This is an optimization exercise on Yosys and OpenROAD, whose aim is small area, not a production implementation. In this exercise RTL edits were held to simulation tests only and were not proved equivalent to the original. The series may have gaps, and a smaller design here may also do less where the tests do not look.

### flow/run.sh
#!/bin/bash
# synth_recipe.tcl (not shown) runs the flow's synth.tcl, then flattens the netlist and writes it again
# the make line also repeats each setting of config.mk as NAME=value (left out here)
make -C /OpenROAD-flow-scripts/flow DESIGN_CONFIG=/design/flow/config.mk WORK_HOME=/design/flow/orfs CLKGATE_MAP_FILE= SYNTH_SCRIPT=/design/flow/synth_recipe.tcl finish
### flow/config.mk
export PLATFORM = sky130hd
export DESIGN_NAME = connect_four
export DESIGN_NICKNAME = connect_four
export VERILOG_FILES = /design/flow/design.v
export SDC_FILE = /design/flow/constraint.sdc
export NUM_CORES = 4
export LEC_CHECK = 0
export CAP_MARGIN = 20
export CORE_MARGIN = 2
export CORE_UTILIZATION = 40
export CTS_BUF_LIST = sky130_fd_sc_hd__clkbuf_8
export PLACE_DENSITY = 0.6
export SLEW_MARGIN = 20
### flow/design.v
`timescale 1ns / 1ps
module debounce_one_shot(
    input CLK,
    input EN,
    input RST,
    input BTN,
    output logic DB_BTN
    );
    logic       ph;
    logic [5:0] q;
    wire s25 = q[1] & q[3] & q[4];               
    wire s52 = q[1] & q[2] & q[3] & q[4];        
    wire s53 = q[2] & q[3] & q[4] & q[5];        
    wire last = ph ? s53 : s25;                  
    wire adv  = ph ? (s52 | s53 | ~BTN) : BTN;   
    wire step = adv & ~last;
    assign DB_BTN = ph & s52;
    wire load = EN | RST;                        
    wire move = EN & step & ~RST;                
    wire wrap = RST | (EN & ph & s53);           
    wire hold = ~load;
    wire fb   = ~(q[5] ^ q[0]);
    always_ff @(posedge CLK) begin
        ph   <= (load & ~RST & (ph ? ~s53 : (BTN & s25))) | (hold & ph);
        q[0] <= (move & fb)   | (hold & q[0]);
        q[1] <= (move & q[0]) | (hold & q[1]);
        q[2] <= (move & q[1]) | (hold & q[2]);
        q[3] <= (move & q[2]) | (hold & q[3]);
        q[4] <= (move & q[3]) | (hold & q[4]);
        q[5] <= (move & q[4]) | wrap | (hold & q[5]);
    end
endmodule
`timescale 1ns / 1ps
module position_mover(
    input RBTN,
    input LBTN,
    input clock,
    input en,
    input reset,
    input rst,
    output [2:0] columnPosition
    );
    logic [2:0] position;
    always_ff @(posedge clock) begin
        if (reset)
            position <= 3'b011;
        else if (en) begin
            if (rst)
                position <= 3'b011;
            else if (RBTN && !LBTN && !(position[2] && position[1]))
                position <= position + 3'd1;
            else if (LBTN && !RBTN && position != 3'd0)
                position <= position - 3'd1;
        end
    end
    assign columnPosition = position;
endmodule
`timescale 1ns / 1ps
module game_state(
    input clock,
    input en,
    input reset,
    input rst,
    input select,
    input [2:0] columnPosition,
    output logic [7:0] green_driver,
    output logic [7:0] blue_driver,
    output logic [7:0] row_driver
    );
    logic       turn;
    logic [2:0] topPos;
    logic       topTurn;
    logic [2:0] scan;
    wire clr = reset | (en & rst);
    always_ff @(posedge clock) begin
        if (clr)
            turn <= 1'b0;
        else if (en & select)
            turn <= ~turn;
    end
    always_ff @(posedge clock) begin
        if (reset) begin
            topPos  <= 3'd7;
            topTurn <= 1'b0;
            scan    <= 3'd0;
        end else if (en) begin
            topPos  <= columnPosition;
            topTurn <= turn;
            scan    <= scan + 3'd1;
        end
    end
    wire       s0 = (scan == 3'd0);
    wire       s2 = (scan == 3'd2);
    wire [4:0] lvl;                      
    wire [5:1] above;                    
    assign lvl[0] = (scan == 3'd7);
    assign lvl[1] = (scan == 3'd6);
    assign lvl[2] = (scan == 3'd5);
    assign lvl[3] = (scan == 3'd4);
    assign lvl[4] = (scan == 3'd3);
    assign above[1] = lvl[0];
    assign above[2] = scan[2] & scan[1];
    assign above[3] = scan[2] & (scan[1] | scan[0]);
    assign above[4] = scan[2];
    assign above[5] = scan[2] | (scan[1] & scan[0]);
    wire topTurnRow = s0 & topTurn;
    logic [5:0] w   [0:6];
    logic [6:0] sel;                     
    logic [5:0] cw;                      
    always_comb begin
        cw = 6'd0;
        for (int i = 0; i < 7; i++) begin
            sel[i] = (columnPosition == i);
            cw = cw | ({6{sel[i]}} & w[i]);
        end
    end
    wire [5:0] cp = {1'b0, cw[5], cw[5] | cw[4], cw[5] | cw[4] | cw[3],
                     cw[5] | cw[4] | cw[3] | cw[2], cw[5] | cw[4] | cw[3] | cw[2] | cw[1]};
    wire [5:0] ct = cw & ~cp;            
    wire [5:0] nw = {cw[5] | ct[4], (cw[4:0] & ~(ct[4:0] & {5{~turn}})) | {ct[3:0], 1'b0}};
    wire drop = en & select & ~rst & ~reset;
    genvar gc;
    generate
        for (gc = 0; gc < 7; gc++) begin : col
            logic og, ob;
            wire [5:0] cwc = w[gc];
            wire d    = drop & sel[gc];
            wire hold = ~(d | clr);
            always_ff @(posedge clock) begin
                w[gc] <= ({6{d}} & nw) | ({6{hold}} & cwc) | {5'b0, clr};
                og    <= ~clr & (og | (d & ~turn & cwc[5]));
                ob    <= ~clr & (ob | (d & turn & cwc[5]));
            end
            wire lit = (cwc[1] & above[1]) | (cwc[2] & above[2]) | (cwc[3] & above[3]) |
                       (cwc[4] & above[4]) | (cwc[5] & above[5]) |
                       (s0 & (topPos == gc));
            wire blu = (cwc[0] & lvl[0]) | (cwc[1] & lvl[1]) | (cwc[2] & lvl[2]) |
                       (cwc[3] & lvl[3]) | (cwc[4] & lvl[4]) | topTurnRow;
            assign green_driver[7 - gc] = ~((lit & ~blu) | (s2 & og));
            assign blue_driver[7 - gc]  = ~((lit & blu) | (s2 & ob));
        end
    endgenerate
    assign green_driver[0] = 1'b1;
    assign blue_driver[0]  = 1'b1;
    assign row_driver = 8'd1 << scan;
endmodule
`timescale 1ns / 1ps
`timescale 1ns / 1ps
module connect_four(
    input clock,
    input reset,                        
    input rbtn, lbtn, mbtn, bbtn,
    output logic [7:0] row, greenColumn, blueColumn
    );
    logic tick, db_mbtn, db_bbtn, db_lbtn, db_rbtn;
    logic [2:0] position;
    clk_div MYCLOCK (.clk(clock), .reset(reset), .sclk(tick));
    debounce_one_shot debouncer1 (.CLK(clock), .EN(tick), .RST(reset), .BTN(mbtn), .DB_BTN(db_mbtn));
    debounce_one_shot debouncer2 (.CLK(clock), .EN(tick), .RST(reset), .BTN(bbtn), .DB_BTN(db_bbtn));
    debounce_one_shot debouncer3 (.CLK(clock), .EN(tick), .RST(reset), .BTN(rbtn), .DB_BTN(db_rbtn));
    debounce_one_shot debouncer4 (.CLK(clock), .EN(tick), .RST(reset), .BTN(lbtn), .DB_BTN(db_lbtn));
    position_mover mover (
        .RBTN(db_rbtn), .LBTN(db_lbtn), .rst(db_bbtn),
        .clock(clock), .en(tick), .reset(reset),
        .columnPosition(position)
    );
    game_state game (
        .clock(clock), .en(tick), .reset(reset),
        .rst(db_bbtn), .select(db_mbtn), .columnPosition(position),
        .green_driver(greenColumn), .blue_driver(blueColumn), .row_driver(row)
    );
endmodule
module clk_div (
    input clk,
    input reset,
    output sclk
    );
    logic [6:0] q;
    assign sclk = ~q[6] & ~q[5] & ~q[3] & q[2] & ~q[1] & ~q[0];
    always_ff @(posedge clk) begin
        if (reset)
            q <= 7'b1011110;
        else
            q <= {q[5], q[4] | sclk, q[3:0], ~(q[6] ^ q[0])};
    end
endmodule
### flow/constraint.sdc
create_clock -name core_clock -period 10.0 [get_ports {clock}]
set_input_delay 2.0000 -clock core_clock [delete_from_list [all_inputs] [get_ports {clock}]]
set_output_delay 2.0000 -clock core_clock [all_outputs]
set_load 0.01 [all_outputs]
Fig. 1: run 1, supply network
Pins as bars on the die edge. Tap cells in grey.
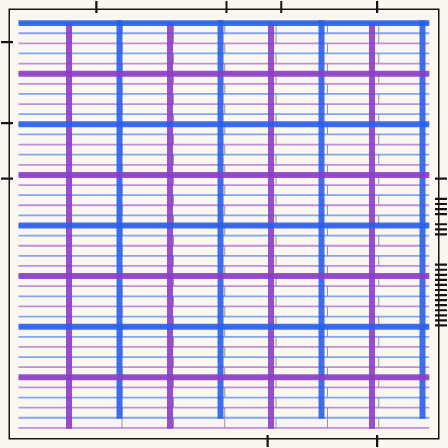
| net | colour |
|---|---|
| VDD | blue |
| VSS | purple |
met1 rails: 41
signal pins: 30
met4 straps: 8
met5 straps: 8
Die Ht: 115 µm
core region area: 0.0120 mm²

Fig. 2: run 1, placement by cell class
Scale bar: 20 µm. Fill, decap, tap and diode cells in grey.
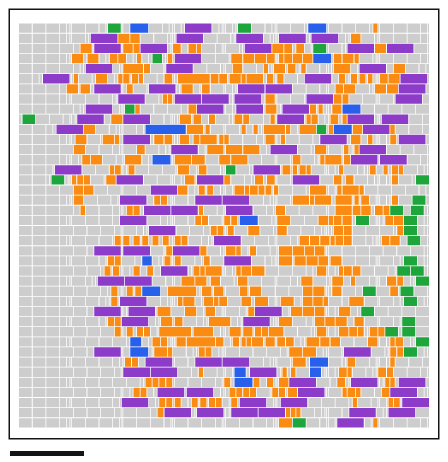
| class | colour | cells |
|---|---|---|
| clock drivers and dummy loads | blue | 16 |
| flip-flops | purple | 102 |
| all other logic | orange | 413 |
| other buffers and delay cells | green | 31 |
register share of the cell area: 37.3%
Final Core Density: 45.6%
FP Rows: 40

Fig. 3: run 1, clock distribution
Scale bar: 20 µm.
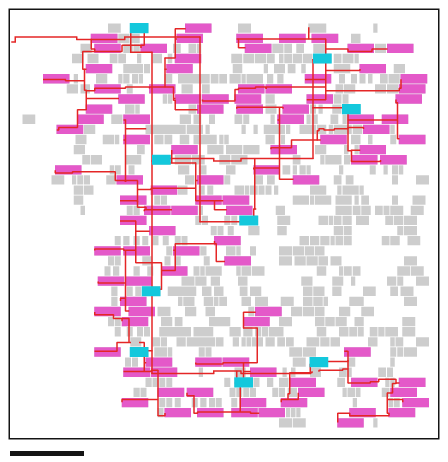
[clock wires] red | length: 1,260 µm
[cells driving clock nets] cyan | count: 9
[flip-flops] magenta | count: 102
flops lie: widely spread
routed clock nets: 10
clock skew: 0.0124 ns
Clk Latency, worst-skew pair: 0.39 ns

==> summary.txt, run 1 <==
synth top area cells: dfxtp_1 (41%), nand3_1 (4.5%), a22oi_1 (4.1%), a22o_1 (3.7%), ha_1 (3.3%)
outcome: timing/DRC/antenna clean
Crit path required time: 8.00 ns
DR pass1 iterations: 6
maximum clock path buffer count: 2
n_diodes: 0
Crit. End Element: output pin
Synth Flop Type: dfxtp_1
WL per Instance: 19.2 µm
Worst Path Buf+Inv: 2
clk sink count: 102
P&R area growth vs syn: 11.1%
Max Slew Vio Count: 0
number of flops mapped to enable cells by yosys: 0
number of placed cells counting well taps: 693
CTS Buf Count: 9
crit start category: flip-flop
Yosys top cell by area: dfxtp_1
Final Cell Area: 0.00548 mm²
cell area after synthesis: 0.00493 mm²
first-pass GRT wire length: 22,100 µm
post-cts sizing count: 0
Initial DRC Count: 367
vias in the first global route: 4,030
sequential element share of the synthesized area: 41.4%
Setup violations, final: 0
RSZ-0062 raised after global routing: no
area post-placement: 0.00526 mm²
Synth warnings: 5
largest net degree at the start of global routing: 42
min Tclk post-route: 4.97 ns
# IOs: 30
Max-slew headroom: 39.5%
crit path kind: reg -> out
final RePlAce weighted congestion: 0.927
most frequent cells in the layout: dfxtp_1 (102), nand3_1 (44), nand2_1 (35), nor2_1 (31)
post-CTS setup buffer count: 0
initial core utilization: 41.1%
non-filler instance count after layout: 709
H-tree level count: 3
Mapped Avg Cell Area: 8.97 µm²
Die Width: 115 µm
most common cell after layout, fill and taps aside: dfxtp_1
Via Count: 4,370
final worst-path setup slack: 5.03 ns
Max Freq: 201 MHz
crit path max fanout: 17
gr usage total: 21.5%
Mapped Cells: 550
drt total wl: 13,600 µm
DP Worst Slack: 5.49 ns
Worst path max stage delay: 0.56 ns
grt total ovfl: 0
initial antenna violation count: 0
slowest CP cell: clkdlybuf4s50_1
run 1: sequential cells by signal (all words and copies together), names as in the netlist, 6 cells and up:
register and cells:
MYCLOCK.q 7, debouncer1.q 6, debouncer2.q 6, debouncer3.q 6
debouncer4.q 6, game.col.ob 7, game.col.og 7, game.w 42
run 1: synth_stat cells, drive strengths merged, types with 4 or more instances:
master  instances
and3           13
o21a            4
a22o           21
a21o            6
o221ai          4
ha             13
o21ai          44
dfxtp         102
a221oi         10
and2            6
or2             5
nor2b          14
a22oi          29
a222oi         10
inv            10
nand2b          4
nand2          36
nor3            8
nor2           31
buf            12
a31oi          14
nand3          44
nor3b           4
o211ai         19
a21oi          25
clkbuf         24
run 1: per-layer routing:
metal  global-route usage [%]  wire [µm]
met1                     31.0       6350
met2                     31.8       5960
met3                     4.38       1020
met4                     8.03        268
met5                        0          0
run 1: final cells by class:
| class | count | area, µm² |
|---|---|---|
| Clock inverter | 5 | 63.8 |
| Tap cell | 147 | 184 |
| Sequential cell | 102 | 2040 |
| Clock buffer | 11 | 151 |
| Multi-Input combinational cell | 403 | 2700 |
| Fill cell | 1169 | 6530 |
| Timing Repair Buffer | 31 | 300 |
| Inverter | 10 | 37.5 |
run 1: path summary, 6_finish.rpt:
check	from	to	slack, ns	depth (start not counted)
max	game.scan[2]	blueColumn[4]	5.03	7
min reg2reg	MYCLOCK.q[1]	MYCLOCK.q[2]	0.45	1
max reg2reg	mover.position[2]	game.w[1][0]	6.59	7
min	MYCLOCK.q[1]	MYCLOCK.q[2]	0.45	1
run 1: cell families (layout without fill, tap and decap cells):
kind of cell	Yosys count	after routing	synth area share [%]
simple gates	182	182	20.2
compound gates	198	198	29.3
buf+inv	46	57	4.14
xor+xnor	5	5	0.888
flops	102	102	41.4
fa+ha+maj	13	13	3.30
other cells	1	2	0.0760
mux	3	3	0.634
Fig. 4: run 1, routing view
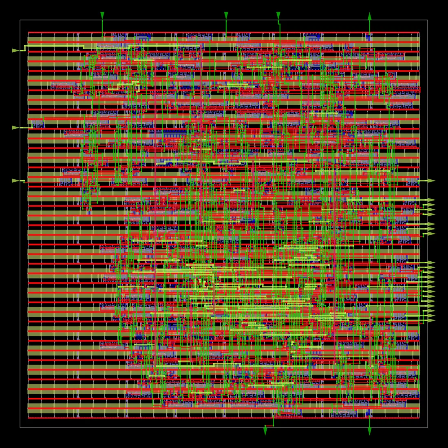

==> inputs of run 2 (changes only) <==
--- a/flow/design.v
+++ b/flow/design.v
@@ -105,15 +105,23 @@
     assign above[5] = scan[2] | (scan[1] & scan[0]);
     wire topTurnRow = s0 & topTurn;
     logic [5:0] w   [0:6];
+    logic [6:0] og, ob;
     logic [6:0] sel;                     
     logic [5:0] cw;                      
+    logic       cog, cob;                
     always_comb begin
         cw = 6'd0;
+        cog = 1'b0;
+        cob = 1'b0;
         for (int i = 0; i < 7; i++) begin
             sel[i] = (columnPosition == i);
             cw = cw | ({6{sel[i]}} & w[i]);
+            cog = cog | (sel[i] & og[i]);
+            cob = cob | (sel[i] & ob[i]);
         end
     end
+    wire nog = cog | (cw[5] & ~turn);
+    wire nob = cob | (cw[5] & turn);
     wire [5:0] cp = {1'b0, cw[5], cw[5] | cw[4], cw[5] | cw[4] | cw[3],
                      cw[5] | cw[4] | cw[3] | cw[2], cw[5] | cw[4] | cw[3] | cw[2] | cw[1]};
     wire [5:0] ct = cw & ~cp;            
@@ -122,22 +130,21 @@
     genvar gc;
     generate
         for (gc = 0; gc < 7; gc++) begin : col
-            logic og, ob;
             wire [5:0] cwc = w[gc];
             wire d    = drop & sel[gc];
             wire hold = ~(d | clr);
             always_ff @(posedge clock) begin
                 w[gc] <= ({6{d}} & nw) | ({6{hold}} & cwc) | {5'b0, clr};
-                og    <= ~clr & (og | (d & ~turn & cwc[5]));
-                ob    <= ~clr & (ob | (d & turn & cwc[5]));
+                og[gc] <= (d & nog) | (hold & og[gc]);
+                ob[gc] <= (d & nob) | (hold & ob[gc]);
             end
             wire lit = (cwc[1] & above[1]) | (cwc[2] & above[2]) | (cwc[3] & above[3]) |
                        (cwc[4] & above[4]) | (cwc[5] & above[5]) |
                        (s0 & (topPos == gc));
             wire blu = (cwc[0] & lvl[0]) | (cwc[1] & lvl[1]) | (cwc[2] & lvl[2]) |
                        (cwc[3] & lvl[3]) | (cwc[4] & lvl[4]) | topTurnRow;
-            assign green_driver[7 - gc] = ~((lit & ~blu) | (s2 & og));
-            assign blue_driver[7 - gc]  = ~((lit & blu) | (s2 & ob));
+            assign green_driver[7 - gc] = ~((lit & ~blu) | (s2 & og[gc]));
+            assign blue_driver[7 - gc]  = ~((lit & blu) | (s2 & ob[gc]));
         end
     endgenerate
     assign green_driver[0] = 1'b1;
==> flow/flow/run.sh (new file) <==
#!/bin/bash
# Layout flow: the standard ORFS flow, with the ports buffered by the
# smallest buffer and cells on paths with slack downsized after global
# routing. Each tool's full output goes to a log file in this folder.
set -euo pipefail
bash standard.sh \
  "BUFFER_PORTS_ARGS=-buffer_cell sky130_fd_sc_hd__buf_1" \
  RECOVER_POWER=100 \
  finish > standard_flow.log 2>&1
==> flow/standard.sh (new file) <==
#!/bin/bash
# synth_recipe.tcl (not shown) runs the flow's synth.tcl, then flattens the netlist and writes it again
# the make line also repeats each setting of config.mk as NAME=value (left out here)
make -C /OpenROAD-flow-scripts/flow DESIGN_CONFIG=/design/flow/config.mk WORK_HOME=/design/flow/orfs CLKGATE_MAP_FILE= SYNTH_SCRIPT=/design/flow/synth_recipe.tcl "${@:-finish}"
removed: flow/run.sh
Fig. 5: run 2, routing view
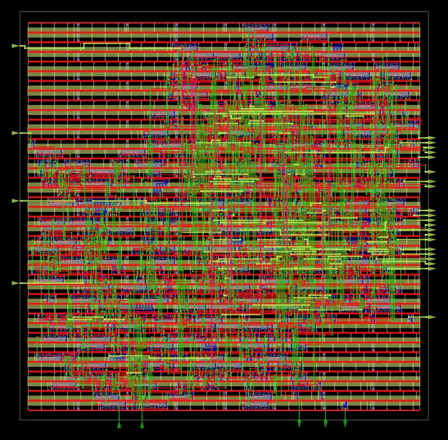
highest routed layer: met4
met2 routed WL: 6260 µm
drt total wl: 13,400 µm
WL met3: 930 µm

Fig. 6: run 2, supply network
Pins as bars on the die edge. Tap cells in grey.
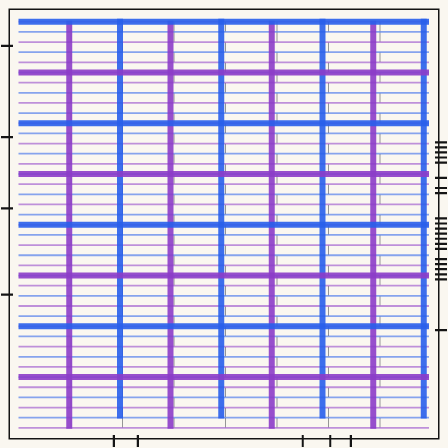
| net | colour |
|---|---|
| VSS | purple |
| VDD | blue |
met5 straps: 8
tap cells: 147
rows: 40
Die Width: 115 µm
Die Ht: 115 µm

==> run 2 against run 1 <==
  * Global-route usage shrank 0.11 points
  * First-iteration DRC count is 5.7% higher
  * Final area fell by 3.6%
  * Setup slack lost 0.14 ns
  * Critical path depth unchanged
  * Clock-buffer cell count down 2
  * Worst hold slack hardly changed
  * Fmax down 2.8%
==> summary.txt, run 2 <==
multi-input combinational cell area: 0.00264 mm² (was 0.00270 mm²)
Crit path required time: 10.25 ns (was 8.00 ns)
r2r worst-path depth: 6 (was 7)
grt total ovfl: 0 (unchanged)
post-CTS setup buffer count: 0 (unchanged)
Worst path max stage delay: 1.04 ns (was 0.56 ns)
number of flops mapped to enable cells by yosys: 0 (unchanged)
Reg area: 0.00204 mm² (unchanged)
FP Rows: 40 (unchanged)
CTS Buf Count: 9 (unchanged)
post-cts sizing count: 0 (unchanged)
largest net degree at the start of global routing: 50 (was 42)
crit path max fanout: 27 (was 17)
Initial DRC Count: 388 (was 367)
most common cell after layout, fill and taps aside: dfxtp_1 (unchanged)
P&R area growth vs syn: 7.87% (was 11.1%)
Biggest register: game.w (unchanged)
DR pass1 iterations: 6 (unchanged)
outcome: timing/DRC/antenna clean (unchanged)
initial antenna violation count: 0 (unchanged)
area post-placement: 0.00506 mm² (was 0.00526 mm²)
first-pass GRT wire length: 22,100 µm (about the same)
reg-to-reg startpoint: MYCLOCK.q[5] (was mover.position[2])
DP Worst Slack: 5.15 ns (was 5.49 ns)
cell area after synthesis: 0.00490 mm² (was 0.00493 mm²)
core region area: 0.0120 mm² (about the same)
synth top area cells: dfxtp_1 (42%), o21ai_0 (6.5%), nand3_1 (5.9%), a22o_1 (3.9%), a22oi_1 (3.8%) (was dfxtp_1 (41%), nand3_1 (4.5%), a22oi_1 (4.1%), a22o_1 (3.7%), ha_1 (3.3%))
reg-to-reg slack, setup: 6.44 ns (was 6.59 ns)
most frequent cells after synthesis: dfxtp_1 (102), o21ai_0 (64), nand3_1 (58), nand2_1 (41), a21oi_1 (34) (was dfxtp_1 (102), nand3_1 (44), nand2_1 (35), nor2_1 (31), a22oi_1 (27))
Critical Path Stages: 7 (unchanged)
initial core utilization: 41.0% (was 41.1%)
final worst-path setup slack: 4.89 ns (was 5.03 ns)
# IOs: 30 (unchanged)
Final Cell Area: 0.00528 mm² (was 0.00548 mm²)
RSZ-0062 raised after global routing: no (unchanged)
Max-slew headroom: 19.4% (was 39.5%)
Synth warnings: 5 (unchanged)
Mapped Avg Cell Area: 8.62 µm² (was 8.97 µm²)
Worst Path Buf+Inv: 1 (was 2)
Mapped Cells: 568 (was 550)
slowest CP cell: nor4_1 (was clkdlybuf4s50_1)
max FFs per register: 42 (unchanged)
clk sink count: 102 (unchanged)
Yosys top cell by area: dfxtp_1 (unchanged)
final RePlAce weighted congestion: 0.915 (was 0.927)
sequential element share of the synthesized area: 41.7% (was 41.4%)
most frequent cell after synthesis: dfxtp_1 (unchanged)
Synth Flop Type: dfxtp_1 (unchanged)
most frequent cells in the layout: dfxtp_1 (102), o21ai_0 (64), nand3_1 (58), nand2_1 (41), a21oi_1 (33) (was dfxtp_1 (102), nand3_1 (44), nand2_1 (35), nor2_1 (31))
Fig. 7: run 2, clock distribution
Scale bar: 20 µm.
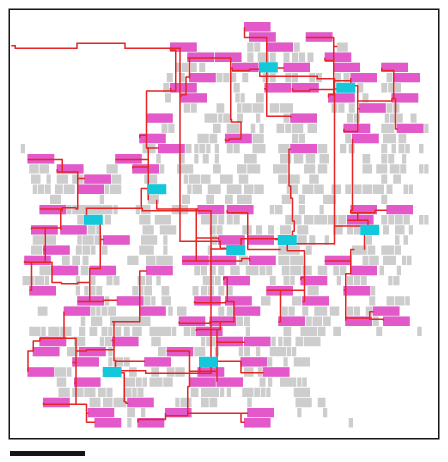
[flip-flops] magenta | count: 102
[clock wires] red | length: 1,290 µm
[cells driving clock nets] cyan | count: 9
flops lie: widely spread
routed clock nets: 10
clock skew: 0.00928 ns

Fig. 8: run 2, signal wires by layer
Only two layers are drawn.
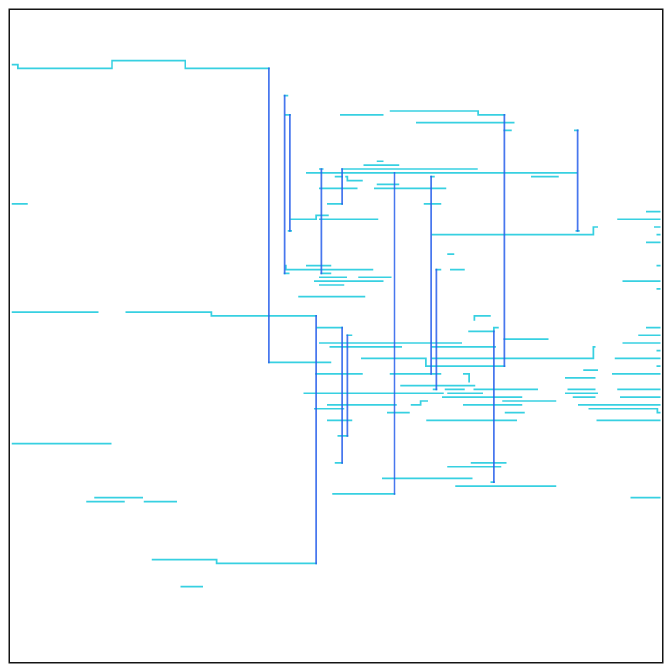
| layer | colour | wire length |
|---|---|---|
| met3 | cyan | 930 µm |
| met4 | blue | 413 µm |
WL per Instance: 18.5 µm
Via Count: 4,522
gr usage total: 21.4%

==> run 2: cell types whose count changed after synthesis, moves of 6 or more <==
cell,change
nand2_1,+6
nor2_1,-9
o21ai_0,+41
nand3_1,+14
and3_1,-6
o21ai_1,-19
a21oi_1,+10
a31oi_1,-7
o211ai_1,-9
==> run 2: cell families after synthesis <==
group / after synthesis / synth area share, %
DFF: 102 / 41.7
adders and majority gates: 13 / 3.32
xor gates and xnor gates: 5 / 0.894
and+or+nand+nor: 180 / 19.0
AOI/OAI and AO/OA: 213 / 29.6
buffers and inverters: 50 / 4.60
other: 1 / 0.0766
muxes: 4 / 0.868
==> run 2: metal layers <==
| layer | vias to the layer above | part of all wire (%) | global-route usage [%] |
|---|---|---|---|
| li1 | 2164 | - | - |
| met1 | 2144 | 43 | 26.4 |
| met2 | 182 | 47 | 35.1 |
| met3 | 32 | 6.9 | 5.51 |
| met4 | 0 | 3.1 | 9.59 |
| met5 | - | 0 | 0 |
==> run 2: final timing paths <==
path / to
setup / recovery: game.w[0][4]
hold / removal: MYCLOCK.q[3]
setup reg to reg: game.w[0][4]
hold reg to reg: MYCLOCK.q[3]
==> run 2: area by class of cell <==
cell class | count | area share, %
Tap cell | 147 | 3.48
Sequential cell | 102 | 38.6
Multi-Input combinational cell | 417 | 49.9
Clock buffer | 9 | 2.34
Clock inverter | 7 | 2.15
Inverter | 14 | 0.995
Timing Repair Buffer | 31 | 2.49
==> run 2: per-stage QoR <==
step                      std cells  hold slack [ns]  utilization [%]
after floorplan                 569            0.408                -
after global placement          711            0.424             42.3
after detailed placement        711            0.434             42.3
after CTS                       727            0.461             44.3
after global routing            727            0.488             44.2
final                           727            0.452             44.2
==> run 2: worst reg2reg max path: stages, from the launching register on <==
cell and delay, ns:
dfxtp_1 0.33, or4b_4 0.55, or3_1 0.51, nor4_1 1.04, nand2_1 0.64, nand3_1 0.24
o21ai_0 0.11
Fig. 9: run 2, placement by cell class
Scale bar: 20 µm. Fill, decap, tap and diode cells in grey.
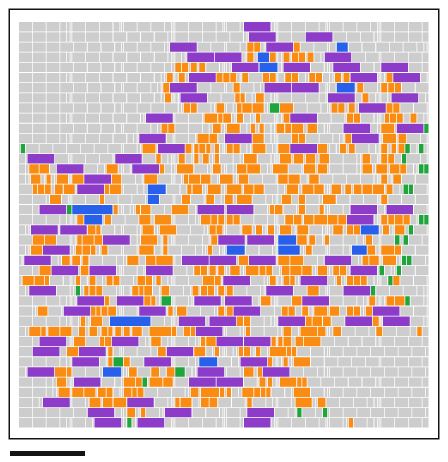

==> inputs of run 3 (changes only) <==
==> flow/flow/run.sh (replaced) <==
#!/bin/bash
# Layout flow: the standard ORFS flow with three changes.
#  1. After the standard synthesis, the combinational logic of its netlist is
#     mapped again by ABC with an area script. The flip-flops stay exactly as
#     the standard synthesis made them (same cells, same instance names).
#  2. Ports are buffered with the smallest buffer (buf_1).
#  3. Clock tree synthesis adds no dummy loads.
# Each tool's full output goes to a log file in this folder.
set -euo pipefail
HERE=$(pwd)
R=$HERE/orfs/results/$FLOW_PLATFORM/connect_four/base
LIB=$FLOW_HOME/platforms/$FLOW_PLATFORM/lib/sky130_fd_sc_hd__tt_025C_1v80.lib
KNOBS=("BUFFER_PORTS_ARGS=-buffer_cell sky130_fd_sc_hd__buf_1"
       "CTS_ARGS=-sink_clustering_enable -repair_clock_nets -buf_list sky130_fd_sc_hd__clkbuf_8 -dont_use_dummy_load")

# 1. standard synthesis
bash standard.sh "${KNOBS[@]}" synth > 1_standard_synth.log 2>&1

# 2. re-map the combinational logic
python3 flow/mkmap.py "$LIB" cells_map.v > mkmap.log 2>&1
cp "$R/1_2_yosys.v" 1_2_yosys_standard.v
cat > resynth.ys <<EOT
read_liberty -lib $LIB
read_verilog 1_2_yosys_standard.v
hierarchy -top $FLOW_TOP
techmap -map cells_map.v
techmap
opt -fast
opt_clean -purge
abc -liberty $LIB -dont_use *lpflow* -dont_use *probe* -script $HERE/flow/area.abc
opt_clean -purge
setundef -zero
hilomap -singleton -hicell sky130_fd_sc_hd__conb_1 HI -locell sky130_fd_sc_hd__conb_1 LO
insbuf -buf sky130_fd_sc_hd__buf_4 A X
splitnets
opt_clean -purge
tee -o resynth_stat.txt stat -liberty $LIB
check -assert -mapped
write_verilog -noattr -nohex -nodec 1_2_yosys_resynth.v
EOT
yosys -s resynth.ys > resynth.log 2>&1
# the same flip-flop instances, cell for cell
diff <(grep -oE '^ *sky130_fd_sc_hd__df[a-z0-9_]+ [^ ]+' 1_2_yosys_standard.v | sort) \
     <(grep -oE '^ *sky130_fd_sc_hd__df[a-z0-9_]+ [^ ]+' 1_2_yosys_resynth.v | sort) > ff_check.log 2>&1
cp 1_2_yosys_resynth.v "$R/1_2_yosys.v"
rm -f "$R/1_synth.odb"

# 3. the rest of the standard flow
bash standard.sh "${KNOBS[@]}" finish > 2_standard_finish.log 2>&1
==> flow/flow/area.abc (new file) <==
strash
balance
rewrite
refactor
balance
rewrite
rewrite -z
balance
refactor -z
rewrite -z
balance
&get -n
&dch -f
&nf -a -R 1000
&put
==> flow/flow/mkmap.py (new file) <==
# Writes a Yosys techmap file that turns each combinational sky130 cell into
# its logic function (from the Liberty file), for re-mapping with ABC.
import re, sys
lib = open(sys.argv[1]).read()
def blocks(text, kind):
    for m in re.finditer(r'\b%s\s*\(\s*"?([A-Za-z0-9_]+)"?\s*\)\s*\{' % kind, text):
        i = m.end(); depth = 1
        while depth:
            c = text[i]
            if c == '{': depth += 1
            elif c == '}': depth -= 1
            i += 1
        yield m.group(1), text[m.end():i-1]
out = []
for name, body in blocks(lib, 'cell'):
    if re.search(r'\b(ff|latch|statetable)\s*\(', body): continue
    ins, outs = [], []
    ok = True
    for pin, pb in blocks(body, 'pin'):
        d = re.search(r'direction\s*:\s*"?(\w+)', pb)
        if not d: continue
        if d.group(1) == 'input': ins.append(pin)
        elif d.group(1) == 'output':
            f = re.search(r'function\s*:\s*"([^"]*)"', pb)
            if not f or 'VPWR' in f.group(1) or 'VGND' in f.group(1): ok = False; break
            outs.append((pin, f.group(1)))
        else: ok = False
    if not ok or not outs: continue
    ports = ins + [o for o, _ in outs]
    s = 'module %s(%s);\n' % (name, ', '.join(ports))
    for i in ins: s += '  input %s;\n' % i
    for o, f in outs:
        e = f.replace('!', '~').replace('+', '|').replace('*', '&')
        s += '  output %s;\n  assign %s = %s;\n' % (o, o, e)
    out.append(s + 'endmodule\n')
open(sys.argv[2], 'w').write(''.join(out))
print(len(out), 'cells')
Fig. 10: run 3, placement by cell class
Scale bar: 20 µm. Fill, decap, tap and diode cells in grey.
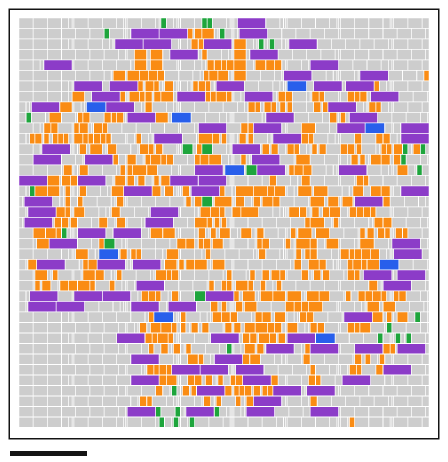
| class | colour | cells |
|---|---|---|
| all other logic | orange | 450 |
| flip-flops | purple | 102 |
| other buffers and delay cells | green | 33 |
| cells driving clock nets | blue | 9 |
register share of the cell area: 40.9%
core region area: 0.0113 mm²
FP Rows: 39
Final Cell Area: 0.00500 mm²
Final Core Density: 44.3%

Fig. 11: run 3, signal wires by layer
Only two layers are drawn.
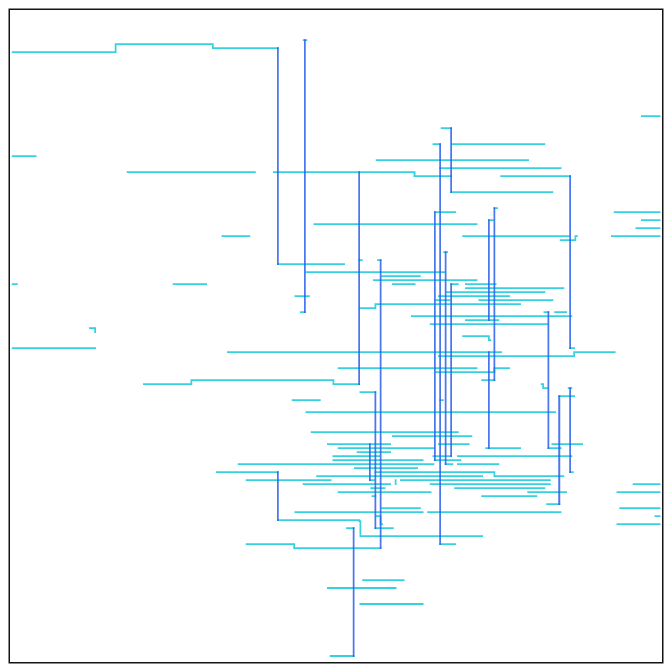
| layer | colour | wire length |
|---|---|---|
| met4 | blue | 561 µm |
| met3 | cyan | 1,300 µm |
gr usage total: 23.0%
Via Count: 4,500
WL per Instance: 19.3 µm
drt total wl: 14,200 µm

==> run 3 against run 2 <==
  * Critical endpoint is now blueColumn[2]
  * Sequential cell count is the same
  * Highest routed layer unchanged
  * Setup slack lost 0.14 ns
==> summary.txt, run 3 <==
final worst-path setup slack: 4.75 ns (was 4.89 ns)
n_diodes: 0 (unchanged)
post-CTS setup buffer count: 0 (unchanged)
# IOs: 30 (unchanged)
first-pass GRT wire length: 22,200 µm (was 22,100 µm)
H-tree level count: 3 (unchanged)
reg2reg end: game.w[5][4] (was game.w[0][4])
cell area after synthesis: 0.00457 mm² (was 0.00490 mm²)
DR pass1 iterations: 6 (unchanged)
post-cts sizing count: 0 (unchanged)
Biggest register: game.w (unchanged)
min Tclk post-route: 5.25 ns (was 5.11 ns)
Worst path max stage delay: 0.71 ns (was 1.04 ns)
Clk Latency, worst-skew pair: 0.40 ns (was 0.39 ns)
Mapped Avg Cell Area: 8.21 µm² (was 8.62 µm²)
Initial DRC Count: 407 (was 388)
Mapped Cells: 556 (was 568)
Crit path required time: 8.00 ns (was 10.25 ns)
P&R area growth vs syn: 9.42% (was 7.87%)
initial core utilization: 40.5% (was 41.0%)
CTS Buf Count: 9 (unchanged)
largest net degree at the start of global routing: 32 (was 50)
most common cell after layout, fill and taps aside: nand2_1 (was dfxtp_1)
Synth warnings: 5 (unchanged)
slowest CP cell: or2_0 (was nor4_1)
number of placed cells counting well taps: 728 (was 711)
reg-to-reg startpoint: mover.position[0] (was MYCLOCK.q[5])
reg-to-reg slack, setup: 6.53 ns (was 6.44 ns)
vias in the first global route: 4,096 (was 4,267)
multi-input combinational cell area: 0.00246 mm² (was 0.00264 mm²)
Reg area: 0.00204 mm² (unchanged)
hold wc startpoint: MYCLOCK.q[4] (was MYCLOCK.q[2])
crit path kind: reg -> out (was in -> reg)
hold path cells: 2 (was 1)
non-filler instance count after layout: 737 (was 727)
Crit. End Element: output pin (was flip-flop)
RSZ-0062 raised after global routing: no (unchanged)
max FFs per register: 42 (unchanged)
hold path endpoint: MYCLOCK.q[5] (was MYCLOCK.q[3])
grt total ovfl: 0 (unchanged)
Max Slew Vio Count: 0 (unchanged)
Hold WS: 0.451 ns (was 0.452 ns)
Die Ht: 111 µm (was 115 µm)
maximum clock path buffer count: 2 (unchanged)
outcome: timing/DRC/antenna clean (unchanged)
initial antenna violation count: 0 (unchanged)
DP Worst Slack: 5.31 ns (was 5.15 ns)
most frequent cells in the layout: nand2_1 (104), dfxtp_1 (102), o21ai_0 (73), a21oi_1 (48), nor2_1 (30) (was dfxtp_1 (102), o21ai_0 (64), nand3_1 (58), nand2_1 (41), a21oi_1 (33))
Worst Path Buf+Inv: 1 (unchanged)
Die Width: 111 µm (was 115 µm)
Max Freq: 190 MHz (was 196 MHz)
final RePlAce weighted congestion: 0.957 (was 0.915)
Setup violations, final: 0 (unchanged)
Fig. 12: run 3, routing view
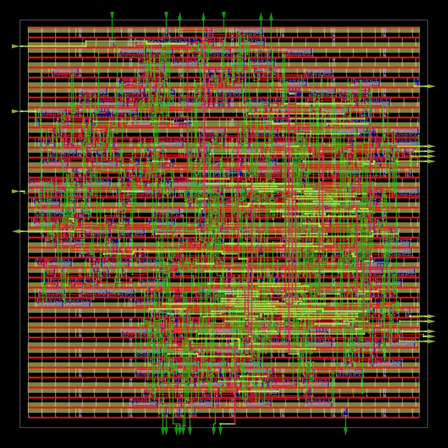
WL met3: 1300 µm
met2 routed WL: 6370 µm
met1 WL: 5990 µm

Fig. 13: run 3, clock distribution
Scale bar: 20 µm.
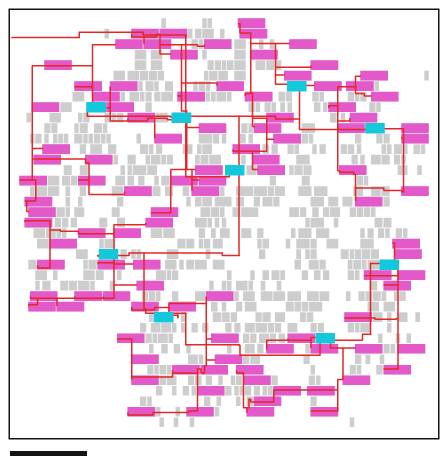
[flip-flops] magenta | count: 102
[clock wires] red | length: 1,250 µm
[cells driving clock nets] cyan | count: 9
flops lie: widely spread
clock skew: 0.0336 ns

## run 3: area by class of cell
type,count,share of cell area [%]
Sequential cell,102,40.9
Multi-Input combinational cell,439,49.3
Clock buffer,9,2.48
Timing Repair Buffer,33,2.93
Tap cell,143,3.58
Inverter,11,0.826
## run 3: stage by stage
step / utilization (%) / area (µm²)
2_1_floorplan: - / 4570
3_3_place_gp: 43.1 / 4860
3_5_place_dp: 43.2 / 4870
4_1_cts: 44.3 / 4990
5_1_grt: 44.3 / 5000
6_report: 44.3 / 5000
## run 3: how the worst max path moves through the flow
stage | from | end | slack, ns | depth (start not counted)
6_report | game.scan[1] | blueColumn[2] | 4.75 | 7
5_1_grt | game.scan[1] | blueColumn[7] | 4.55 | 7
4_1_cts | game.scan[1] | blueColumn[7] | 4.85 | 7
3_5_place_dp | game.scan[1] | blueColumn[7] | 5.31 | 7
3_3_place_gp | game.scan[1] | blueColumn[2] | 5.34 | 7
2_1_floorplan | game.scan[2] | greenColumn[2] | 6.01 | 6
## run 3: per-layer routing
metal / vias to the layer above / global-route usage (%) / wire length (µm)
li1: 2156 / - / -
met1: 2088 / 29.8 / 5990
met2: 210 / 35.5 / 6370
met3: 46 / 7.11 / 1300
met4: 0 / 10.1 / 561
met5: - / 0 / 0
## run 3: worst reg2reg max path, delay by kind of cell, from the launching register on
family	cells	cell delay, ns
flip-flops	1	0.48
AO/OA/AOI/OAI	3	1.20
AND/OR/NAND/NOR	4	1.66
==> inputs of run 4 (changes only) <==
--- a/flow/flow/run.sh
+++ b/flow/flow/run.sh
@@ -11,7 +11,7 @@
 R=$HERE/orfs/results/$FLOW_PLATFORM/connect_four/base
 LIB=$FLOW_HOME/platforms/$FLOW_PLATFORM/lib/sky130_fd_sc_hd__tt_025C_1v80.lib
 KNOBS=("BUFFER_PORTS_ARGS=-buffer_cell sky130_fd_sc_hd__buf_1"
-       "CTS_ARGS=-sink_clustering_enable -repair_clock_nets -buf_list sky130_fd_sc_hd__clkbuf_8 -dont_use_dummy_load")
+       "CTS_ARGS=-sink_clustering_enable -repair_clock_nets -buf_list sky130_fd_sc_hd__clkbuf_16 -sink_clustering_size 51 -sink_clustering_max_diameter 300 -dont_use_dummy_load")
 
 # 1. standard synthesis
 bash standard.sh "${KNOBS[@]}" synth > 1_standard_synth.log 2>&1
Fig. 14: run 4, signal wires by layer
Only two layers are drawn.
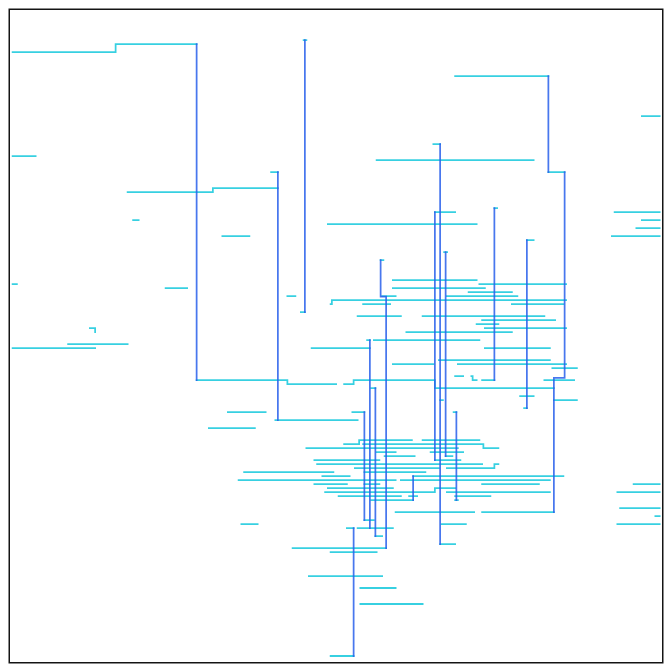
| layer | colour | wire length |
|---|---|---|
| met3 | cyan | 1,080 µm |
| met4 | blue | 590 µm |
drt total wl: 14,300 µm
gr usage total: 23.3%

Fig. 15: run 4, supply network
Pins as bars on the die edge. Tap cells in grey.
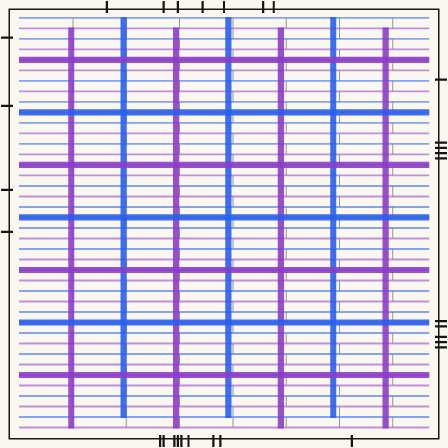
| net | colour |
|---|---|
| VSS | purple |
| VDD | blue |
met4 straps: 7
tap cells: 143
Die Width: 111 µm
Die Ht: 111 µm

Fig. 16: run 4, routing view
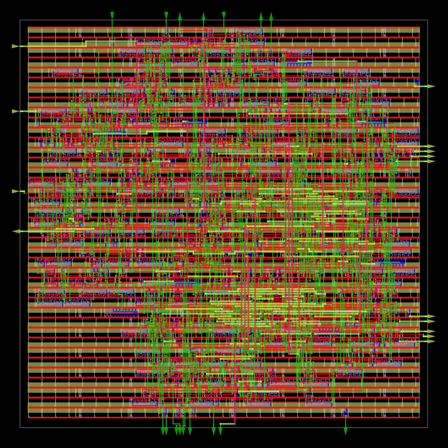
WL per Instance: 19.4 µm
met2 routed WL: 6360 µm

Fig. 17: run 4, clock distribution
Scale bar: 20 µm.
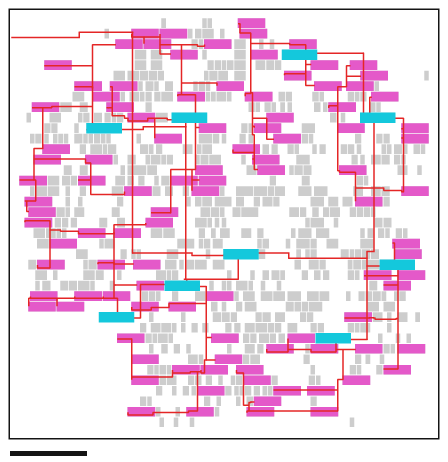
[clock wires] red | length: 1,290 µm
[cells driving clock nets] cyan | count: 9
[flip-flops] magenta | count: 102
flops lie: widely spread
Clk Latency, worst-skew pair: 0.36 ns
clock skew: 0.0212 ns

==> run 4 against run 3 <==
  * Critical path depth did not move
  * Clock skew fell by 0.012 ns
  * Register-to-register slack barely moved
  * Synthesized area did not move
  * Non-clock buffer count did not move
  * Largest cell class unchanged
  * Highest routed layer unchanged
==> summary.txt, run 4 <==
outcome: timing/DRC/antenna clean (unchanged)
area post-placement: 0.00487 mm² (unchanged)
most common cell after layout, fill and taps aside: nand2_1 (unchanged)
crit path max fanout: 15 (unchanged)
Max-slew headroom: 28.2% (was 29.5%)
post-CTS setup buffer count: 0 (unchanged)
Mapped Cells: 556 (unchanged)
post-cts sizing count: 0 (unchanged)
Synth warnings: 5 (unchanged)
Biggest register: game.w (unchanged)
Final Cell Area: 0.00510 mm² (was 0.00500 mm²)
Via Count: 4,482 (was 4,500)
RSZ-0062 raised after global routing: no (unchanged)
H-tree level count: 3 (unchanged)
most frequent cells in the layout: nand2_1 (104), dfxtp_1 (102), o21ai_0 (73), a21oi_1 (48), nor2_1 (30) (unchanged)
slowest CP cell: or2_0 (unchanged)
Crit. End Element: output pin (unchanged)
Setup violations, final: 0 (unchanged)
# IOs: 30 (unchanged)
FP Rows: 39 (unchanged)
Worst path max stage delay: 0.67 ns (was 0.71 ns)
largest net degree at the start of global routing: 32 (unchanged)
crit start category: flip-flop (unchanged)
clk sink count: 102 (unchanged)
==> run 4: final cells by class <==
class / count / area, µm²
tap: 143 / 179
sequential: 102 / 2040
timing repair buffer: 33 / 146
clock buffer: 9 / 225
fill: 1119 / 6170
inverter: 11 / 41.3
multi-input combinational: 439 / 2460
==> run 4: routing by layer <==
metal	track usage, %	share of wire (%)	vias up
li1	-	-	2157
met1	30.0	44	2083
met2	35.5	45	200
met3	6.45	7.6	42
met4	12.4	4.1	0
met5	0	0	-
==> run 4: critical path: cells and delay by family (launching register included) <==
family / cells / cell delay [ns]
AOI/OAI and AO/OA: 2 / 0.52
buffers and inverters: 1 / 0.17
DFF: 1 / 0.65
and+or+nand+nor: 4 / 1.45
==> run 4: per-stage QoR <==
| stage | hold WS [ns] | worst slack (ns) |
|---|---|---|
| floorplan | 0.416 | 6.01 |
| global placement | 0.435 | 5.34 |
| detailed placement | 0.443 | 5.31 |
| CTS | 0.452 | 4.90 |
| global route | 0.477 | 4.61 |
| finish | 0.446 | 4.83 |
==> run 4: worst paths after layout <==
check / startpoint / endpoint / slack, ns / cells after the start
setup / recovery: game.scan[1] / blueColumn[7] / 4.83 / 7
hold / removal: MYCLOCK.q[4] / MYCLOCK.q[5] / 0.45 / 2
setup reg to reg: mover.position[0] / game.w[3][4] / 6.52 / 6
hold reg to reg: MYCLOCK.q[4] / MYCLOCK.q[5] / 0.45 / 2
Fig. 18: run 4, placement by cell class
Scale bar: 20 µm. Fill, decap, tap and diode cells in grey.
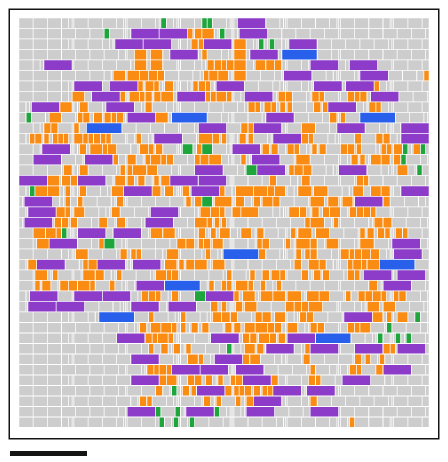

==> inputs of run 5 (changes only) <==
--- a/flow/flow/run.sh
+++ b/flow/flow/run.sh
@@ -4,14 +4,13 @@
 #     mapped again by ABC with an area script. The flip-flops stay exactly as
 #     the standard synthesis made them (same cells, same instance names).
 #  2. Ports are buffered with the smallest buffer (buf_1).
-#  3. Clock tree synthesis adds no dummy loads.
+#  3. Cells on paths with slack are downsized after global routing.
 # Each tool's full output goes to a log file in this folder.
 set -euo pipefail
 HERE=$(pwd)
 R=$HERE/orfs/results/$FLOW_PLATFORM/connect_four/base
 LIB=$FLOW_HOME/platforms/$FLOW_PLATFORM/lib/sky130_fd_sc_hd__tt_025C_1v80.lib
-KNOBS=("BUFFER_PORTS_ARGS=-buffer_cell sky130_fd_sc_hd__buf_1"
-       "CTS_ARGS=-sink_clustering_enable -repair_clock_nets -buf_list sky130_fd_sc_hd__clkbuf_16 -sink_clustering_size 51 -sink_clustering_max_diameter 300 -dont_use_dummy_load")
+KNOBS=("BUFFER_PORTS_ARGS=-buffer_cell sky130_fd_sc_hd__buf_1" "RECOVER_POWER=100")
 
 # 1. standard synthesis
 bash standard.sh "${KNOBS[@]}" synth > 1_standard_synth.log 2>&1
Fig. 19: run 5, placement by cell class
Scale bar: 20 µm. Fill, decap, tap and diode cells in grey.
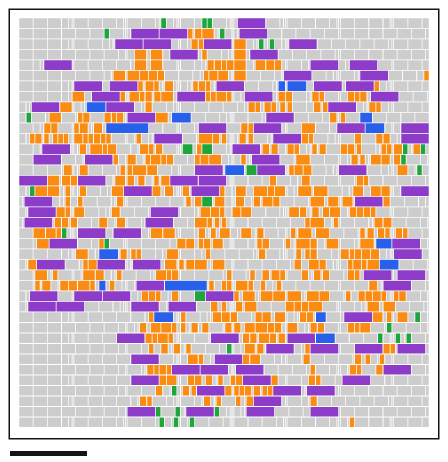
| class | colour | cells |
|---|---|---|
| other buffers and delay cells | green | 33 |
| clock drivers and dummy loads | blue | 16 |
| flip-flops | purple | 102 |
| all other logic | orange | 450 |
Final Core Density: 45.0%
register share of the cell area: 40.2%
Final Cell Area: 0.00508 mm²

Fig. 20: run 5, clock distribution
Scale bar: 20 µm.
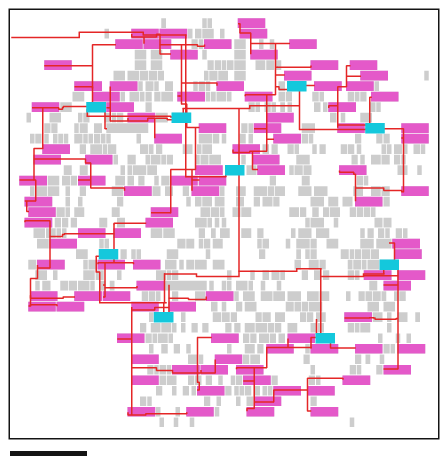
[cells driving clock nets] cyan | count: 9
[clock wires] red | length: 1,240 µm
[flip-flops] magenta | count: 102
flops lie: widely spread
Clk Latency, worst-skew pair: 0.39 ns
clock skew: 0.0122 ns

==> run 5 against run 4 <==
  * Still clean
  * Via count is 0.87% higher
  * Sequential share of layout area is 0.18 points higher
  * Final area is 0.44% lower
  * Worst hold slack better by 0.0077 ns
  * First-iteration DRC count increased by 6.2%
==> summary.txt, run 5 <==
r2r worst-path depth: 6 (unchanged)
Mapped Cells: 556 (unchanged)
grt total ovfl: 0 (unchanged)
Biggest register: game.w (unchanged)
Mapped Avg Cell Area: 8.21 µm² (unchanged)
multi-input combinational cell area: 0.00245 mm² (was 0.00246 mm²)
Synth warnings: 5 (unchanged)
P&R area growth vs syn: 11.2% (was 11.6%)
first-pass GRT wire length: 22,300 µm (was 22,400 µm)
Reg area: 0.00204 mm² (unchanged)
outcome: timing/DRC/antenna clean (unchanged)
maximum clock path buffer count: 2 (unchanged)
initial core utilization: 40.5% (unchanged)
GRT met2 Usage: 35.6% (was 35.5%)
hold path endpoint: MYCLOCK.q[5] (unchanged)
RSZ-0062 raised after global routing: no (unchanged)
M3 GR Usage: 7.11% (was 6.45%)
cell area after synthesis: 0.00457 mm² (unchanged)
Fillers: 1,119 (unchanged)
GR peak layer: met2 (unchanged)
reg2reg end: game.w[3][4] (unchanged)
post-CTS setup buffer count: 0 (unchanged)
FP Rows: 39 (unchanged)
Die Ht: 111 µm (unchanged)
met1 Use GR: 30.0% (about the same)
clk sink count: 102 (unchanged)
min Tclk post-route: 5.22 ns (was 5.17 ns)
core region area: 0.0113 mm² (unchanged)
final RePlAce weighted congestion: 0.957 (unchanged)
reg-to-reg startpoint: mover.position[0] (unchanged)
max FFs per register: 42 (unchanged)
initial antenna violation count: 0 (unchanged)
n_diodes: 0 (unchanged)
most common cell after layout, fill and taps aside: nand2_1 (unchanged)
Max Freq: 192 MHz (was 193 MHz)
Crit path required time: 8.00 ns (about the same)
hold wc startpoint: MYCLOCK.q[4] (unchanged)
crit start category: flip-flop (unchanged)
largest net degree at the start of global routing: 32 (unchanged)
post-cts sizing count: 0 (unchanged)
Die Width: 111 µm (unchanged)
reg-to-reg slack, setup: 6.53 ns (was 6.52 ns)
Setup violations, final: 0 (unchanged)
Fig. 21: run 5, routing view
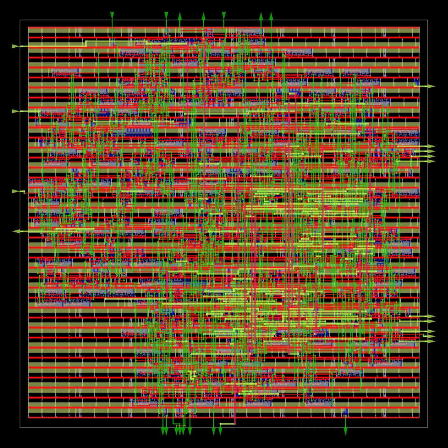
gr usage total: 23.1%
drt total wl: 14,200 µm

Fig. 22: run 5, signal wires by layer
Only two layers are drawn.
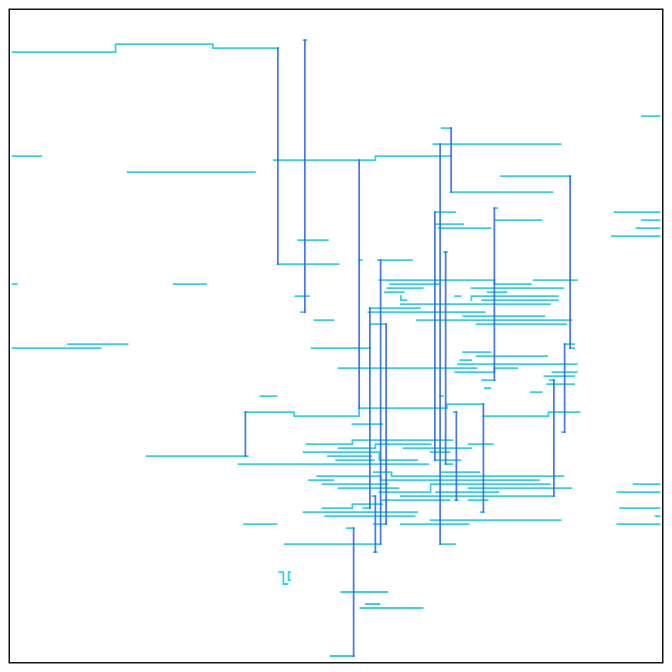
| layer | colour | wire length |
|---|---|---|
| met3 | cyan | 1,170 µm |
| met4 | blue | 564 µm |
WL per Instance: 19.1 µm
Via Count: 4,521

[run 5: area by class of cell]
| cell class | count | area share, % |
|---|---|---|
| Clock inverter | 7 | 1.92 |
| Clock buffer | 9 | 2.44 |
| Multi-Input combinational cell | 439 | 48.3 |
| Tap cell | 143 | 3.52 |
| Inverter | 11 | 0.813 |
| Timing Repair Buffer | 33 | 2.81 |
| Sequential cell | 102 | 40.2 |
[run 5: layer usage]
layer	vias up	routed length (µm)	share of wire, %
li1	2161	-	-
met1	2103	6110	43
met2	213	6340	45
met3	44	1170	8.2
met4	0	563	4.0
met5	-	0	0
[run 5: critical path, cell delays in order, from the launching register on]
cell,delay (ns)
dfxtp_1,0.65
or2_0,0.68
nor2_1,0.27
and2_0,0.43
a21oi_1,0.21
nand3_1,0.16
a22oi_1,0.24
buf_1,0.19
[run 5: worst max path at each step]
stage / start / to / slack [ns] / cells after the start
after CTS: game.scan[1] / blueColumn[7] / 4.85 / 7
final: game.scan[1] / blueColumn[2] / 4.78 / 7
after floorplan: game.scan[2] / greenColumn[2] / 6.01 / 6
after detailed placement: game.scan[1] / blueColumn[7] / 5.31 / 7
after global placement: game.scan[1] / blueColumn[2] / 5.34 / 7
after global routing: game.scan[1] / blueColumn[7] / 4.58 / 7
[run 5: metrics by stage]
stage | std cells | instance area, µm² | hold WS (ns) | setup slack, ns
after global placement | 728 | 4860 | 0.435 | 5.34
after floorplan | 557 | 4570 | 0.416 | 6.01
after detailed placement | 728 | 4870 | 0.443 | 5.31
after CTS | 744 | 5090 | 0.460 | 4.85
final | 744 | 5080 | 0.454 | 4.78
after global routing | 744 | 5080 | 0.486 | 4.58
==> inputs of run 6 (changes only) <==
--- a/flow/design.v
+++ b/flow/design.v
@@ -105,23 +105,15 @@
     assign above[5] = scan[2] | (scan[1] & scan[0]);
     wire topTurnRow = s0 & topTurn;
     logic [5:0] w   [0:6];
-    logic [6:0] og, ob;
     logic [6:0] sel;                     
     logic [5:0] cw;                      
-    logic       cog, cob;                
     always_comb begin
         cw = 6'd0;
-        cog = 1'b0;
-        cob = 1'b0;
         for (int i = 0; i < 7; i++) begin
             sel[i] = (columnPosition == i);
             cw = cw | ({6{sel[i]}} & w[i]);
-            cog = cog | (sel[i] & og[i]);
-            cob = cob | (sel[i] & ob[i]);
         end
     end
-    wire nog = cog | (cw[5] & ~turn);
-    wire nob = cob | (cw[5] & turn);
     wire [5:0] cp = {1'b0, cw[5], cw[5] | cw[4], cw[5] | cw[4] | cw[3],
                      cw[5] | cw[4] | cw[3] | cw[2], cw[5] | cw[4] | cw[3] | cw[2] | cw[1]};
     wire [5:0] ct = cw & ~cp;            
@@ -130,21 +122,22 @@
     genvar gc;
     generate
         for (gc = 0; gc < 7; gc++) begin : col
+            logic og, ob;
             wire [5:0] cwc = w[gc];
             wire d    = drop & sel[gc];
             wire hold = ~(d | clr);
             always_ff @(posedge clock) begin
                 w[gc] <= ({6{d}} & nw) | ({6{hold}} & cwc) | {5'b0, clr};
-                og[gc] <= (d & nog) | (hold & og[gc]);
-                ob[gc] <= (d & nob) | (hold & ob[gc]);
+                og    <= ~clr & (og | (d & ~turn & cwc[5]));
+                ob    <= ~clr & (ob | (d & turn & cwc[5]));
             end
             wire lit = (cwc[1] & above[1]) | (cwc[2] & above[2]) | (cwc[3] & above[3]) |
                        (cwc[4] & above[4]) | (cwc[5] & above[5]) |
                        (s0 & (topPos == gc));
             wire blu = (cwc[0] & lvl[0]) | (cwc[1] & lvl[1]) | (cwc[2] & lvl[2]) |
                        (cwc[3] & lvl[3]) | (cwc[4] & lvl[4]) | topTurnRow;
-            assign green_driver[7 - gc] = ~((lit & ~blu) | (s2 & og[gc]));
-            assign blue_driver[7 - gc]  = ~((lit & blu) | (s2 & ob[gc]));
+            assign green_driver[7 - gc] = ~((lit & ~blu) | (s2 & og));
+            assign blue_driver[7 - gc]  = ~((lit & blu) | (s2 & ob));
         end
     endgenerate
     assign green_driver[0] = 1'b1;
==> flow/flow/run.sh (replaced) <==
#!/bin/bash
# Layout flow: the standard ORFS flow with these changes.
#  1. The design is synthesized again from design.v with the same Yosys
#     front end as the standard synthesis (synth -flatten -nofsm -noshare,
#     the same $func$ renaming) but an area-oriented ABC script. Each
#     flip-flop is then given the instance name of the standard synthesis's
#     flip-flop on the same Q net; the two must pair one to one with the
#     same cell types. If they do not, the standard netlist's combinational
#     logic is re-mapped with the same ABC script instead, keeping its
#     flip-flops as they are.
#  2. Ports are buffered with the smallest buffer (buf_1).
#  3. Clock tree synthesis adds no dummy loads.
# Each tool's full output goes to a log file in this folder.
set -euo pipefail
HERE=$(pwd)
R=$HERE/orfs/results/$FLOW_PLATFORM/connect_four/base
LIB=$FLOW_HOME/platforms/$FLOW_PLATFORM/lib/sky130_fd_sc_hd__tt_025C_1v80.lib
KNOBS=("BUFFER_PORTS_ARGS=-buffer_cell sky130_fd_sc_hd__buf_1"
       "CTS_ARGS=-sink_clustering_enable -repair_clock_nets -buf_list sky130_fd_sc_hd__clkbuf_8 -dont_use_dummy_load")
ABC="abc -liberty $LIB -dont_use *lpflow* -dont_use *probe* -script $HERE/flow/area.abc"
FINISH="opt_clean -purge
setundef -zero
hilomap -singleton -hicell sky130_fd_sc_hd__conb_1 HI -locell sky130_fd_sc_hd__conb_1 LO
insbuf -buf sky130_fd_sc_hd__buf_4 A X
splitnets
opt_clean -purge
check -assert -mapped"

ffs() { grep -oE '^ *sky130_fd_sc_hd__df[a-z0-9_]+ [^ ]+' "$1" | sort; }

bash standard.sh "${KNOBS[@]}" synth > 1_standard_synth.log 2>&1
cp "$R/1_2_yosys.v" 1_2_yosys_standard.v

# 2a. own synthesis from the design
cat > own_synth.ys <<EOT
read_verilog -sv $FLOW_DESIGN
synth -flatten -top $FLOW_TOP -nofsm -noshare
rename -hide w:*\$func\$*
dfflibmap -liberty $LIB -dont_use *lpflow* -dont_use *probe*
opt
$ABC
$FINISH
write_verilog -noattr -nohex -nodec own_unnamed.v
EOT
CHOSEN=""
if yosys -s own_synth.ys > own_synth.log 2>&1 &&
   python3 flow/ffnames.py 1_2_yosys_standard.v own_unnamed.v own_rename.ys > ffnames.log 2>&1; then
  cat > own_rename_apply.ys <<EOT
read_liberty -lib $LIB
read_verilog own_unnamed.v
hierarchy -top $FLOW_TOP
cd $FLOW_TOP
script own_rename.ys
cd
tee -o own_stat.txt stat -liberty $LIB
write_verilog -noattr -nohex -nodec own_named.v
EOT
  if yosys -s own_rename_apply.ys > own_rename_apply.log 2>&1 &&
     diff <(ffs 1_2_yosys_standard.v) <(ffs own_named.v) > ff_check_own.log 2>&1; then
    CHOSEN=own_named.v
  fi
fi

# 2b. otherwise re-map the standard netlist's combinational logic
if [[ -z "$CHOSEN" ]]; then
  python3 flow/mkmap.py "$LIB" cells_map.v > mkmap.log 2>&1
  cat > resynth.ys <<EOT
read_liberty -lib $LIB
read_verilog 1_2_yosys_standard.v
hierarchy -top $FLOW_TOP
techmap -map cells_map.v
techmap
opt -fast
opt_clean -purge
$ABC
$FINISH
tee -o resynth_stat.txt stat -liberty $LIB
write_verilog -noattr -nohex -nodec 1_2_yosys_resynth.v
EOT
  yosys -s resynth.ys > resynth.log 2>&1
  diff <(ffs 1_2_yosys_standard.v) <(ffs 1_2_yosys_resynth.v) > ff_check_resynth.log 2>&1
  CHOSEN=1_2_yosys_resynth.v
fi
echo "netlist used: $CHOSEN" > netlist_choice.log
cp "$CHOSEN" "$R/1_2_yosys.v"
rm -f "$R/1_synth.odb"

# 3. the rest of the standard flow
bash standard.sh "${KNOBS[@]}" finish > 2_standard_finish.log 2>&1
==> flow/flow/ffnames.py (new file) <==
# Usage: ffnames.py standard.v own.v out.ys
# Pairs each flip-flop of own.v with the standard synthesis's flip-flop that
# drives the same Q net and writes Yosys rename commands giving it the
# standard instance name. Exits 1 unless the pairing is one-to-one with the
# same cell types.
import re, sys
def flops(path):
    text = open(path).read()
    res = {}
    for m in re.finditer(r'(sky130_fd_sc_hd__df\w+)\s+(\\\S+|\S+)\s*\((.*?)\);', text, re.S):
        cell, name, body = m.groups()
        q = re.search(r'\.Q\(\s*(.*?)\s*\)\s*(,|$)', body, re.S)
        if not q: sys.exit('no Q on ' + name)
        net = q.group(1).replace(' ', '')
        if net in res: sys.exit('two flops on ' + net)
        res[net] = (cell, name)
    return res
std, own = flops(sys.argv[1]), flops(sys.argv[2])
if set(std) != set(own): sys.exit('Q nets differ: %s' % sorted(set(std) ^ set(own))[:10])
with open(sys.argv[3], 'w') as f:
    for net, (cell, name) in own.items():
        scell, sname = std[net]
        if scell != cell: sys.exit('cell type differs on ' + net)
        f.write('rename %s %s\n' % (name if name.startswith('\\') else '\\' + name, sname))
print(len(own), 'flip-flops paired')
Fig. 23: run 6, routing view
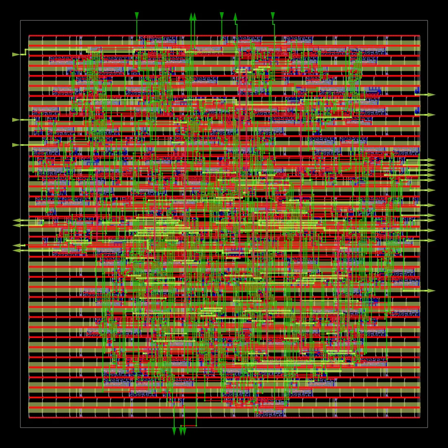
drt total wl: 13,700 µm
Via Count: 4,388
WL per Instance: 19.0 µm
WL met3: 1050 µm
met1 WL: 6290 µm

Fig. 24: run 6, supply network
Pins as bars on the die edge. Tap cells in grey.
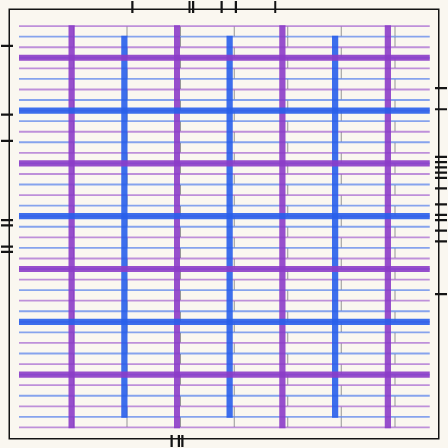
| net | colour |
|---|---|
| VSS | purple |
| VDD | blue |
rows: 38
met4 straps: 7
met5 straps: 7
met1 rails: 39
tap cells: 140
Die Width: 110 µm
core region area: 0.0109 mm²
Die Ht: 110 µm

Fig. 25: run 6, clock distribution
Scale bar: 20 µm.
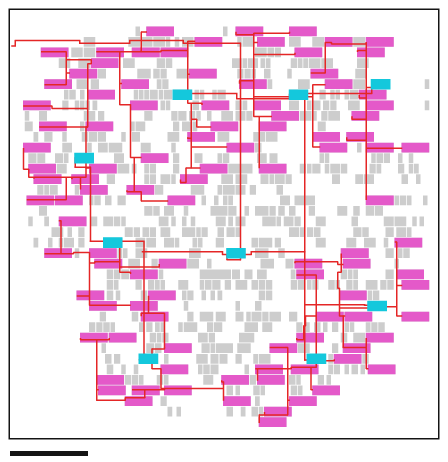
[flip-flops] magenta | count: 102
[clock wires] red | length: 1,240 µm
[cells driving clock nets] cyan | count: 9
routed clock nets: 10
flops lie: widely spread

Fig. 26: run 6, placement by cell class
Scale bar: 20 µm. Fill, decap, tap and diode cells in grey.
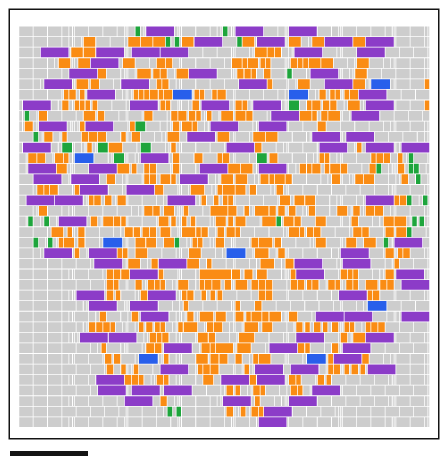
| class | colour | cells |
|---|---|---|
| other buffers and delay cells | green | 34 |
| cells driving clock nets | blue | 9 |
| flip-flops | purple | 102 |
| all other logic | orange | 433 |
Final Cell Area: 0.00495 mm²
FP Rows: 38
Final Core Density: 45.3%
register share of the cell area: 41.3%

==> run 6 against run 5 <==
  * Core utilization rose by 0.23 points
  * Sequential cell count unchanged
  * Setup slack improved by 0.11 ns
  * Worst hold slack lost 0.0047 ns
  * Sequential share of layout area grew 1.0 points
  * Routed wire length is 3.6% lower
  * Global-route usage increased by 1.0 points
  * Synthesized cell count is 3.1% lower
  * Largest cell class unchanged
==> summary.txt, run 6 <==
Max Slew Vio Count: 0 (unchanged)
crit start category: flip-flop (unchanged)
RSZ-0062 raised after global routing: no (unchanged)
final worst-path setup slack: 4.89 ns (was 4.78 ns)
Clk Latency, worst-skew pair: 0.40 ns (was 0.39 ns)
max FFs per register: 42 (unchanged)
outcome: timing/DRC/antenna clean (unchanged)
cell area after synthesis: 0.00451 mm² (was 0.00457 mm²)
DP Worst Slack: 5.47 ns (was 5.31 ns)
crit path max fanout: 16 (was 15)
n_diodes: 0 (unchanged)
# IOs: 30 (unchanged)
vias per std cell: 6.11 (was 6.08)
Mapped Avg Cell Area: 8.37 µm² (was 8.21 µm²)
Initial DRC Count: 400 (was 412)
Synth warnings: 5 (unchanged)
crit path kind: reg -> out (unchanged)
Mapped Cells: 539 (was 556)
Biggest register: game.w (unchanged)
maximum clock path buffer count: 2 (unchanged)
Crit. End Element: output pin (unchanged)
final RePlAce weighted congestion: 0.969 (was 0.957)
post-cts sizing count: 0 (unchanged)
post-CTS setup buffer count: 0 (unchanged)
Setup violations, final: 0 (unchanged)
Fillers: 1,123 (was 1,119)
initial core utilization: 41.3% (was 40.5%)
P&R area growth vs syn: 9.68% (was 11.2%)
DR pass1 iterations: 5 (was 6)
min Tclk post-route: 5.11 ns (was 5.22 ns)
grt total ovfl: 0 (unchanged)
largest net degree at the start of global routing: 33 (was 32)
Max Freq: 196 MHz (was 192 MHz)
most frequent cells in the layout: dfxtp_1 (102), nand2_1 (83), o21ai_0 (55), a21oi_1 (54), nor2_1 (45) (was nand2_1 (104), dfxtp_1 (102), o21ai_0 (73), a21oi_1 (48), nor2_1 (30))
initial antenna violation count: 0 (unchanged)
clock skew: 0.0323 ns (was 0.0122 ns)
crit path DAT: 3.11 ns (was 3.22 ns)
most common cell after layout, fill and taps aside: dfxtp_1 (was nand2_1)
clk sink count: 102 (unchanged)
gr usage total: 24.1% (was 23.1%)
hold crit path type: reg -> reg (unchanged)
CTS Buf Count: 9 (unchanged)
vias in the first global route: 3,976 (was 4,106)
first-pass GRT wire length: 21,800 µm (was 22,300 µm)
Crit path required time: 8.00 ns (about the same)
H-tree level count: 3 (unchanged)
Max-slew headroom: 25.6% (was 7.96%)
CTS Hold Bufs: 0 (unchanged)
run 6: worst max-delay path: stages, from the launching register on:
cell,delay (ns)
dfxtp_1,0.65
or2_0,0.57
nor2_1,0.22
and2_0,0.37
a211oi_1,0.44
nand2_1,0.10
a22oi_1,0.18
buf_1,0.17
run 6: layout make-up:
class | count | area, µm² | share of cell area (%)
sequential | 102 | 2040 | 41.3
multi-input combinational | 426 | 2430 | 49.1
inverter | 7 | 26.3 | 0.531
clock buffer | 9 | 124 | 2.50
timing repair buffer | 34 | 154 | 3.11
tap | 140 | 175 | 3.54
run 6: worst paths after layout:
kind	slack, ns	depth (start not counted)	from	to
setup reg to reg	6.03	7	mover.position[1]	game.w[0][3]
hold reg to reg	0.45	1	MYCLOCK.q[3]	MYCLOCK.q[4]
hold / removal	0.45	1	MYCLOCK.q[3]	MYCLOCK.q[4]
setup / recovery	4.89	7	game.scan[1]	blueColumn[2]
run 6: metrics by stage:
step / hold slack [ns] / instances / util (%) / area [µm²]
after floorplan: 0.406 / 540 / - / 4520
after CTS: 0.453 / 718 / 45.2 / 4940
after global placement: 0.421 / 709 / 44.1 / 4820
after detailed placement: 0.430 / 709 / 44.1 / 4820
after global routing: 0.472 / 718 / 45.3 / 4950
final: 0.449 / 718 / 45.3 / 4950
run 6: routing by layer:
layer	vias up	part of all wire, %	GRT usage (%)
met5	-	0	0
met2	181	43	35.9
met4	0	2.9	11.3
met1	2078	46	33.1
li1	2102	-	-
met3	27	7.7	5.58
Fig. 27: run 6, signal wires by layer
Only two layers are drawn.
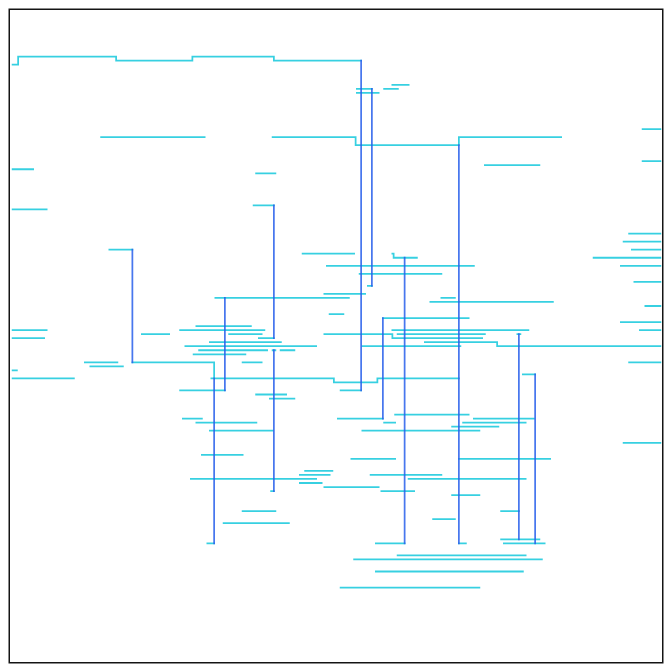

==> inputs of run 7 (changes only) <==
--- a/flow/flow/run.sh
+++ b/flow/flow/run.sh
@@ -2,7 +2,7 @@
 # Layout flow: the standard ORFS flow with these changes.
 #  1. The design is synthesized again from design.v with the same Yosys
 #     front end as the standard synthesis (synth -flatten -nofsm -noshare,
-#     the same $func$ renaming) but an area-oriented ABC script. Each
+#     the same $func$ renaming) but an area-oriented ABC script (deepsyn). Each
 #     flip-flop is then given the instance name of the standard synthesis's
 #     flip-flop on the same Q net; the two must pair one to one with the
 #     same cell types. If they do not, the standard netlist's combinational
@@ -18,6 +18,7 @@
 KNOBS=("BUFFER_PORTS_ARGS=-buffer_cell sky130_fd_sc_hd__buf_1"
        "CTS_ARGS=-sink_clustering_enable -repair_clock_nets -buf_list sky130_fd_sc_hd__clkbuf_8 -dont_use_dummy_load")
 ABC="abc -liberty $LIB -dont_use *lpflow* -dont_use *probe* -script $HERE/flow/area.abc"
+ABC_DEEP="abc -liberty $LIB -dont_use *lpflow* -dont_use *probe* -script $HERE/flow/deep.abc"
 FINISH="opt_clean -purge
 setundef -zero
 hilomap -singleton -hicell sky130_fd_sc_hd__conb_1 HI -locell sky130_fd_sc_hd__conb_1 LO
@@ -33,12 +34,13 @@
 
 # 2a. own synthesis from the design
 cat > own_synth.ys <<EOT
+read_liberty -lib $LIB
 read_verilog -sv $FLOW_DESIGN
 synth -flatten -top $FLOW_TOP -nofsm -noshare
 rename -hide w:*\$func\$*
 dfflibmap -liberty $LIB -dont_use *lpflow* -dont_use *probe*
 opt
-$ABC
+$ABC_DEEP
 $FINISH
 write_verilog -noattr -nohex -nodec own_unnamed.v
 EOT
==> flow/flow/deep.abc (new file) <==
strash
&get -n
&deepsyn -T 60 -S 2
&put
&get -n
&dch -f
&nf -a -R 1000
&put
Fig. 28: run 7, signal wires by layer
Only two layers are drawn.
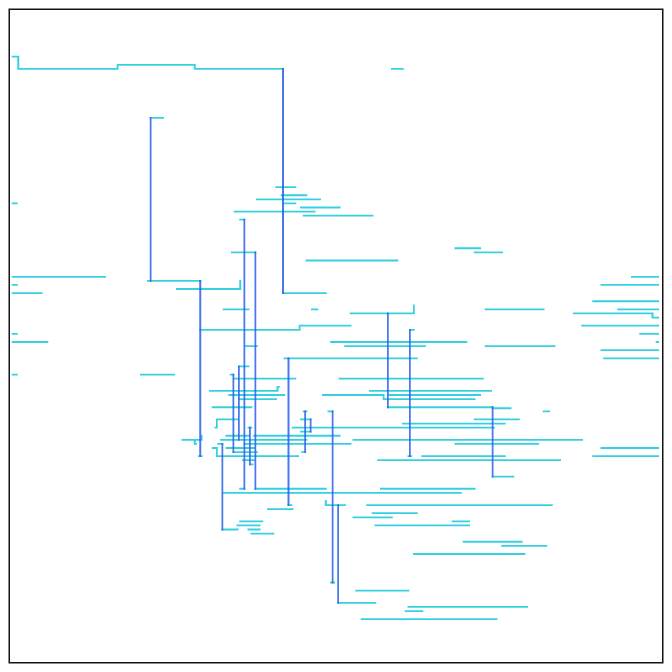
| layer | colour | wire length |
|---|---|---|
| met4 | blue | 350 µm |
| met3 | cyan | 1,070 µm |
WL per Instance: 19.6 µm
drt total wl: 13,000 µm
gr usage total: 22.7%
Via Count: 4,171

Fig. 29: run 7, placement by cell class
Scale bar: 20 µm. Fill, decap, tap and diode cells in grey.
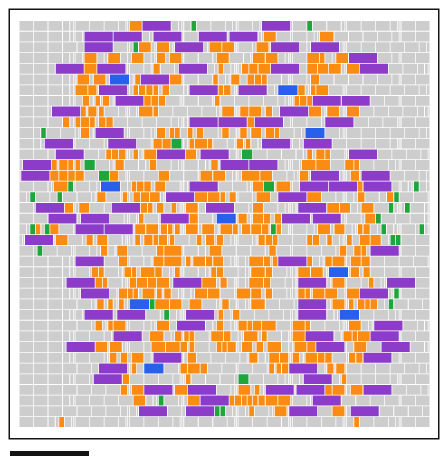
| class | colour | cells |
|---|---|---|
| other buffers and delay cells | green | 33 |
| cells driving clock nets | blue | 9 |
| all other logic | orange | 377 |
| flip-flops | purple | 102 |
Final Cell Area: 0.00484 mm²
core region area: 0.0108 mm²

==> run 7 against run 6 <==
  * Critical path type unchanged
  * Final area fell by 2.2%
  * Still clean
  * Die area fell by 2.6%
  * Register-to-register slack improved by 0.20 ns
==> summary.txt, run 7 <==
outcome: timing/DRC/antenna clean (unchanged)
slowest CP cell: nor3b_1 (was dfxtp_1)
Worst Path Buf+Inv: 2 (was 1)
hold wc startpoint: MYCLOCK.q[5] (was MYCLOCK.q[3])
CTS Hold Bufs: 0 (unchanged)
crit path DAT: 3.10 ns (was 3.11 ns)
DR pass1 iterations: 5 (unchanged)
most frequent cells in the layout: dfxtp_1 (102), nand2_1 (59), a22o_1 (53), a21oi_1 (40), nor2_1 (32) (was dfxtp_1 (102), nand2_1 (83), o21ai_0 (55), a21oi_1 (54), nor2_1 (45))
Setup violations, final: 0 (unchanged)
CP Cell Sequence: clkinv_1 > nor3b_1 > a222oi_1 > and3_1 > a31oi_1 > a21oi_1 > buf_1 (was or2_0 > nor2_1 > and2_0 > a211oi_1 > nand2_1 > a22oi_1 > buf_1)
first-pass GRT wire length: 20,600 µm (was 21,800 µm)
hold path endpoint: MYCLOCK.q[6] (was MYCLOCK.q[4])
crit path max fanout: 12 (was 16)
n_diodes: 0 (unchanged)
highest routed layer: met4 (unchanged)
Max Freq: 196 MHz (about the same)
grt total ovfl: 0 (unchanged)
clock skew: 0.0296 ns (was 0.0323 ns)
Biggest register: game.w (unchanged)
H-tree level count: 3 (unchanged)
cell area after synthesis: 0.00439 mm² (was 0.00451 mm²)
Worst path max stage delay: 0.99 ns (was 0.65 ns)
# IOs: 30 (unchanged)
P&R area growth vs syn: 10.2% (was 9.68%)
hold path cells: 1 (unchanged)
RSZ-0062 raised after global routing: no (unchanged)
area post-placement: 0.00471 mm² (was 0.00482 mm²)
post-cts sizing count: 0 (unchanged)
max FFs per register: 42 (unchanged)
Synth warnings: 5 (unchanged)
Mapped Cells: 480 (was 539)
Crit path required time: 8.00 ns (about the same)
Max Slew Vio Count: 0 (unchanged)
post-CTS setup buffer count: 0 (unchanged)
reg2reg end: game.w[4][1] (was game.w[0][3])
initial core utilization: 40.7% (was 41.3%)
Clk Latency, worst-skew pair: 0.38 ns (was 0.40 ns)
FP Rows: 38 (unchanged)
r2r worst-path depth: 10 (was 7)
Mapped Avg Cell Area: 9.15 µm² (was 8.37 µm²)
most common cell after layout, fill and taps aside: dfxtp_1 (unchanged)
initial antenna violation count: 0 (unchanged)
crit start category: flip-flop (unchanged)
CTS Buf Count: 9 (unchanged)
clk sink count: 102 (unchanged)
min Tclk post-route: 5.10 ns (was 5.11 ns)
crit path kind: reg -> out (unchanged)
vias per std cell: 6.31 (was 6.11)
largest net degree at the start of global routing: 27 (was 33)
maximum clock path buffer count: 2 (unchanged)
reg-to-reg startpoint: mover.position[1] (unchanged)
reg-to-reg slack, setup: 6.23 ns (was 6.03 ns)
Initial DRC Count: 385 (was 400)
Max-slew headroom: 24.3% (was 25.6%)
vias in the first global route: 3,873 (was 3,976)
Fig. 30: run 7, supply network
Pins as bars on the die edge. Tap cells in grey.
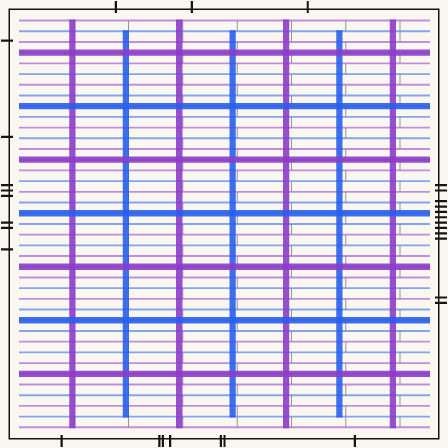
| net | colour |
|---|---|
| VSS | purple |
| VDD | blue |
met1 rails: 39
met5 straps: 7
tap cells: 140
signal pins: 30
rows: 38
Die Ht: 109 µm
Die Width: 109 µm

Fig. 31: run 7, routing view
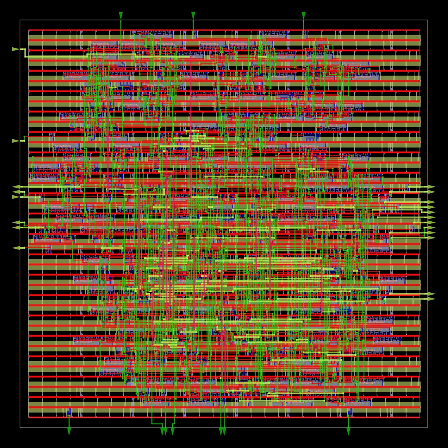
met2 routed WL: 5620 µm
met1 WL: 5920 µm
WL met3: 1070 µm

run 7: final cells by class:
cell class                      count  area, µm²  area share [%]
Multi-Input combinational cell    374       2340            48.4
Sequential cell                   102       2040            42.2
Tap cell                          140        175            3.62
Timing Repair Buffer               33        146            3.02
Clock buffer                        9        124            2.56
Inverter                            3       11.3           0.233
run 7: per-stage QoR:
step / hold slack [ns] / instances / util, % / setup WS, ns
2_1_floorplan: 0.409 / 481 / - / 5.77
3_3_place_gp: 0.433 / 652 / 43.6 / 5.42
3_5_place_dp: 0.439 / 652 / 43.6 / 5.42
4_1_cts: 0.467 / 661 / 44.8 / 5.00
5_1_grt: 0.475 / 661 / 44.8 / 4.65
6_report: 0.460 / 661 / 44.8 / 4.90
run 7: worst register-to-register path, cell delays in order, from the launching register on:
cell	delay [ns]
dfxtp_1	0.69
nor2_1	0.14
and2_0	0.44
a222oi_1	0.41
nand2_1	0.18
nor2_1	0.60
nand2_1	0.24
nor2_1	0.19
a21oi_1	0.08
nor2_1	0.48
a22o_1	0.24
run 7: per-layer routing:
| layer | vias to the layer above | global-route usage (%) |
|---|---|---|
| li1 | 1969 | - |
| met1 | 1966 | 32.4 |
| met2 | 199 | 33.1 |
| met3 | 37 | 4.06 |
| met4 | 0 | 10.8 |
| met5 | - | 0 |
run 7: how the worst max path moves through the flow:
stage / from / end / slack [ns] / depth (start not counted)
after floorplan: reset / game.col[0].og / 5.77 / 4
after global placement: game.scan[2] / greenColumn[2] / 5.42 / 6
after detailed placement: game.scan[2] / greenColumn[2] / 5.42 / 6
after CTS: game.scan[2] / greenColumn[2] / 5.00 / 6
after global routing: game.scan[2] / blueColumn[1] / 4.65 / 7
final: game.scan[2] / blueColumn[1] / 4.90 / 7
==> inputs of run 8 (changes only) <==
--- a/flow/flow/run.sh
+++ b/flow/flow/run.sh
@@ -6,7 +6,7 @@
 #     flip-flop is then given the instance name of the standard synthesis's
 #     flip-flop on the same Q net; the two must pair one to one with the
 #     same cell types. If they do not, the standard netlist's combinational
-#     logic is re-mapped with the same ABC script instead, keeping its
+#     logic is re-mapped with an area ABC script instead, keeping its
 #     flip-flops as they are.
 #  2. Ports are buffered with the smallest buffer (buf_1).
 #  3. Clock tree synthesis adds no dummy loads.
Fig. 32: run 8, clock distribution
Scale bar: 20 µm.
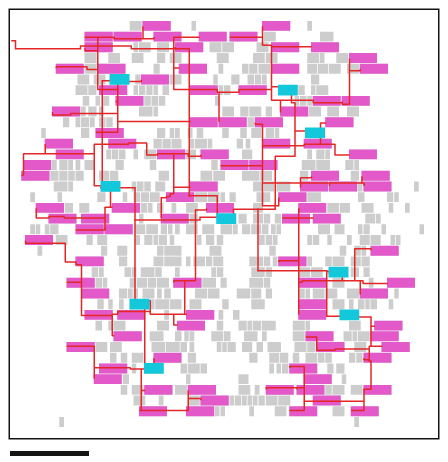
[cells driving clock nets] cyan | count: 9
[flip-flops] magenta | count: 102
[clock wires] red | length: 1,190 µm
flops lie: widely spread
routed clock nets: 10
Clk Latency, worst-skew pair: 0.38 ns
clock skew: 0.0296 ns

==> run 8 against run 7 <==
  * Setup slack unchanged
  * Highest routed layer unchanged
  * Register-to-register slack about the same
  * Die area unchanged
  * First-iteration DRC count unchanged
  * Critical path depth unchanged
  * Non-clock buffer count unchanged
  * Sequential cell count unchanged
  * Synthesized cell count unchanged
  * Routed wire length unchanged
==> summary.txt, run 8 <==
core region area: 0.0108 mm² (unchanged)
Setup violations, final: 0 (unchanged)
hold crit path type: reg -> reg (unchanged)
hold path endpoint: MYCLOCK.q[6] (unchanged)
Mapped Avg Cell Area: 9.15 µm² (unchanged)
Synth warnings: 5 (unchanged)
non-filler instance count after layout: 661 (unchanged)
post-CTS setup buffer count: 0 (unchanged)
RSZ-0062 raised after global routing: no (unchanged)
grt total ovfl: 0 (unchanged)
final RePlAce weighted congestion: 0.920 (unchanged)
crit start category: flip-flop (unchanged)
P&R area growth vs syn: 10.2% (unchanged)
cell area after synthesis: 0.00439 mm² (unchanged)
n_diodes: 0 (unchanged)
Crit path required time: 8.00 ns (about the same)
max FFs per register: 42 (unchanged)
min Tclk post-route: 5.10 ns (unchanged)
crit path max fanout: 12 (unchanged)
# IOs: 30 (unchanged)
reg-to-reg startpoint: mover.position[1] (unchanged)
number of placed cells counting well taps: 652 (unchanged)
vias in the first global route: 3,873 (unchanged)
Die Ht: 109 µm (unchanged)
Max Slew Vio Count: 0 (unchanged)
initial core utilization: 40.7% (unchanged)
Biggest register: game.w (unchanged)
hold path cells: 1 (unchanged)
largest net degree at the start of global routing: 27 (unchanged)
initial antenna violation count: 0 (unchanged)
outcome: timing/DRC/antenna clean (unchanged)
CTS Hold Bufs: 0 (unchanged)
vias per std cell: 6.31 (unchanged)
first-pass GRT wire length: 20,600 µm (unchanged)
Fillers: 1,071 (unchanged)
gr usage total: 22.7% (unchanged)
hold wc startpoint: MYCLOCK.q[5] (unchanged)
DR pass1 iterations: 5 (unchanged)
most frequent cells in the layout: dfxtp_1 (102), nand2_1 (59), a22o_1 (53), a21oi_1 (40), nor2_1 (32) (unchanged)
Max-slew headroom: 24.3% (unchanged)
run 8: worst max-delay path, stage by stage (launching register included):
cell and delay (ns):
dfxtp_1 0.49, clkinv_1 0.33, nor3b_1 0.99, a222oi_1 0.27, and3_1 0.25, a31oi_1 0.15, a21oi_1 0.07, buf_1 0.17
run 8: cell type report:
cell class	instances	area, µm²	area share (%)
inverter	3	11.3	0.233
multi-input combinational	374	2340	48.4
sequential	102	2040	42.2
tap	140	175	3.62
clock buffer	9	124	2.56
timing repair buffer	33	146	3.02
run 8: metrics by stage:
stage               util (%)  setup WS (ns)  area [µm²]
finish                  44.8           4.90        4840
floorplan                  -           5.77        4390
global placement        43.6           5.42        4710
CTS                     44.8           5.00        4830
global route            44.8           4.65        4840
detailed placement      43.6           5.42        4710
run 8: layer usage:
layer  GRT usage (%)  vias up  wire [µm]
li1                -     1969          -
met1            32.4     1966       5920
met2            33.1      199       5620
met3            4.06       37       1070
met4            10.8        0        350
met5               0        -          0
run 8: worst max-delay path by stage:
| stage | cells after the start | end | start | slack, ns |
|---|---|---|---|---|
| finish | 7 | blueColumn[1] | game.scan[2] | 4.90 |
| global route | 7 | blueColumn[1] | game.scan[2] | 4.65 |
| CTS | 6 | greenColumn[2] | game.scan[2] | 5.00 |
| detailed placement | 6 | greenColumn[2] | game.scan[2] | 5.42 |
| global placement | 6 | greenColumn[2] | game.scan[2] | 5.42 |
| floorplan | 4 | game.col[0].og | reset | 5.77 |
==> inputs of run 9 (changes only) <==
--- a/flow/flow/run.sh
+++ b/flow/flow/run.sh
@@ -10,6 +10,8 @@
 #     flip-flops as they are.
 #  2. Ports are buffered with the smallest buffer (buf_1).
 #  3. Clock tree synthesis adds no dummy loads.
+#  4. The layout steps after synthesis do not use buffers of drive 4 and up
+#     (the platform's own don't-use cells stay don't-use).
 # Each tool's full output goes to a log file in this folder.
 set -euo pipefail
 HERE=$(pwd)
@@ -88,4 +90,6 @@
 rm -f "$R/1_synth.odb"
 
 # 3. the rest of the standard flow
-bash standard.sh "${KNOBS[@]}" finish > 2_standard_finish.log 2>&1
+PLATFORM_DONT_USE="sky130_fd_sc_hd__probe_p_8 sky130_fd_sc_hd__probec_p_8 sky130_fd_sc_hd__lpflow_bleeder_1 sky130_fd_sc_hd__lpflow_clkbufkapwr_1 sky130_fd_sc_hd__lpflow_clkbufkapwr_16 sky130_fd_sc_hd__lpflow_clkbufkapwr_2 sky130_fd_sc_hd__lpflow_clkbufkapwr_4 sky130_fd_sc_hd__lpflow_clkbufkapwr_8 sky130_fd_sc_hd__lpflow_clkinvkapwr_1 sky130_fd_sc_hd__lpflow_clkinvkapwr_16 sky130_fd_sc_hd__lpflow_clkinvkapwr_2 sky130_fd_sc_hd__lpflow_clkinvkapwr_4 sky130_fd_sc_hd__lpflow_clkinvkapwr_8 sky130_fd_sc_hd__lpflow_decapkapwr_12 sky130_fd_sc_hd__lpflow_decapkapwr_3 sky130_fd_sc_hd__lpflow_decapkapwr_4 sky130_fd_sc_hd__lpflow_decapkapwr_6 sky130_fd_sc_hd__lpflow_decapkapwr_8 sky130_fd_sc_hd__lpflow_inputiso0n_1 sky130_fd_sc_hd__lpflow_inputiso0p_1 sky130_fd_sc_hd__lpflow_inputiso1n_1 sky130_fd_sc_hd__lpflow_inputiso1p_1 sky130_fd_sc_hd__lpflow_inputisolatch_1 sky130_fd_sc_hd__lpflow_isobufsrc_1 sky130_fd_sc_hd__lpflow_isobufsrc_16 sky130_fd_sc_hd__lpflow_isobufsrc_2 sky130_fd_sc_hd__lpflow_isobufsrc_4 sky130_fd_sc_hd__lpflow_isobufsrc_8 sky130_fd_sc_hd__lpflow_isobufsrckapwr_16 sky130_fd_sc_hd__lpflow_lsbuf_lh_hl_isowell_tap_1 sky130_fd_sc_hd__lpflow_lsbuf_lh_hl_isowell_tap_2 sky130_fd_sc_hd__lpflow_lsbuf_lh_hl_isowell_tap_4 sky130_fd_sc_hd__lpflow_lsbuf_lh_isowell_4 sky130_fd_sc_hd__lpflow_lsbuf_lh_isowell_tap_1 sky130_fd_sc_hd__lpflow_lsbuf_lh_isowell_tap_2 sky130_fd_sc_hd__lpflow_lsbuf_lh_isowell_tap_4"
+SMALL_BUFFERS_ONLY="sky130_fd_sc_hd__buf_4 sky130_fd_sc_hd__buf_6 sky130_fd_sc_hd__buf_8 sky130_fd_sc_hd__buf_12 sky130_fd_sc_hd__buf_16 sky130_fd_sc_hd__bufbuf_8 sky130_fd_sc_hd__bufbuf_16 sky130_fd_sc_hd__bufinv_8 sky130_fd_sc_hd__bufinv_16"
+bash standard.sh "${KNOBS[@]}" "DONT_USE_CELLS=$PLATFORM_DONT_USE $SMALL_BUFFERS_ONLY" finish > 2_standard_finish.log 2>&1
Fig. 33: run 9, signal wires by layer
Only two layers are drawn.
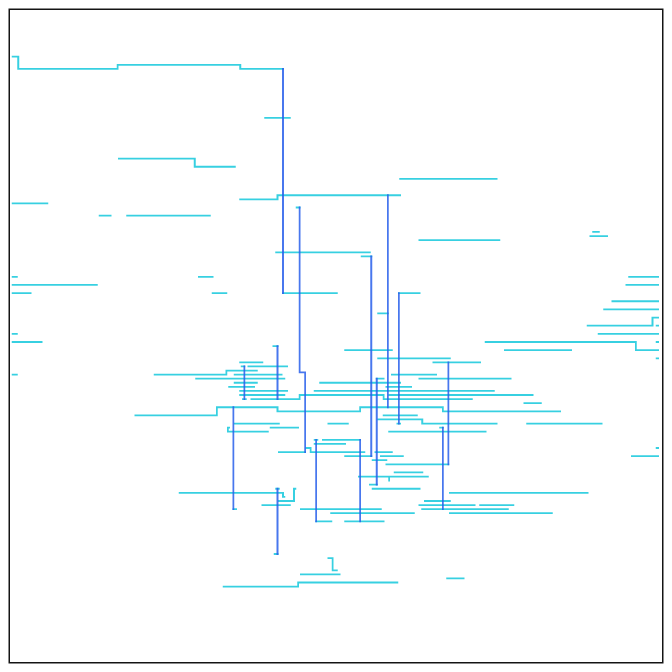
| layer | colour | wire length |
|---|---|---|
| met3 | cyan | 957 µm |
| met4 | blue | 287 µm |
Via Count: 4,207
gr usage total: 23.4%
drt total wl: 13,300 µm
WL per Instance: 20.1 µm

Fig. 34: run 9, routing view
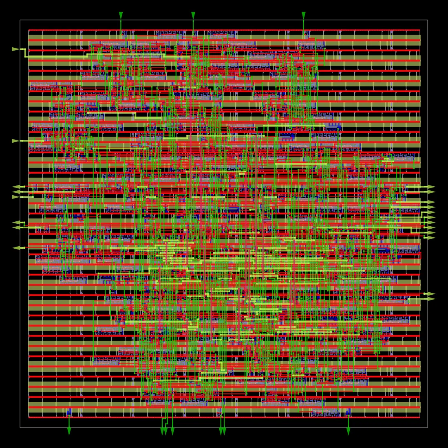
WL met3: 956 µm
met1 WL: 6210 µm

==> run 9 against run 8 <==
  * Fmax increased by 0.63%
  * Synthesized area unchanged
  * Critical path depth decreased by 1
==> summary.txt, run 9 <==
crit start category: flip-flop (unchanged)
largest net degree at the start of global routing: 25 (was 27)
Clk Latency, worst-skew pair: 0.38 ns (about the same)
Biggest register: game.w (unchanged)
Final Cell Area: 0.00483 mm² (was 0.00484 mm²)
M3 GR Usage: 6.22% (was 4.06%)
cell area after synthesis: 0.00439 mm² (unchanged)
most frequent cells in the layout: dfxtp_1 (102), nand2_1 (59), a22o_1 (53), a21oi_1 (40), buf_1 (33) (was dfxtp_1 (102), nand2_1 (59), a22o_1 (53), a21oi_1 (40), nor2_1 (32))
FP Rows: 38 (unchanged)
crit path kind: reg -> out (unchanged)
hold crit path type: reg -> reg (unchanged)
max FFs per register: 42 (unchanged)
crit path max fanout: 12 (unchanged)
maximum clock path buffer count: 2 (unchanged)
H-tree level count: 3 (unchanged)
Mapped Avg Cell Area: 9.15 µm² (unchanged)
Mapped Cells: 480 (unchanged)
grt total ovfl: 0 (unchanged)
clk sink count: 102 (unchanged)
CTS Buf Count: 9 (unchanged)
Reg area: 0.00204 mm² (unchanged)
multi-input combinational cell area: 0.00234 mm² (unchanged)
vias in the first global route: 3,959 (was 3,873)
GRT met2 Usage: 35.4% (was 33.1%)
core region area: 0.0108 mm² (unchanged)
CTS Hold Bufs: 0 (unchanged)
area post-placement: 0.00469 mm² (was 0.00471 mm²)
Max Slew Vio Count: 0 (unchanged)
number of placed cells counting well taps: 653 (was 652)
non-filler instance count after layout: 663 (was 661)
# IOs: 30 (unchanged)
min Tclk post-route: 5.07 ns (was 5.10 ns)
first-pass GRT wire length: 21,100 µm (was 20,600 µm)
crit path DAT: 3.07 ns (was 3.10 ns)
Crit path required time: 8.00 ns (about the same)
initial core utilization: 40.7% (unchanged)
initial antenna violation count: 0 (unchanged)
P&R area growth vs syn: 10.0% (was 10.2%)
Crit. End Element: output pin (unchanged)
Synth warnings: 5 (unchanged)
n_diodes: 0 (unchanged)
Die Width: 109 µm (unchanged)
Max Freq: 197 MHz (was 196 MHz)
outcome: timing/DRC/antenna clean (unchanged)
vias per std cell: 6.35 (was 6.31)
most common cell after layout, fill and taps aside: dfxtp_1 (unchanged)
RSZ-0062 raised after global routing: no (unchanged)
Fillers: 1,087 (was 1,071)
GR peak layer: met2 (unchanged)
Fig. 35: run 9, placement by cell class
Scale bar: 20 µm. Fill, decap, tap and diode cells in grey.
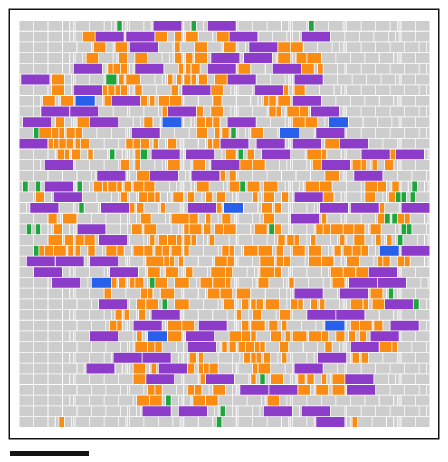
| class | colour | cells |
|---|---|---|
| other buffers and delay cells | green | 35 |
| all other logic | orange | 377 |
| cells driving clock nets | blue | 9 |
| flip-flops | purple | 102 |
register share of the cell area: 42.3%
Final Core Density: 44.7%

Fig. 36: run 9, clock distribution
Scale bar: 20 µm.
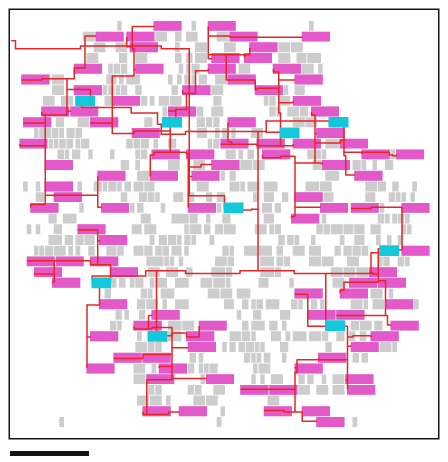
[flip-flops] magenta | count: 102
[cells driving clock nets] cyan | count: 9
[clock wires] red | length: 1,170 µm
routed clock nets: 10
flops lie: widely spread
clock skew: 0.0253 ns

run 9: worst max-delay path: stages, from the launching register on:
cell      delay, ns
dfxtp_1        0.50
clkinv_1       0.35
nor3b_1        0.98
a22o_1         0.27
a221oi_1       0.06
a32oi_1        0.34
buf_1          0.18
run 9: final timing paths:
kind | from | cells after the start | slack [ns] | to
worst max-delay path | game.scan[2] | 6 | 4.93 | greenColumn[2]
worst min register to register | MYCLOCK.q[2] | 1 | 0.46 | MYCLOCK.q[3]
worst min-delay path | MYCLOCK.q[2] | 1 | 0.46 | MYCLOCK.q[3]
worst max register to register | mover.position[0] | 10 | 6.19 | game.w[3][1]
run 9: final cells by class:
class	count	share of cell area [%]
Inverter	3	0.233
Clock buffer	9	2.56
Timing Repair Buffer	35	2.82
Multi-Input combinational cell	374	48.5
Sequential cell	102	42.3
Tap cell	140	3.63
run 9: stage by stage:
step / worst slack, ns / hold WS (ns) / utilization [%]
after floorplan: 5.77 / 0.409 / -
after global placement: 5.28 / 0.429 / 43.4
after CTS: 4.90 / 0.469 / 44.6
after detailed placement: 5.16 / 0.445 / 43.4
final: 4.93 / 0.460 / 44.7
after global routing: 4.76 / 0.496 / 44.7
run 9: per-layer routing:
metal / part of all wire [%] / up-vias
li1: - / 1967
met1: 47 / 2027
met2: 44 / 184
met3: 7.2 / 29
met4: 2.2 / 0
met5: 0 / -
==> inputs of run 10 (changes only) <==
--- a/flow/flow/run.sh
+++ b/flow/flow/run.sh
@@ -2,7 +2,8 @@
 # Layout flow: the standard ORFS flow with these changes.
 #  1. The design is synthesized again from design.v with the same Yosys
 #     front end as the standard synthesis (synth -flatten -nofsm -noshare,
-#     the same $func$ renaming) but an area-oriented ABC script (deepsyn). Each
+#     the same $func$ renaming) but an area-oriented ABC script (deepsyn, three seeds,
+#     smallest result kept). Each
 #     flip-flop is then given the instance name of the standard synthesis's
 #     flip-flop on the same Q net; the two must pair one to one with the
 #     same cell types. If they do not, the standard netlist's combinational
@@ -20,7 +21,6 @@
 KNOBS=("BUFFER_PORTS_ARGS=-buffer_cell sky130_fd_sc_hd__buf_1"
        "CTS_ARGS=-sink_clustering_enable -repair_clock_nets -buf_list sky130_fd_sc_hd__clkbuf_8 -dont_use_dummy_load")
 ABC="abc -liberty $LIB -dont_use *lpflow* -dont_use *probe* -script $HERE/flow/area.abc"
-ABC_DEEP="abc -liberty $LIB -dont_use *lpflow* -dont_use *probe* -script $HERE/flow/deep.abc"
 FINISH="opt_clean -purge
 setundef -zero
 hilomap -singleton -hicell sky130_fd_sc_hd__conb_1 HI -locell sky130_fd_sc_hd__conb_1 LO
@@ -34,24 +34,38 @@
 bash standard.sh "${KNOBS[@]}" synth > 1_standard_synth.log 2>&1
 cp "$R/1_2_yosys.v" 1_2_yosys_standard.v
 
-# 2a. own synthesis from the design
-cat > own_synth.ys <<EOT
+# 2a. own synthesis from the design, with three ABC seeds run side by side;
+#     the smallest netlist that checks out is kept
+own_synth() {  # $1: seed
+  cat > own_synth_$1.ys <<EOT
 read_liberty -lib $LIB
 read_verilog -sv $FLOW_DESIGN
 synth -flatten -top $FLOW_TOP -nofsm -noshare
 rename -hide w:*\$func\$*
 dfflibmap -liberty $LIB -dont_use *lpflow* -dont_use *probe*
 opt
-$ABC_DEEP
+abc -liberty $LIB -dont_use *lpflow* -dont_use *probe* -script $HERE/flow/deep$1.abc
 $FINISH
-write_verilog -noattr -nohex -nodec own_unnamed.v
+tee -o own_stat_$1.txt stat -liberty $LIB
+write_verilog -noattr -nohex -nodec own_unnamed_$1.v
 EOT
+  yosys -s own_synth_$1.ys > own_synth_$1.log 2>&1
+}
+for s in 1 2 3; do own_synth $s & done
+wait || true
+BEST=""; BEST_AREA=""
+for s in 1 2 3; do
+  [[ -f own_unnamed_$s.v && -f own_stat_$s.txt ]] || continue
+  A=$(awk '/Chip area/ {print $NF}' own_stat_$s.txt)
+  if [[ -z "$BEST" ]] || awk -v a="$A" -v b="$BEST_AREA" 'BEGIN {exit !(a < b)}'; then BEST=$s; BEST_AREA=$A; fi
+done
+echo "own synthesis areas: $(grep -h 'Chip area' own_stat_*.txt 2>/dev/null | awk '{print $NF}' | tr '\n' ' ') best seed: $BEST" > own_choice.log
 CHOSEN=""
-if yosys -s own_synth.ys > own_synth.log 2>&1 &&
-   python3 flow/ffnames.py 1_2_yosys_standard.v own_unnamed.v own_rename.ys > ffnames.log 2>&1; then
+if [[ -n "$BEST" ]] &&
+   python3 flow/ffnames.py 1_2_yosys_standard.v own_unnamed_$BEST.v own_rename.ys > ffnames.log 2>&1; then
   cat > own_rename_apply.ys <<EOT
 read_liberty -lib $LIB
-read_verilog own_unnamed.v
+read_verilog own_unnamed_$BEST.v
 hierarchy -top $FLOW_TOP
 cd $FLOW_TOP
 script own_rename.ys
==> flow/flow/deep1.abc (new file) <==
strash
&get -n
&deepsyn -T 60 -S 1
&put
&get -n
&dch -f
&nf -F 20 -A 20 -E 100 -R 1000
&put
==> flow/flow/deep2.abc (new file) <==
strash
&get -n
&deepsyn -T 60 -S 2
&put
&get -n
&dch -f
&nf -F 20 -A 20 -E 100 -R 1000
&put
==> flow/flow/deep3.abc (new file) <==
strash
&get -n
&deepsyn -T 60 -S 3
&put
&get -n
&dch -f
&nf -F 20 -A 20 -E 100 -R 1000
&put
removed: flow/flow/deep.abc
Fig. 37: run 10, supply network
Pins as bars on the die edge. Tap cells in grey.
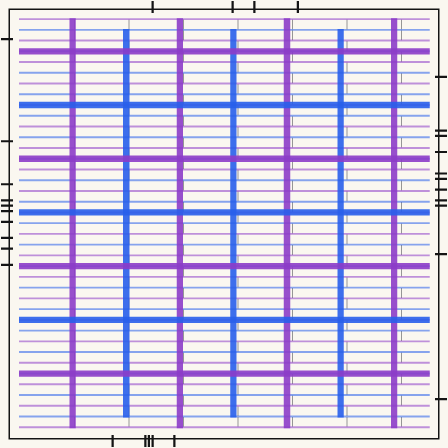
| net | colour |
|---|---|
| VDD | blue |
| VSS | purple |
tap cells: 140
rows: 38
signal pins: 30
core region area: 0.0107 mm²
Die Width: 108 µm
Die Ht: 108 µm

Fig. 38: run 10, signal wires by layer
Only two layers are drawn.
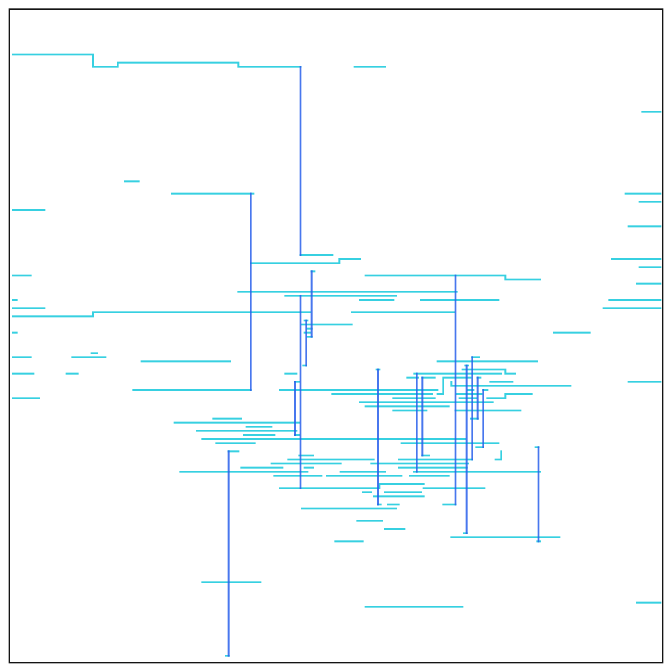
| layer | colour | wire length |
|---|---|---|
| met4 | blue | 324 µm |
| met3 | cyan | 1,010 µm |
Via Count: 4,183
gr usage total: 23.9%
drt total wl: 13,400 µm
WL per Instance: 20.5 µm

==> run 10 against run 9 <==
  * Still clean
  * Via count is 0.57% lower
  * Core utilization is 0.14 points lower
  * Register-to-register slack worse by 0.30 ns
  * Global-route usage is 0.49 points higher
  * Critical path depth is 3 higher
  * Non-clock buffer count is 1 higher
==> summary.txt, run 10 <==
outcome: timing/DRC/antenna clean (unchanged)
CTS Buf Count: 9 (unchanged)
# IOs: 30 (unchanged)
vias per std cell: 6.41 (was 6.35)
post-CTS setup buffer count: 0 (unchanged)
Synth warnings: 5 (unchanged)
P&R area growth vs syn: 9.99% (was 10.0%)
Setup violations, final: 0 (unchanged)
most frequent cells in the layout: dfxtp_1 (102), a22o_1 (61), nand2_1 (47), a21oi_1 (41), buf_1 (35) (was dfxtp_1 (102), nand2_1 (59), a22o_1 (53), a21oi_1 (40), buf_1 (33))
reg-to-reg startpoint: MYCLOCK.q[5] (was mover.position[0])
maximum clock path buffer count: 2 (unchanged)
initial core utilization: 40.6% (was 40.7%)
first-pass GRT wire length: 21,400 µm (was 21,100 µm)
cell area after synthesis: 0.00436 mm² (was 0.00439 mm²)
Max Slew Vio Count: 0 (unchanged)
largest net degree at the start of global routing: 20 (was 25)
post-cts sizing count: 0 (unchanged)
max FFs per register: 42 (unchanged)
crit path DAT: 3.04 ns (was 3.07 ns)
Crit. End Element: output pin (unchanged)
vias in the first global route: 3,969 (was 3,959)
DR pass1 iterations: 6 (unchanged)
initial antenna violation count: 0 (unchanged)
n_diodes: 0 (unchanged)
final RePlAce weighted congestion: 0.974 (was 0.909)
Critical Path Start: game.scan[1] (was game.scan[2])
hold crit path type: reg -> reg (unchanged)
Crit path required time: 8.00 ns (about the same)
Max Freq: 198 MHz (was 197 MHz)
grt total ovfl: 0 (unchanged)
Biggest register: game.w (unchanged)
CTS Hold Bufs: 0 (unchanged)
crit path max fanout: 16 (was 12)
hold wc startpoint: MYCLOCK.q[2] (unchanged)
Mapped Avg Cell Area: 9.29 µm² (was 9.15 µm²)
Fig. 39: run 10, clock distribution
Scale bar: 20 µm.
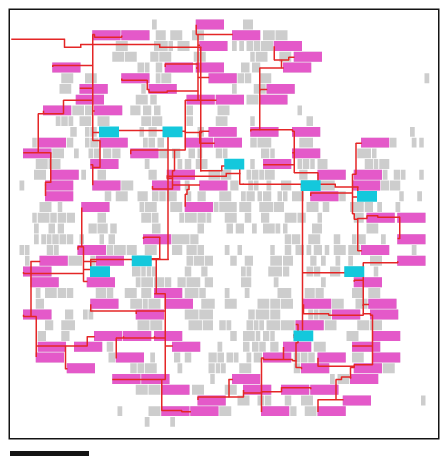
[cells driving clock nets] cyan | count: 9
[flip-flops] magenta | count: 102
[clock wires] red | length: 1,080 µm
routed clock nets: 10
clock skew: 0.0371 ns

Fig. 40: run 10, routing view
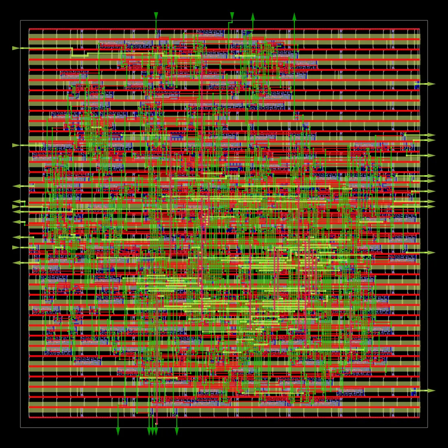
met1 WL: 5940 µm
WL met3: 1010 µm

==> run 10: critical path: stages, from the launching register on <==
cell	delay (ns)
dfxtp_1	0.64
or2_0	0.51
nor2_1	0.19
and2_0	0.33
a21oi_1	0.18
nand2_1	0.07
a221oi_1	0.36
nor2_1	0.09
a21oi_1	0.14
buf_1	0.16
==> run 10: final timing paths <==
check / cells past startpoint / end / slack (ns)
setup / recovery: 9 / blueColumn[7] / 4.96
hold / removal: 1 / MYCLOCK.q[3] / 0.45
setup reg to reg: 7 / game.w[0][2] / 5.89
hold reg to reg: 1 / MYCLOCK.q[3] / 0.45
==> run 10: cell type report <==
cell class / instances / area (µm²)
fill: 1118 / 5950
multi-input combinational: 360 / 2290
sequential: 102 / 2040
tap: 140 / 175
timing repair buffer: 36 / 136
clock buffer: 9 / 124
inverter: 6 / 22.5
==> run 10: metrics by stage <==
stage,area (µm²),setup slack (ns),instances,hold WS [ns],utilization [%]
after floorplan,4360,5.77,470,0.409,-
after detailed placement,4670,4.99,644,0.441,43.5
after global placement,4660,4.28,643,0.421,43.4
after global routing,4790,4.67,653,0.486,44.6
after CTS,4790,5.00,653,0.459,44.6
final,4790,4.96,653,0.450,44.6
==> run 10: metal layers <==
metal / up-vias / share of wire, % / routed length, µm / track usage (%)
li1: 1938 / - / - / -
met1: 2008 / 44 / 5940 / 32.1
met2: 201 / 46 / 6110 / 38.1
met3: 36 / 7.6 / 1010 / 5.24
met4: 0 / 2.4 / 323 / 8.06
met5: - / 0 / 0 / 0
Fig. 41: run 10, placement by cell class
Scale bar: 20 µm. Fill, decap, tap and diode cells in grey.
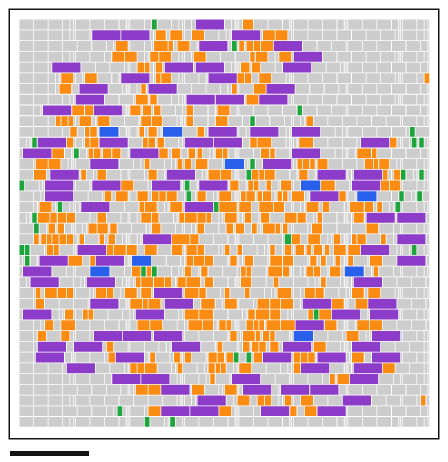

==> inputs of run 11 (changes only) <==
--- a/flow/design.v
+++ b/flow/design.v
@@ -105,15 +105,23 @@
     assign above[5] = scan[2] | (scan[1] & scan[0]);
     wire topTurnRow = s0 & topTurn;
     logic [5:0] w   [0:6];
+    logic [6:0] og, ob;
     logic [6:0] sel;                     
     logic [5:0] cw;                      
+    logic       cog, cob;                
     always_comb begin
         cw = 6'd0;
+        cog = 1'b0;
+        cob = 1'b0;
         for (int i = 0; i < 7; i++) begin
             sel[i] = (columnPosition == i);
             cw = cw | ({6{sel[i]}} & w[i]);
+            cog = cog | (sel[i] & og[i]);
+            cob = cob | (sel[i] & ob[i]);
         end
     end
+    wire nog = cog | (cw[5] & ~turn);
+    wire nob = cob | (cw[5] & turn);
     wire [5:0] cp = {1'b0, cw[5], cw[5] | cw[4], cw[5] | cw[4] | cw[3],
                      cw[5] | cw[4] | cw[3] | cw[2], cw[5] | cw[4] | cw[3] | cw[2] | cw[1]};
     wire [5:0] ct = cw & ~cp;            
@@ -122,22 +130,21 @@
     genvar gc;
     generate
         for (gc = 0; gc < 7; gc++) begin : col
-            logic og, ob;
             wire [5:0] cwc = w[gc];
             wire d    = drop & sel[gc];
             wire hold = ~(d | clr);
             always_ff @(posedge clock) begin
                 w[gc] <= ({6{d}} & nw) | ({6{hold}} & cwc) | {5'b0, clr};
-                og    <= ~clr & (og | (d & ~turn & cwc[5]));
-                ob    <= ~clr & (ob | (d & turn & cwc[5]));
+                og[gc] <= (d & nog) | (hold & og[gc]);
+                ob[gc] <= (d & nob) | (hold & ob[gc]);
             end
             wire lit = (cwc[1] & above[1]) | (cwc[2] & above[2]) | (cwc[3] & above[3]) |
                        (cwc[4] & above[4]) | (cwc[5] & above[5]) |
                        (s0 & (topPos == gc));
             wire blu = (cwc[0] & lvl[0]) | (cwc[1] & lvl[1]) | (cwc[2] & lvl[2]) |
                        (cwc[3] & lvl[3]) | (cwc[4] & lvl[4]) | topTurnRow;
-            assign green_driver[7 - gc] = ~((lit & ~blu) | (s2 & og));
-            assign blue_driver[7 - gc]  = ~((lit & blu) | (s2 & ob));
+            assign green_driver[7 - gc] = ~((lit & ~blu) | (s2 & og[gc]));
+            assign blue_driver[7 - gc]  = ~((lit & blu) | (s2 & ob[gc]));
         end
     endgenerate
     assign green_driver[0] = 1'b1;
--- a/flow/flow/run.sh
+++ b/flow/flow/run.sh
@@ -2,7 +2,7 @@
 # Layout flow: the standard ORFS flow with these changes.
 #  1. The design is synthesized again from design.v with the same Yosys
 #     front end as the standard synthesis (synth -flatten -nofsm -noshare,
-#     the same $func$ renaming) but an area-oriented ABC script (deepsyn, three seeds,
+#     the same $func$ renaming) but an area-oriented ABC script (deepsyn, four seeds,
 #     smallest result kept). Each
 #     flip-flop is then given the instance name of the standard synthesis's
 #     flip-flop on the same Q net; the two must pair one to one with the
@@ -34,7 +34,7 @@
 bash standard.sh "${KNOBS[@]}" synth > 1_standard_synth.log 2>&1
 cp "$R/1_2_yosys.v" 1_2_yosys_standard.v
 
-# 2a. own synthesis from the design, with three ABC seeds run side by side;
+# 2a. own synthesis from the design, with four ABC seeds run side by side;
 #     the smallest netlist that checks out is kept
 own_synth() {  # $1: seed
   cat > own_synth_$1.ys <<EOT
@@ -51,10 +51,10 @@
 EOT
   yosys -s own_synth_$1.ys > own_synth_$1.log 2>&1
 }
-for s in 1 2 3; do own_synth $s & done
+for s in 1 2 3 4; do own_synth $s & done
 wait || true
 BEST=""; BEST_AREA=""
-for s in 1 2 3; do
+for s in 1 2 3 4; do
   [[ -f own_unnamed_$s.v && -f own_stat_$s.txt ]] || continue
   A=$(awk '/Chip area/ {print $NF}' own_stat_$s.txt)
   if [[ -z "$BEST" ]] || awk -v a="$A" -v b="$BEST_AREA" 'BEGIN {exit !(a < b)}'; then BEST=$s; BEST_AREA=$A; fi
==> flow/flow/deep4.abc (new file) <==
strash
&get -n
&deepsyn -T 60 -S 4
&put
&get -n
&dch -f
&nf -F 20 -A 20 -E 100 -R 1000
&put
--- a/flow/config.mk
+++ b/flow/config.mk
@@ -7,7 +7,7 @@
 export LEC_CHECK = 0
 export CAP_MARGIN = 20
 export CORE_MARGIN = 2
-export CORE_UTILIZATION = 40
+export CORE_UTILIZATION = 70
 export CTS_BUF_LIST = sky130_fd_sc_hd__clkbuf_8
-export PLACE_DENSITY = 0.6
+export PLACE_DENSITY = 0.8
 export SLEW_MARGIN = 20
Fig. 42: run 11, placement by cell class
Scale bar: 20 µm. Fill, decap, tap and diode cells in grey.
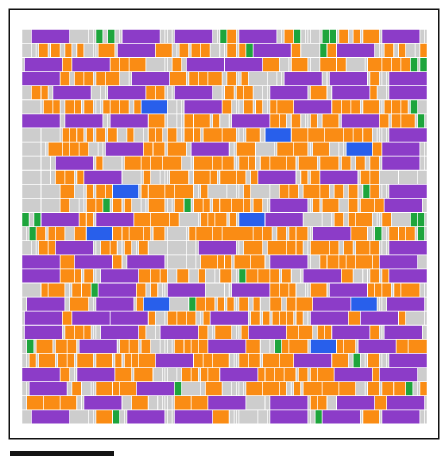
| class | colour | cells |
|---|---|---|
| flip-flops | purple | 102 |
| cells driving clock nets | blue | 9 |
| other buffers and delay cells | green | 32 |
| all other logic | orange | 399 |
Final Cell Area: 0.00466 mm²
FP Rows: 28
Final Core Density: 78.3%
register share of the cell area: 43.8%

Fig. 43: run 11, supply network
Pins as bars on the die edge. Tap cells in grey.
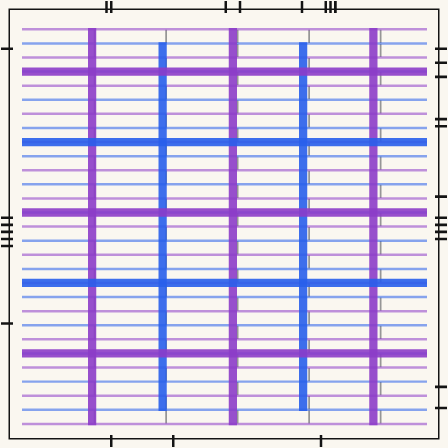
| net | colour |
|---|---|
| VSS | purple |
| VDD | blue |
met4 straps: 5
tap cells: 75
met5 straps: 5
met1 rails: 29
rows: 28
Die Width: 82.6 µm
core region area: 0.00596 mm²

==> run 11 against run 10 <==
  * Worst hold slack better by 0.0090 ns
  * Still clean on timing, DRC and antenna
  * Critical path depth shrank 1
  * Cell count shrank 5.5%
  * Synthesized cell count is 7.0% higher
  * Sequential cell count is the same
  * Largest cell class unchanged
  * First-iteration DRC count increased by 57%
  * Routed wire length down 7.3%
  * Final area down 2.7%
==> summary.txt, run 11 <==
slowest CP cell: dfxtp_1 (unchanged)
cell mode on critical path: a21oi_1
outcome: timing/DRC/antenna clean (unchanged)
grt total ovfl: 0 (unchanged)
reg2reg end: game.w[6][3] (was game.w[0][2])
Fig. 44: run 11, clock distribution
Scale bar: 20 µm.
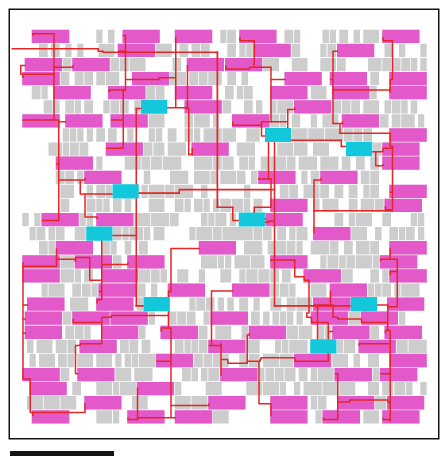
[clock wires] red | length: 993 µm
[cells driving clock nets] cyan | count: 9
[flip-flops] magenta | count: 102
routed clock nets: 10
flops lie: widely spread
Clk Latency, worst-skew pair: 0.36 ns
clock skew: 0.0167 ns

Fig. 45: run 11, routing view
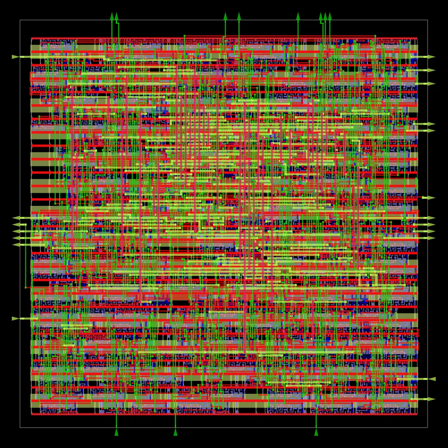
met2 routed WL: 5190 µm
Via Count: 4,441
WL met3: 1590 µm
WL per Instance: 20.1 µm

## run 11: final cells by class
class                   count  share of cell area, %
inverters                   9                  0.724
repair buffers             32                   2.58
flip-flops and latches    102                   43.8
multi-input cells         390                   48.2
clock buffers               9                   2.66
well taps                  75                   2.01
## run 11: metal layers
metal / GRT usage [%] / wire length (µm) / share of wire (%)
met5: 0 / 0 / 0
met4: 19.2 / 657 / 5.3
met3: 9.78 / 1590 / 13
met2: 56.3 / 5190 / 42
met1: 51.4 / 4980 / 40

[what the ideal ports hide]
Ports are ideal in the flow. The routed layouts listed here were re-timed in OpenROAD. Step 1: set_driving_cell puts a clkbuf_16 on clock and a buf_2 on each other input, an assumption about the parent block. Step 2 also shifts input and output timing later by t, the mid clock arrival at the registers, as if the neighbouring blocks saw the same clock. a / b / c = no drivers / after step 1 / after step 2; a / b = the first two.
| run | t, ns | setup slack, ns | hold WS [ns] | worst register clock-pin slew, ns | pins driven straight from the clock port |
|---|---|---|---|---|---|
| run 1 | 0.416 | 5.030 / 4.993 / 5.409 | 0.452 / 0.452 / 0.452 | 0.10 / 0.10 | 1 |
| run 2 | 0.422 | 4.888 / 4.897 / 4.474 | 0.452 / 0.452 / 0.452 | 0.11 / 0.11 | 1 |
| run 3 | 0.415 | 4.746 / 4.712 / 5.127 | 0.451 / 0.451 / 0.451 | 0.10 / 0.10 | 1 |
| run 4 | 0.392 | 4.829 / 4.788 / 5.180 | 0.446 / 0.446 / 0.446 | 0.07 / 0.07 | 1 |
| run 5 | 0.418 | 4.780 / 4.746 / 5.164 | 0.454 / 0.454 / 0.454 | 0.10 / 0.10 | 1 |
| run 6 | 0.419 | 4.894 / 4.855 / 5.274 | 0.449 / 0.449 / 0.449 | 0.10 / 0.10 | 1 |
| run 7 | 0.399 | 4.899 / 4.865 / 5.264 | 0.460 / 0.460 / 0.460 | 0.10 / 0.10 | 1 |
| run 8 | 0.399 | 4.899 / 4.865 / 5.264 | 0.460 / 0.460 / 0.460 | 0.10 / 0.10 | 1 |
| run 9 | 0.405 | 4.931 / 4.896 / 5.301 | 0.460 / 0.460 / 0.460 | 0.10 / 0.10 | 1 |
| run 10 | 0.391 | 4.961 / 4.928 / 5.001 | 0.450 / 0.450 / 0.450 | 0.11 / 0.11 | 1 |
| run 11 | 0.386 | 5.046 / 5.014 / 5.164 | 0.459 / 0.459 / 0.459 | 0.09 / 0.09 | 1 |
After both steps every run listed still meets setup and hold. For run 2, which loses most, drivers alone change the setup slack by +0.009 ns; drivers and shift together by -0.414 ns.
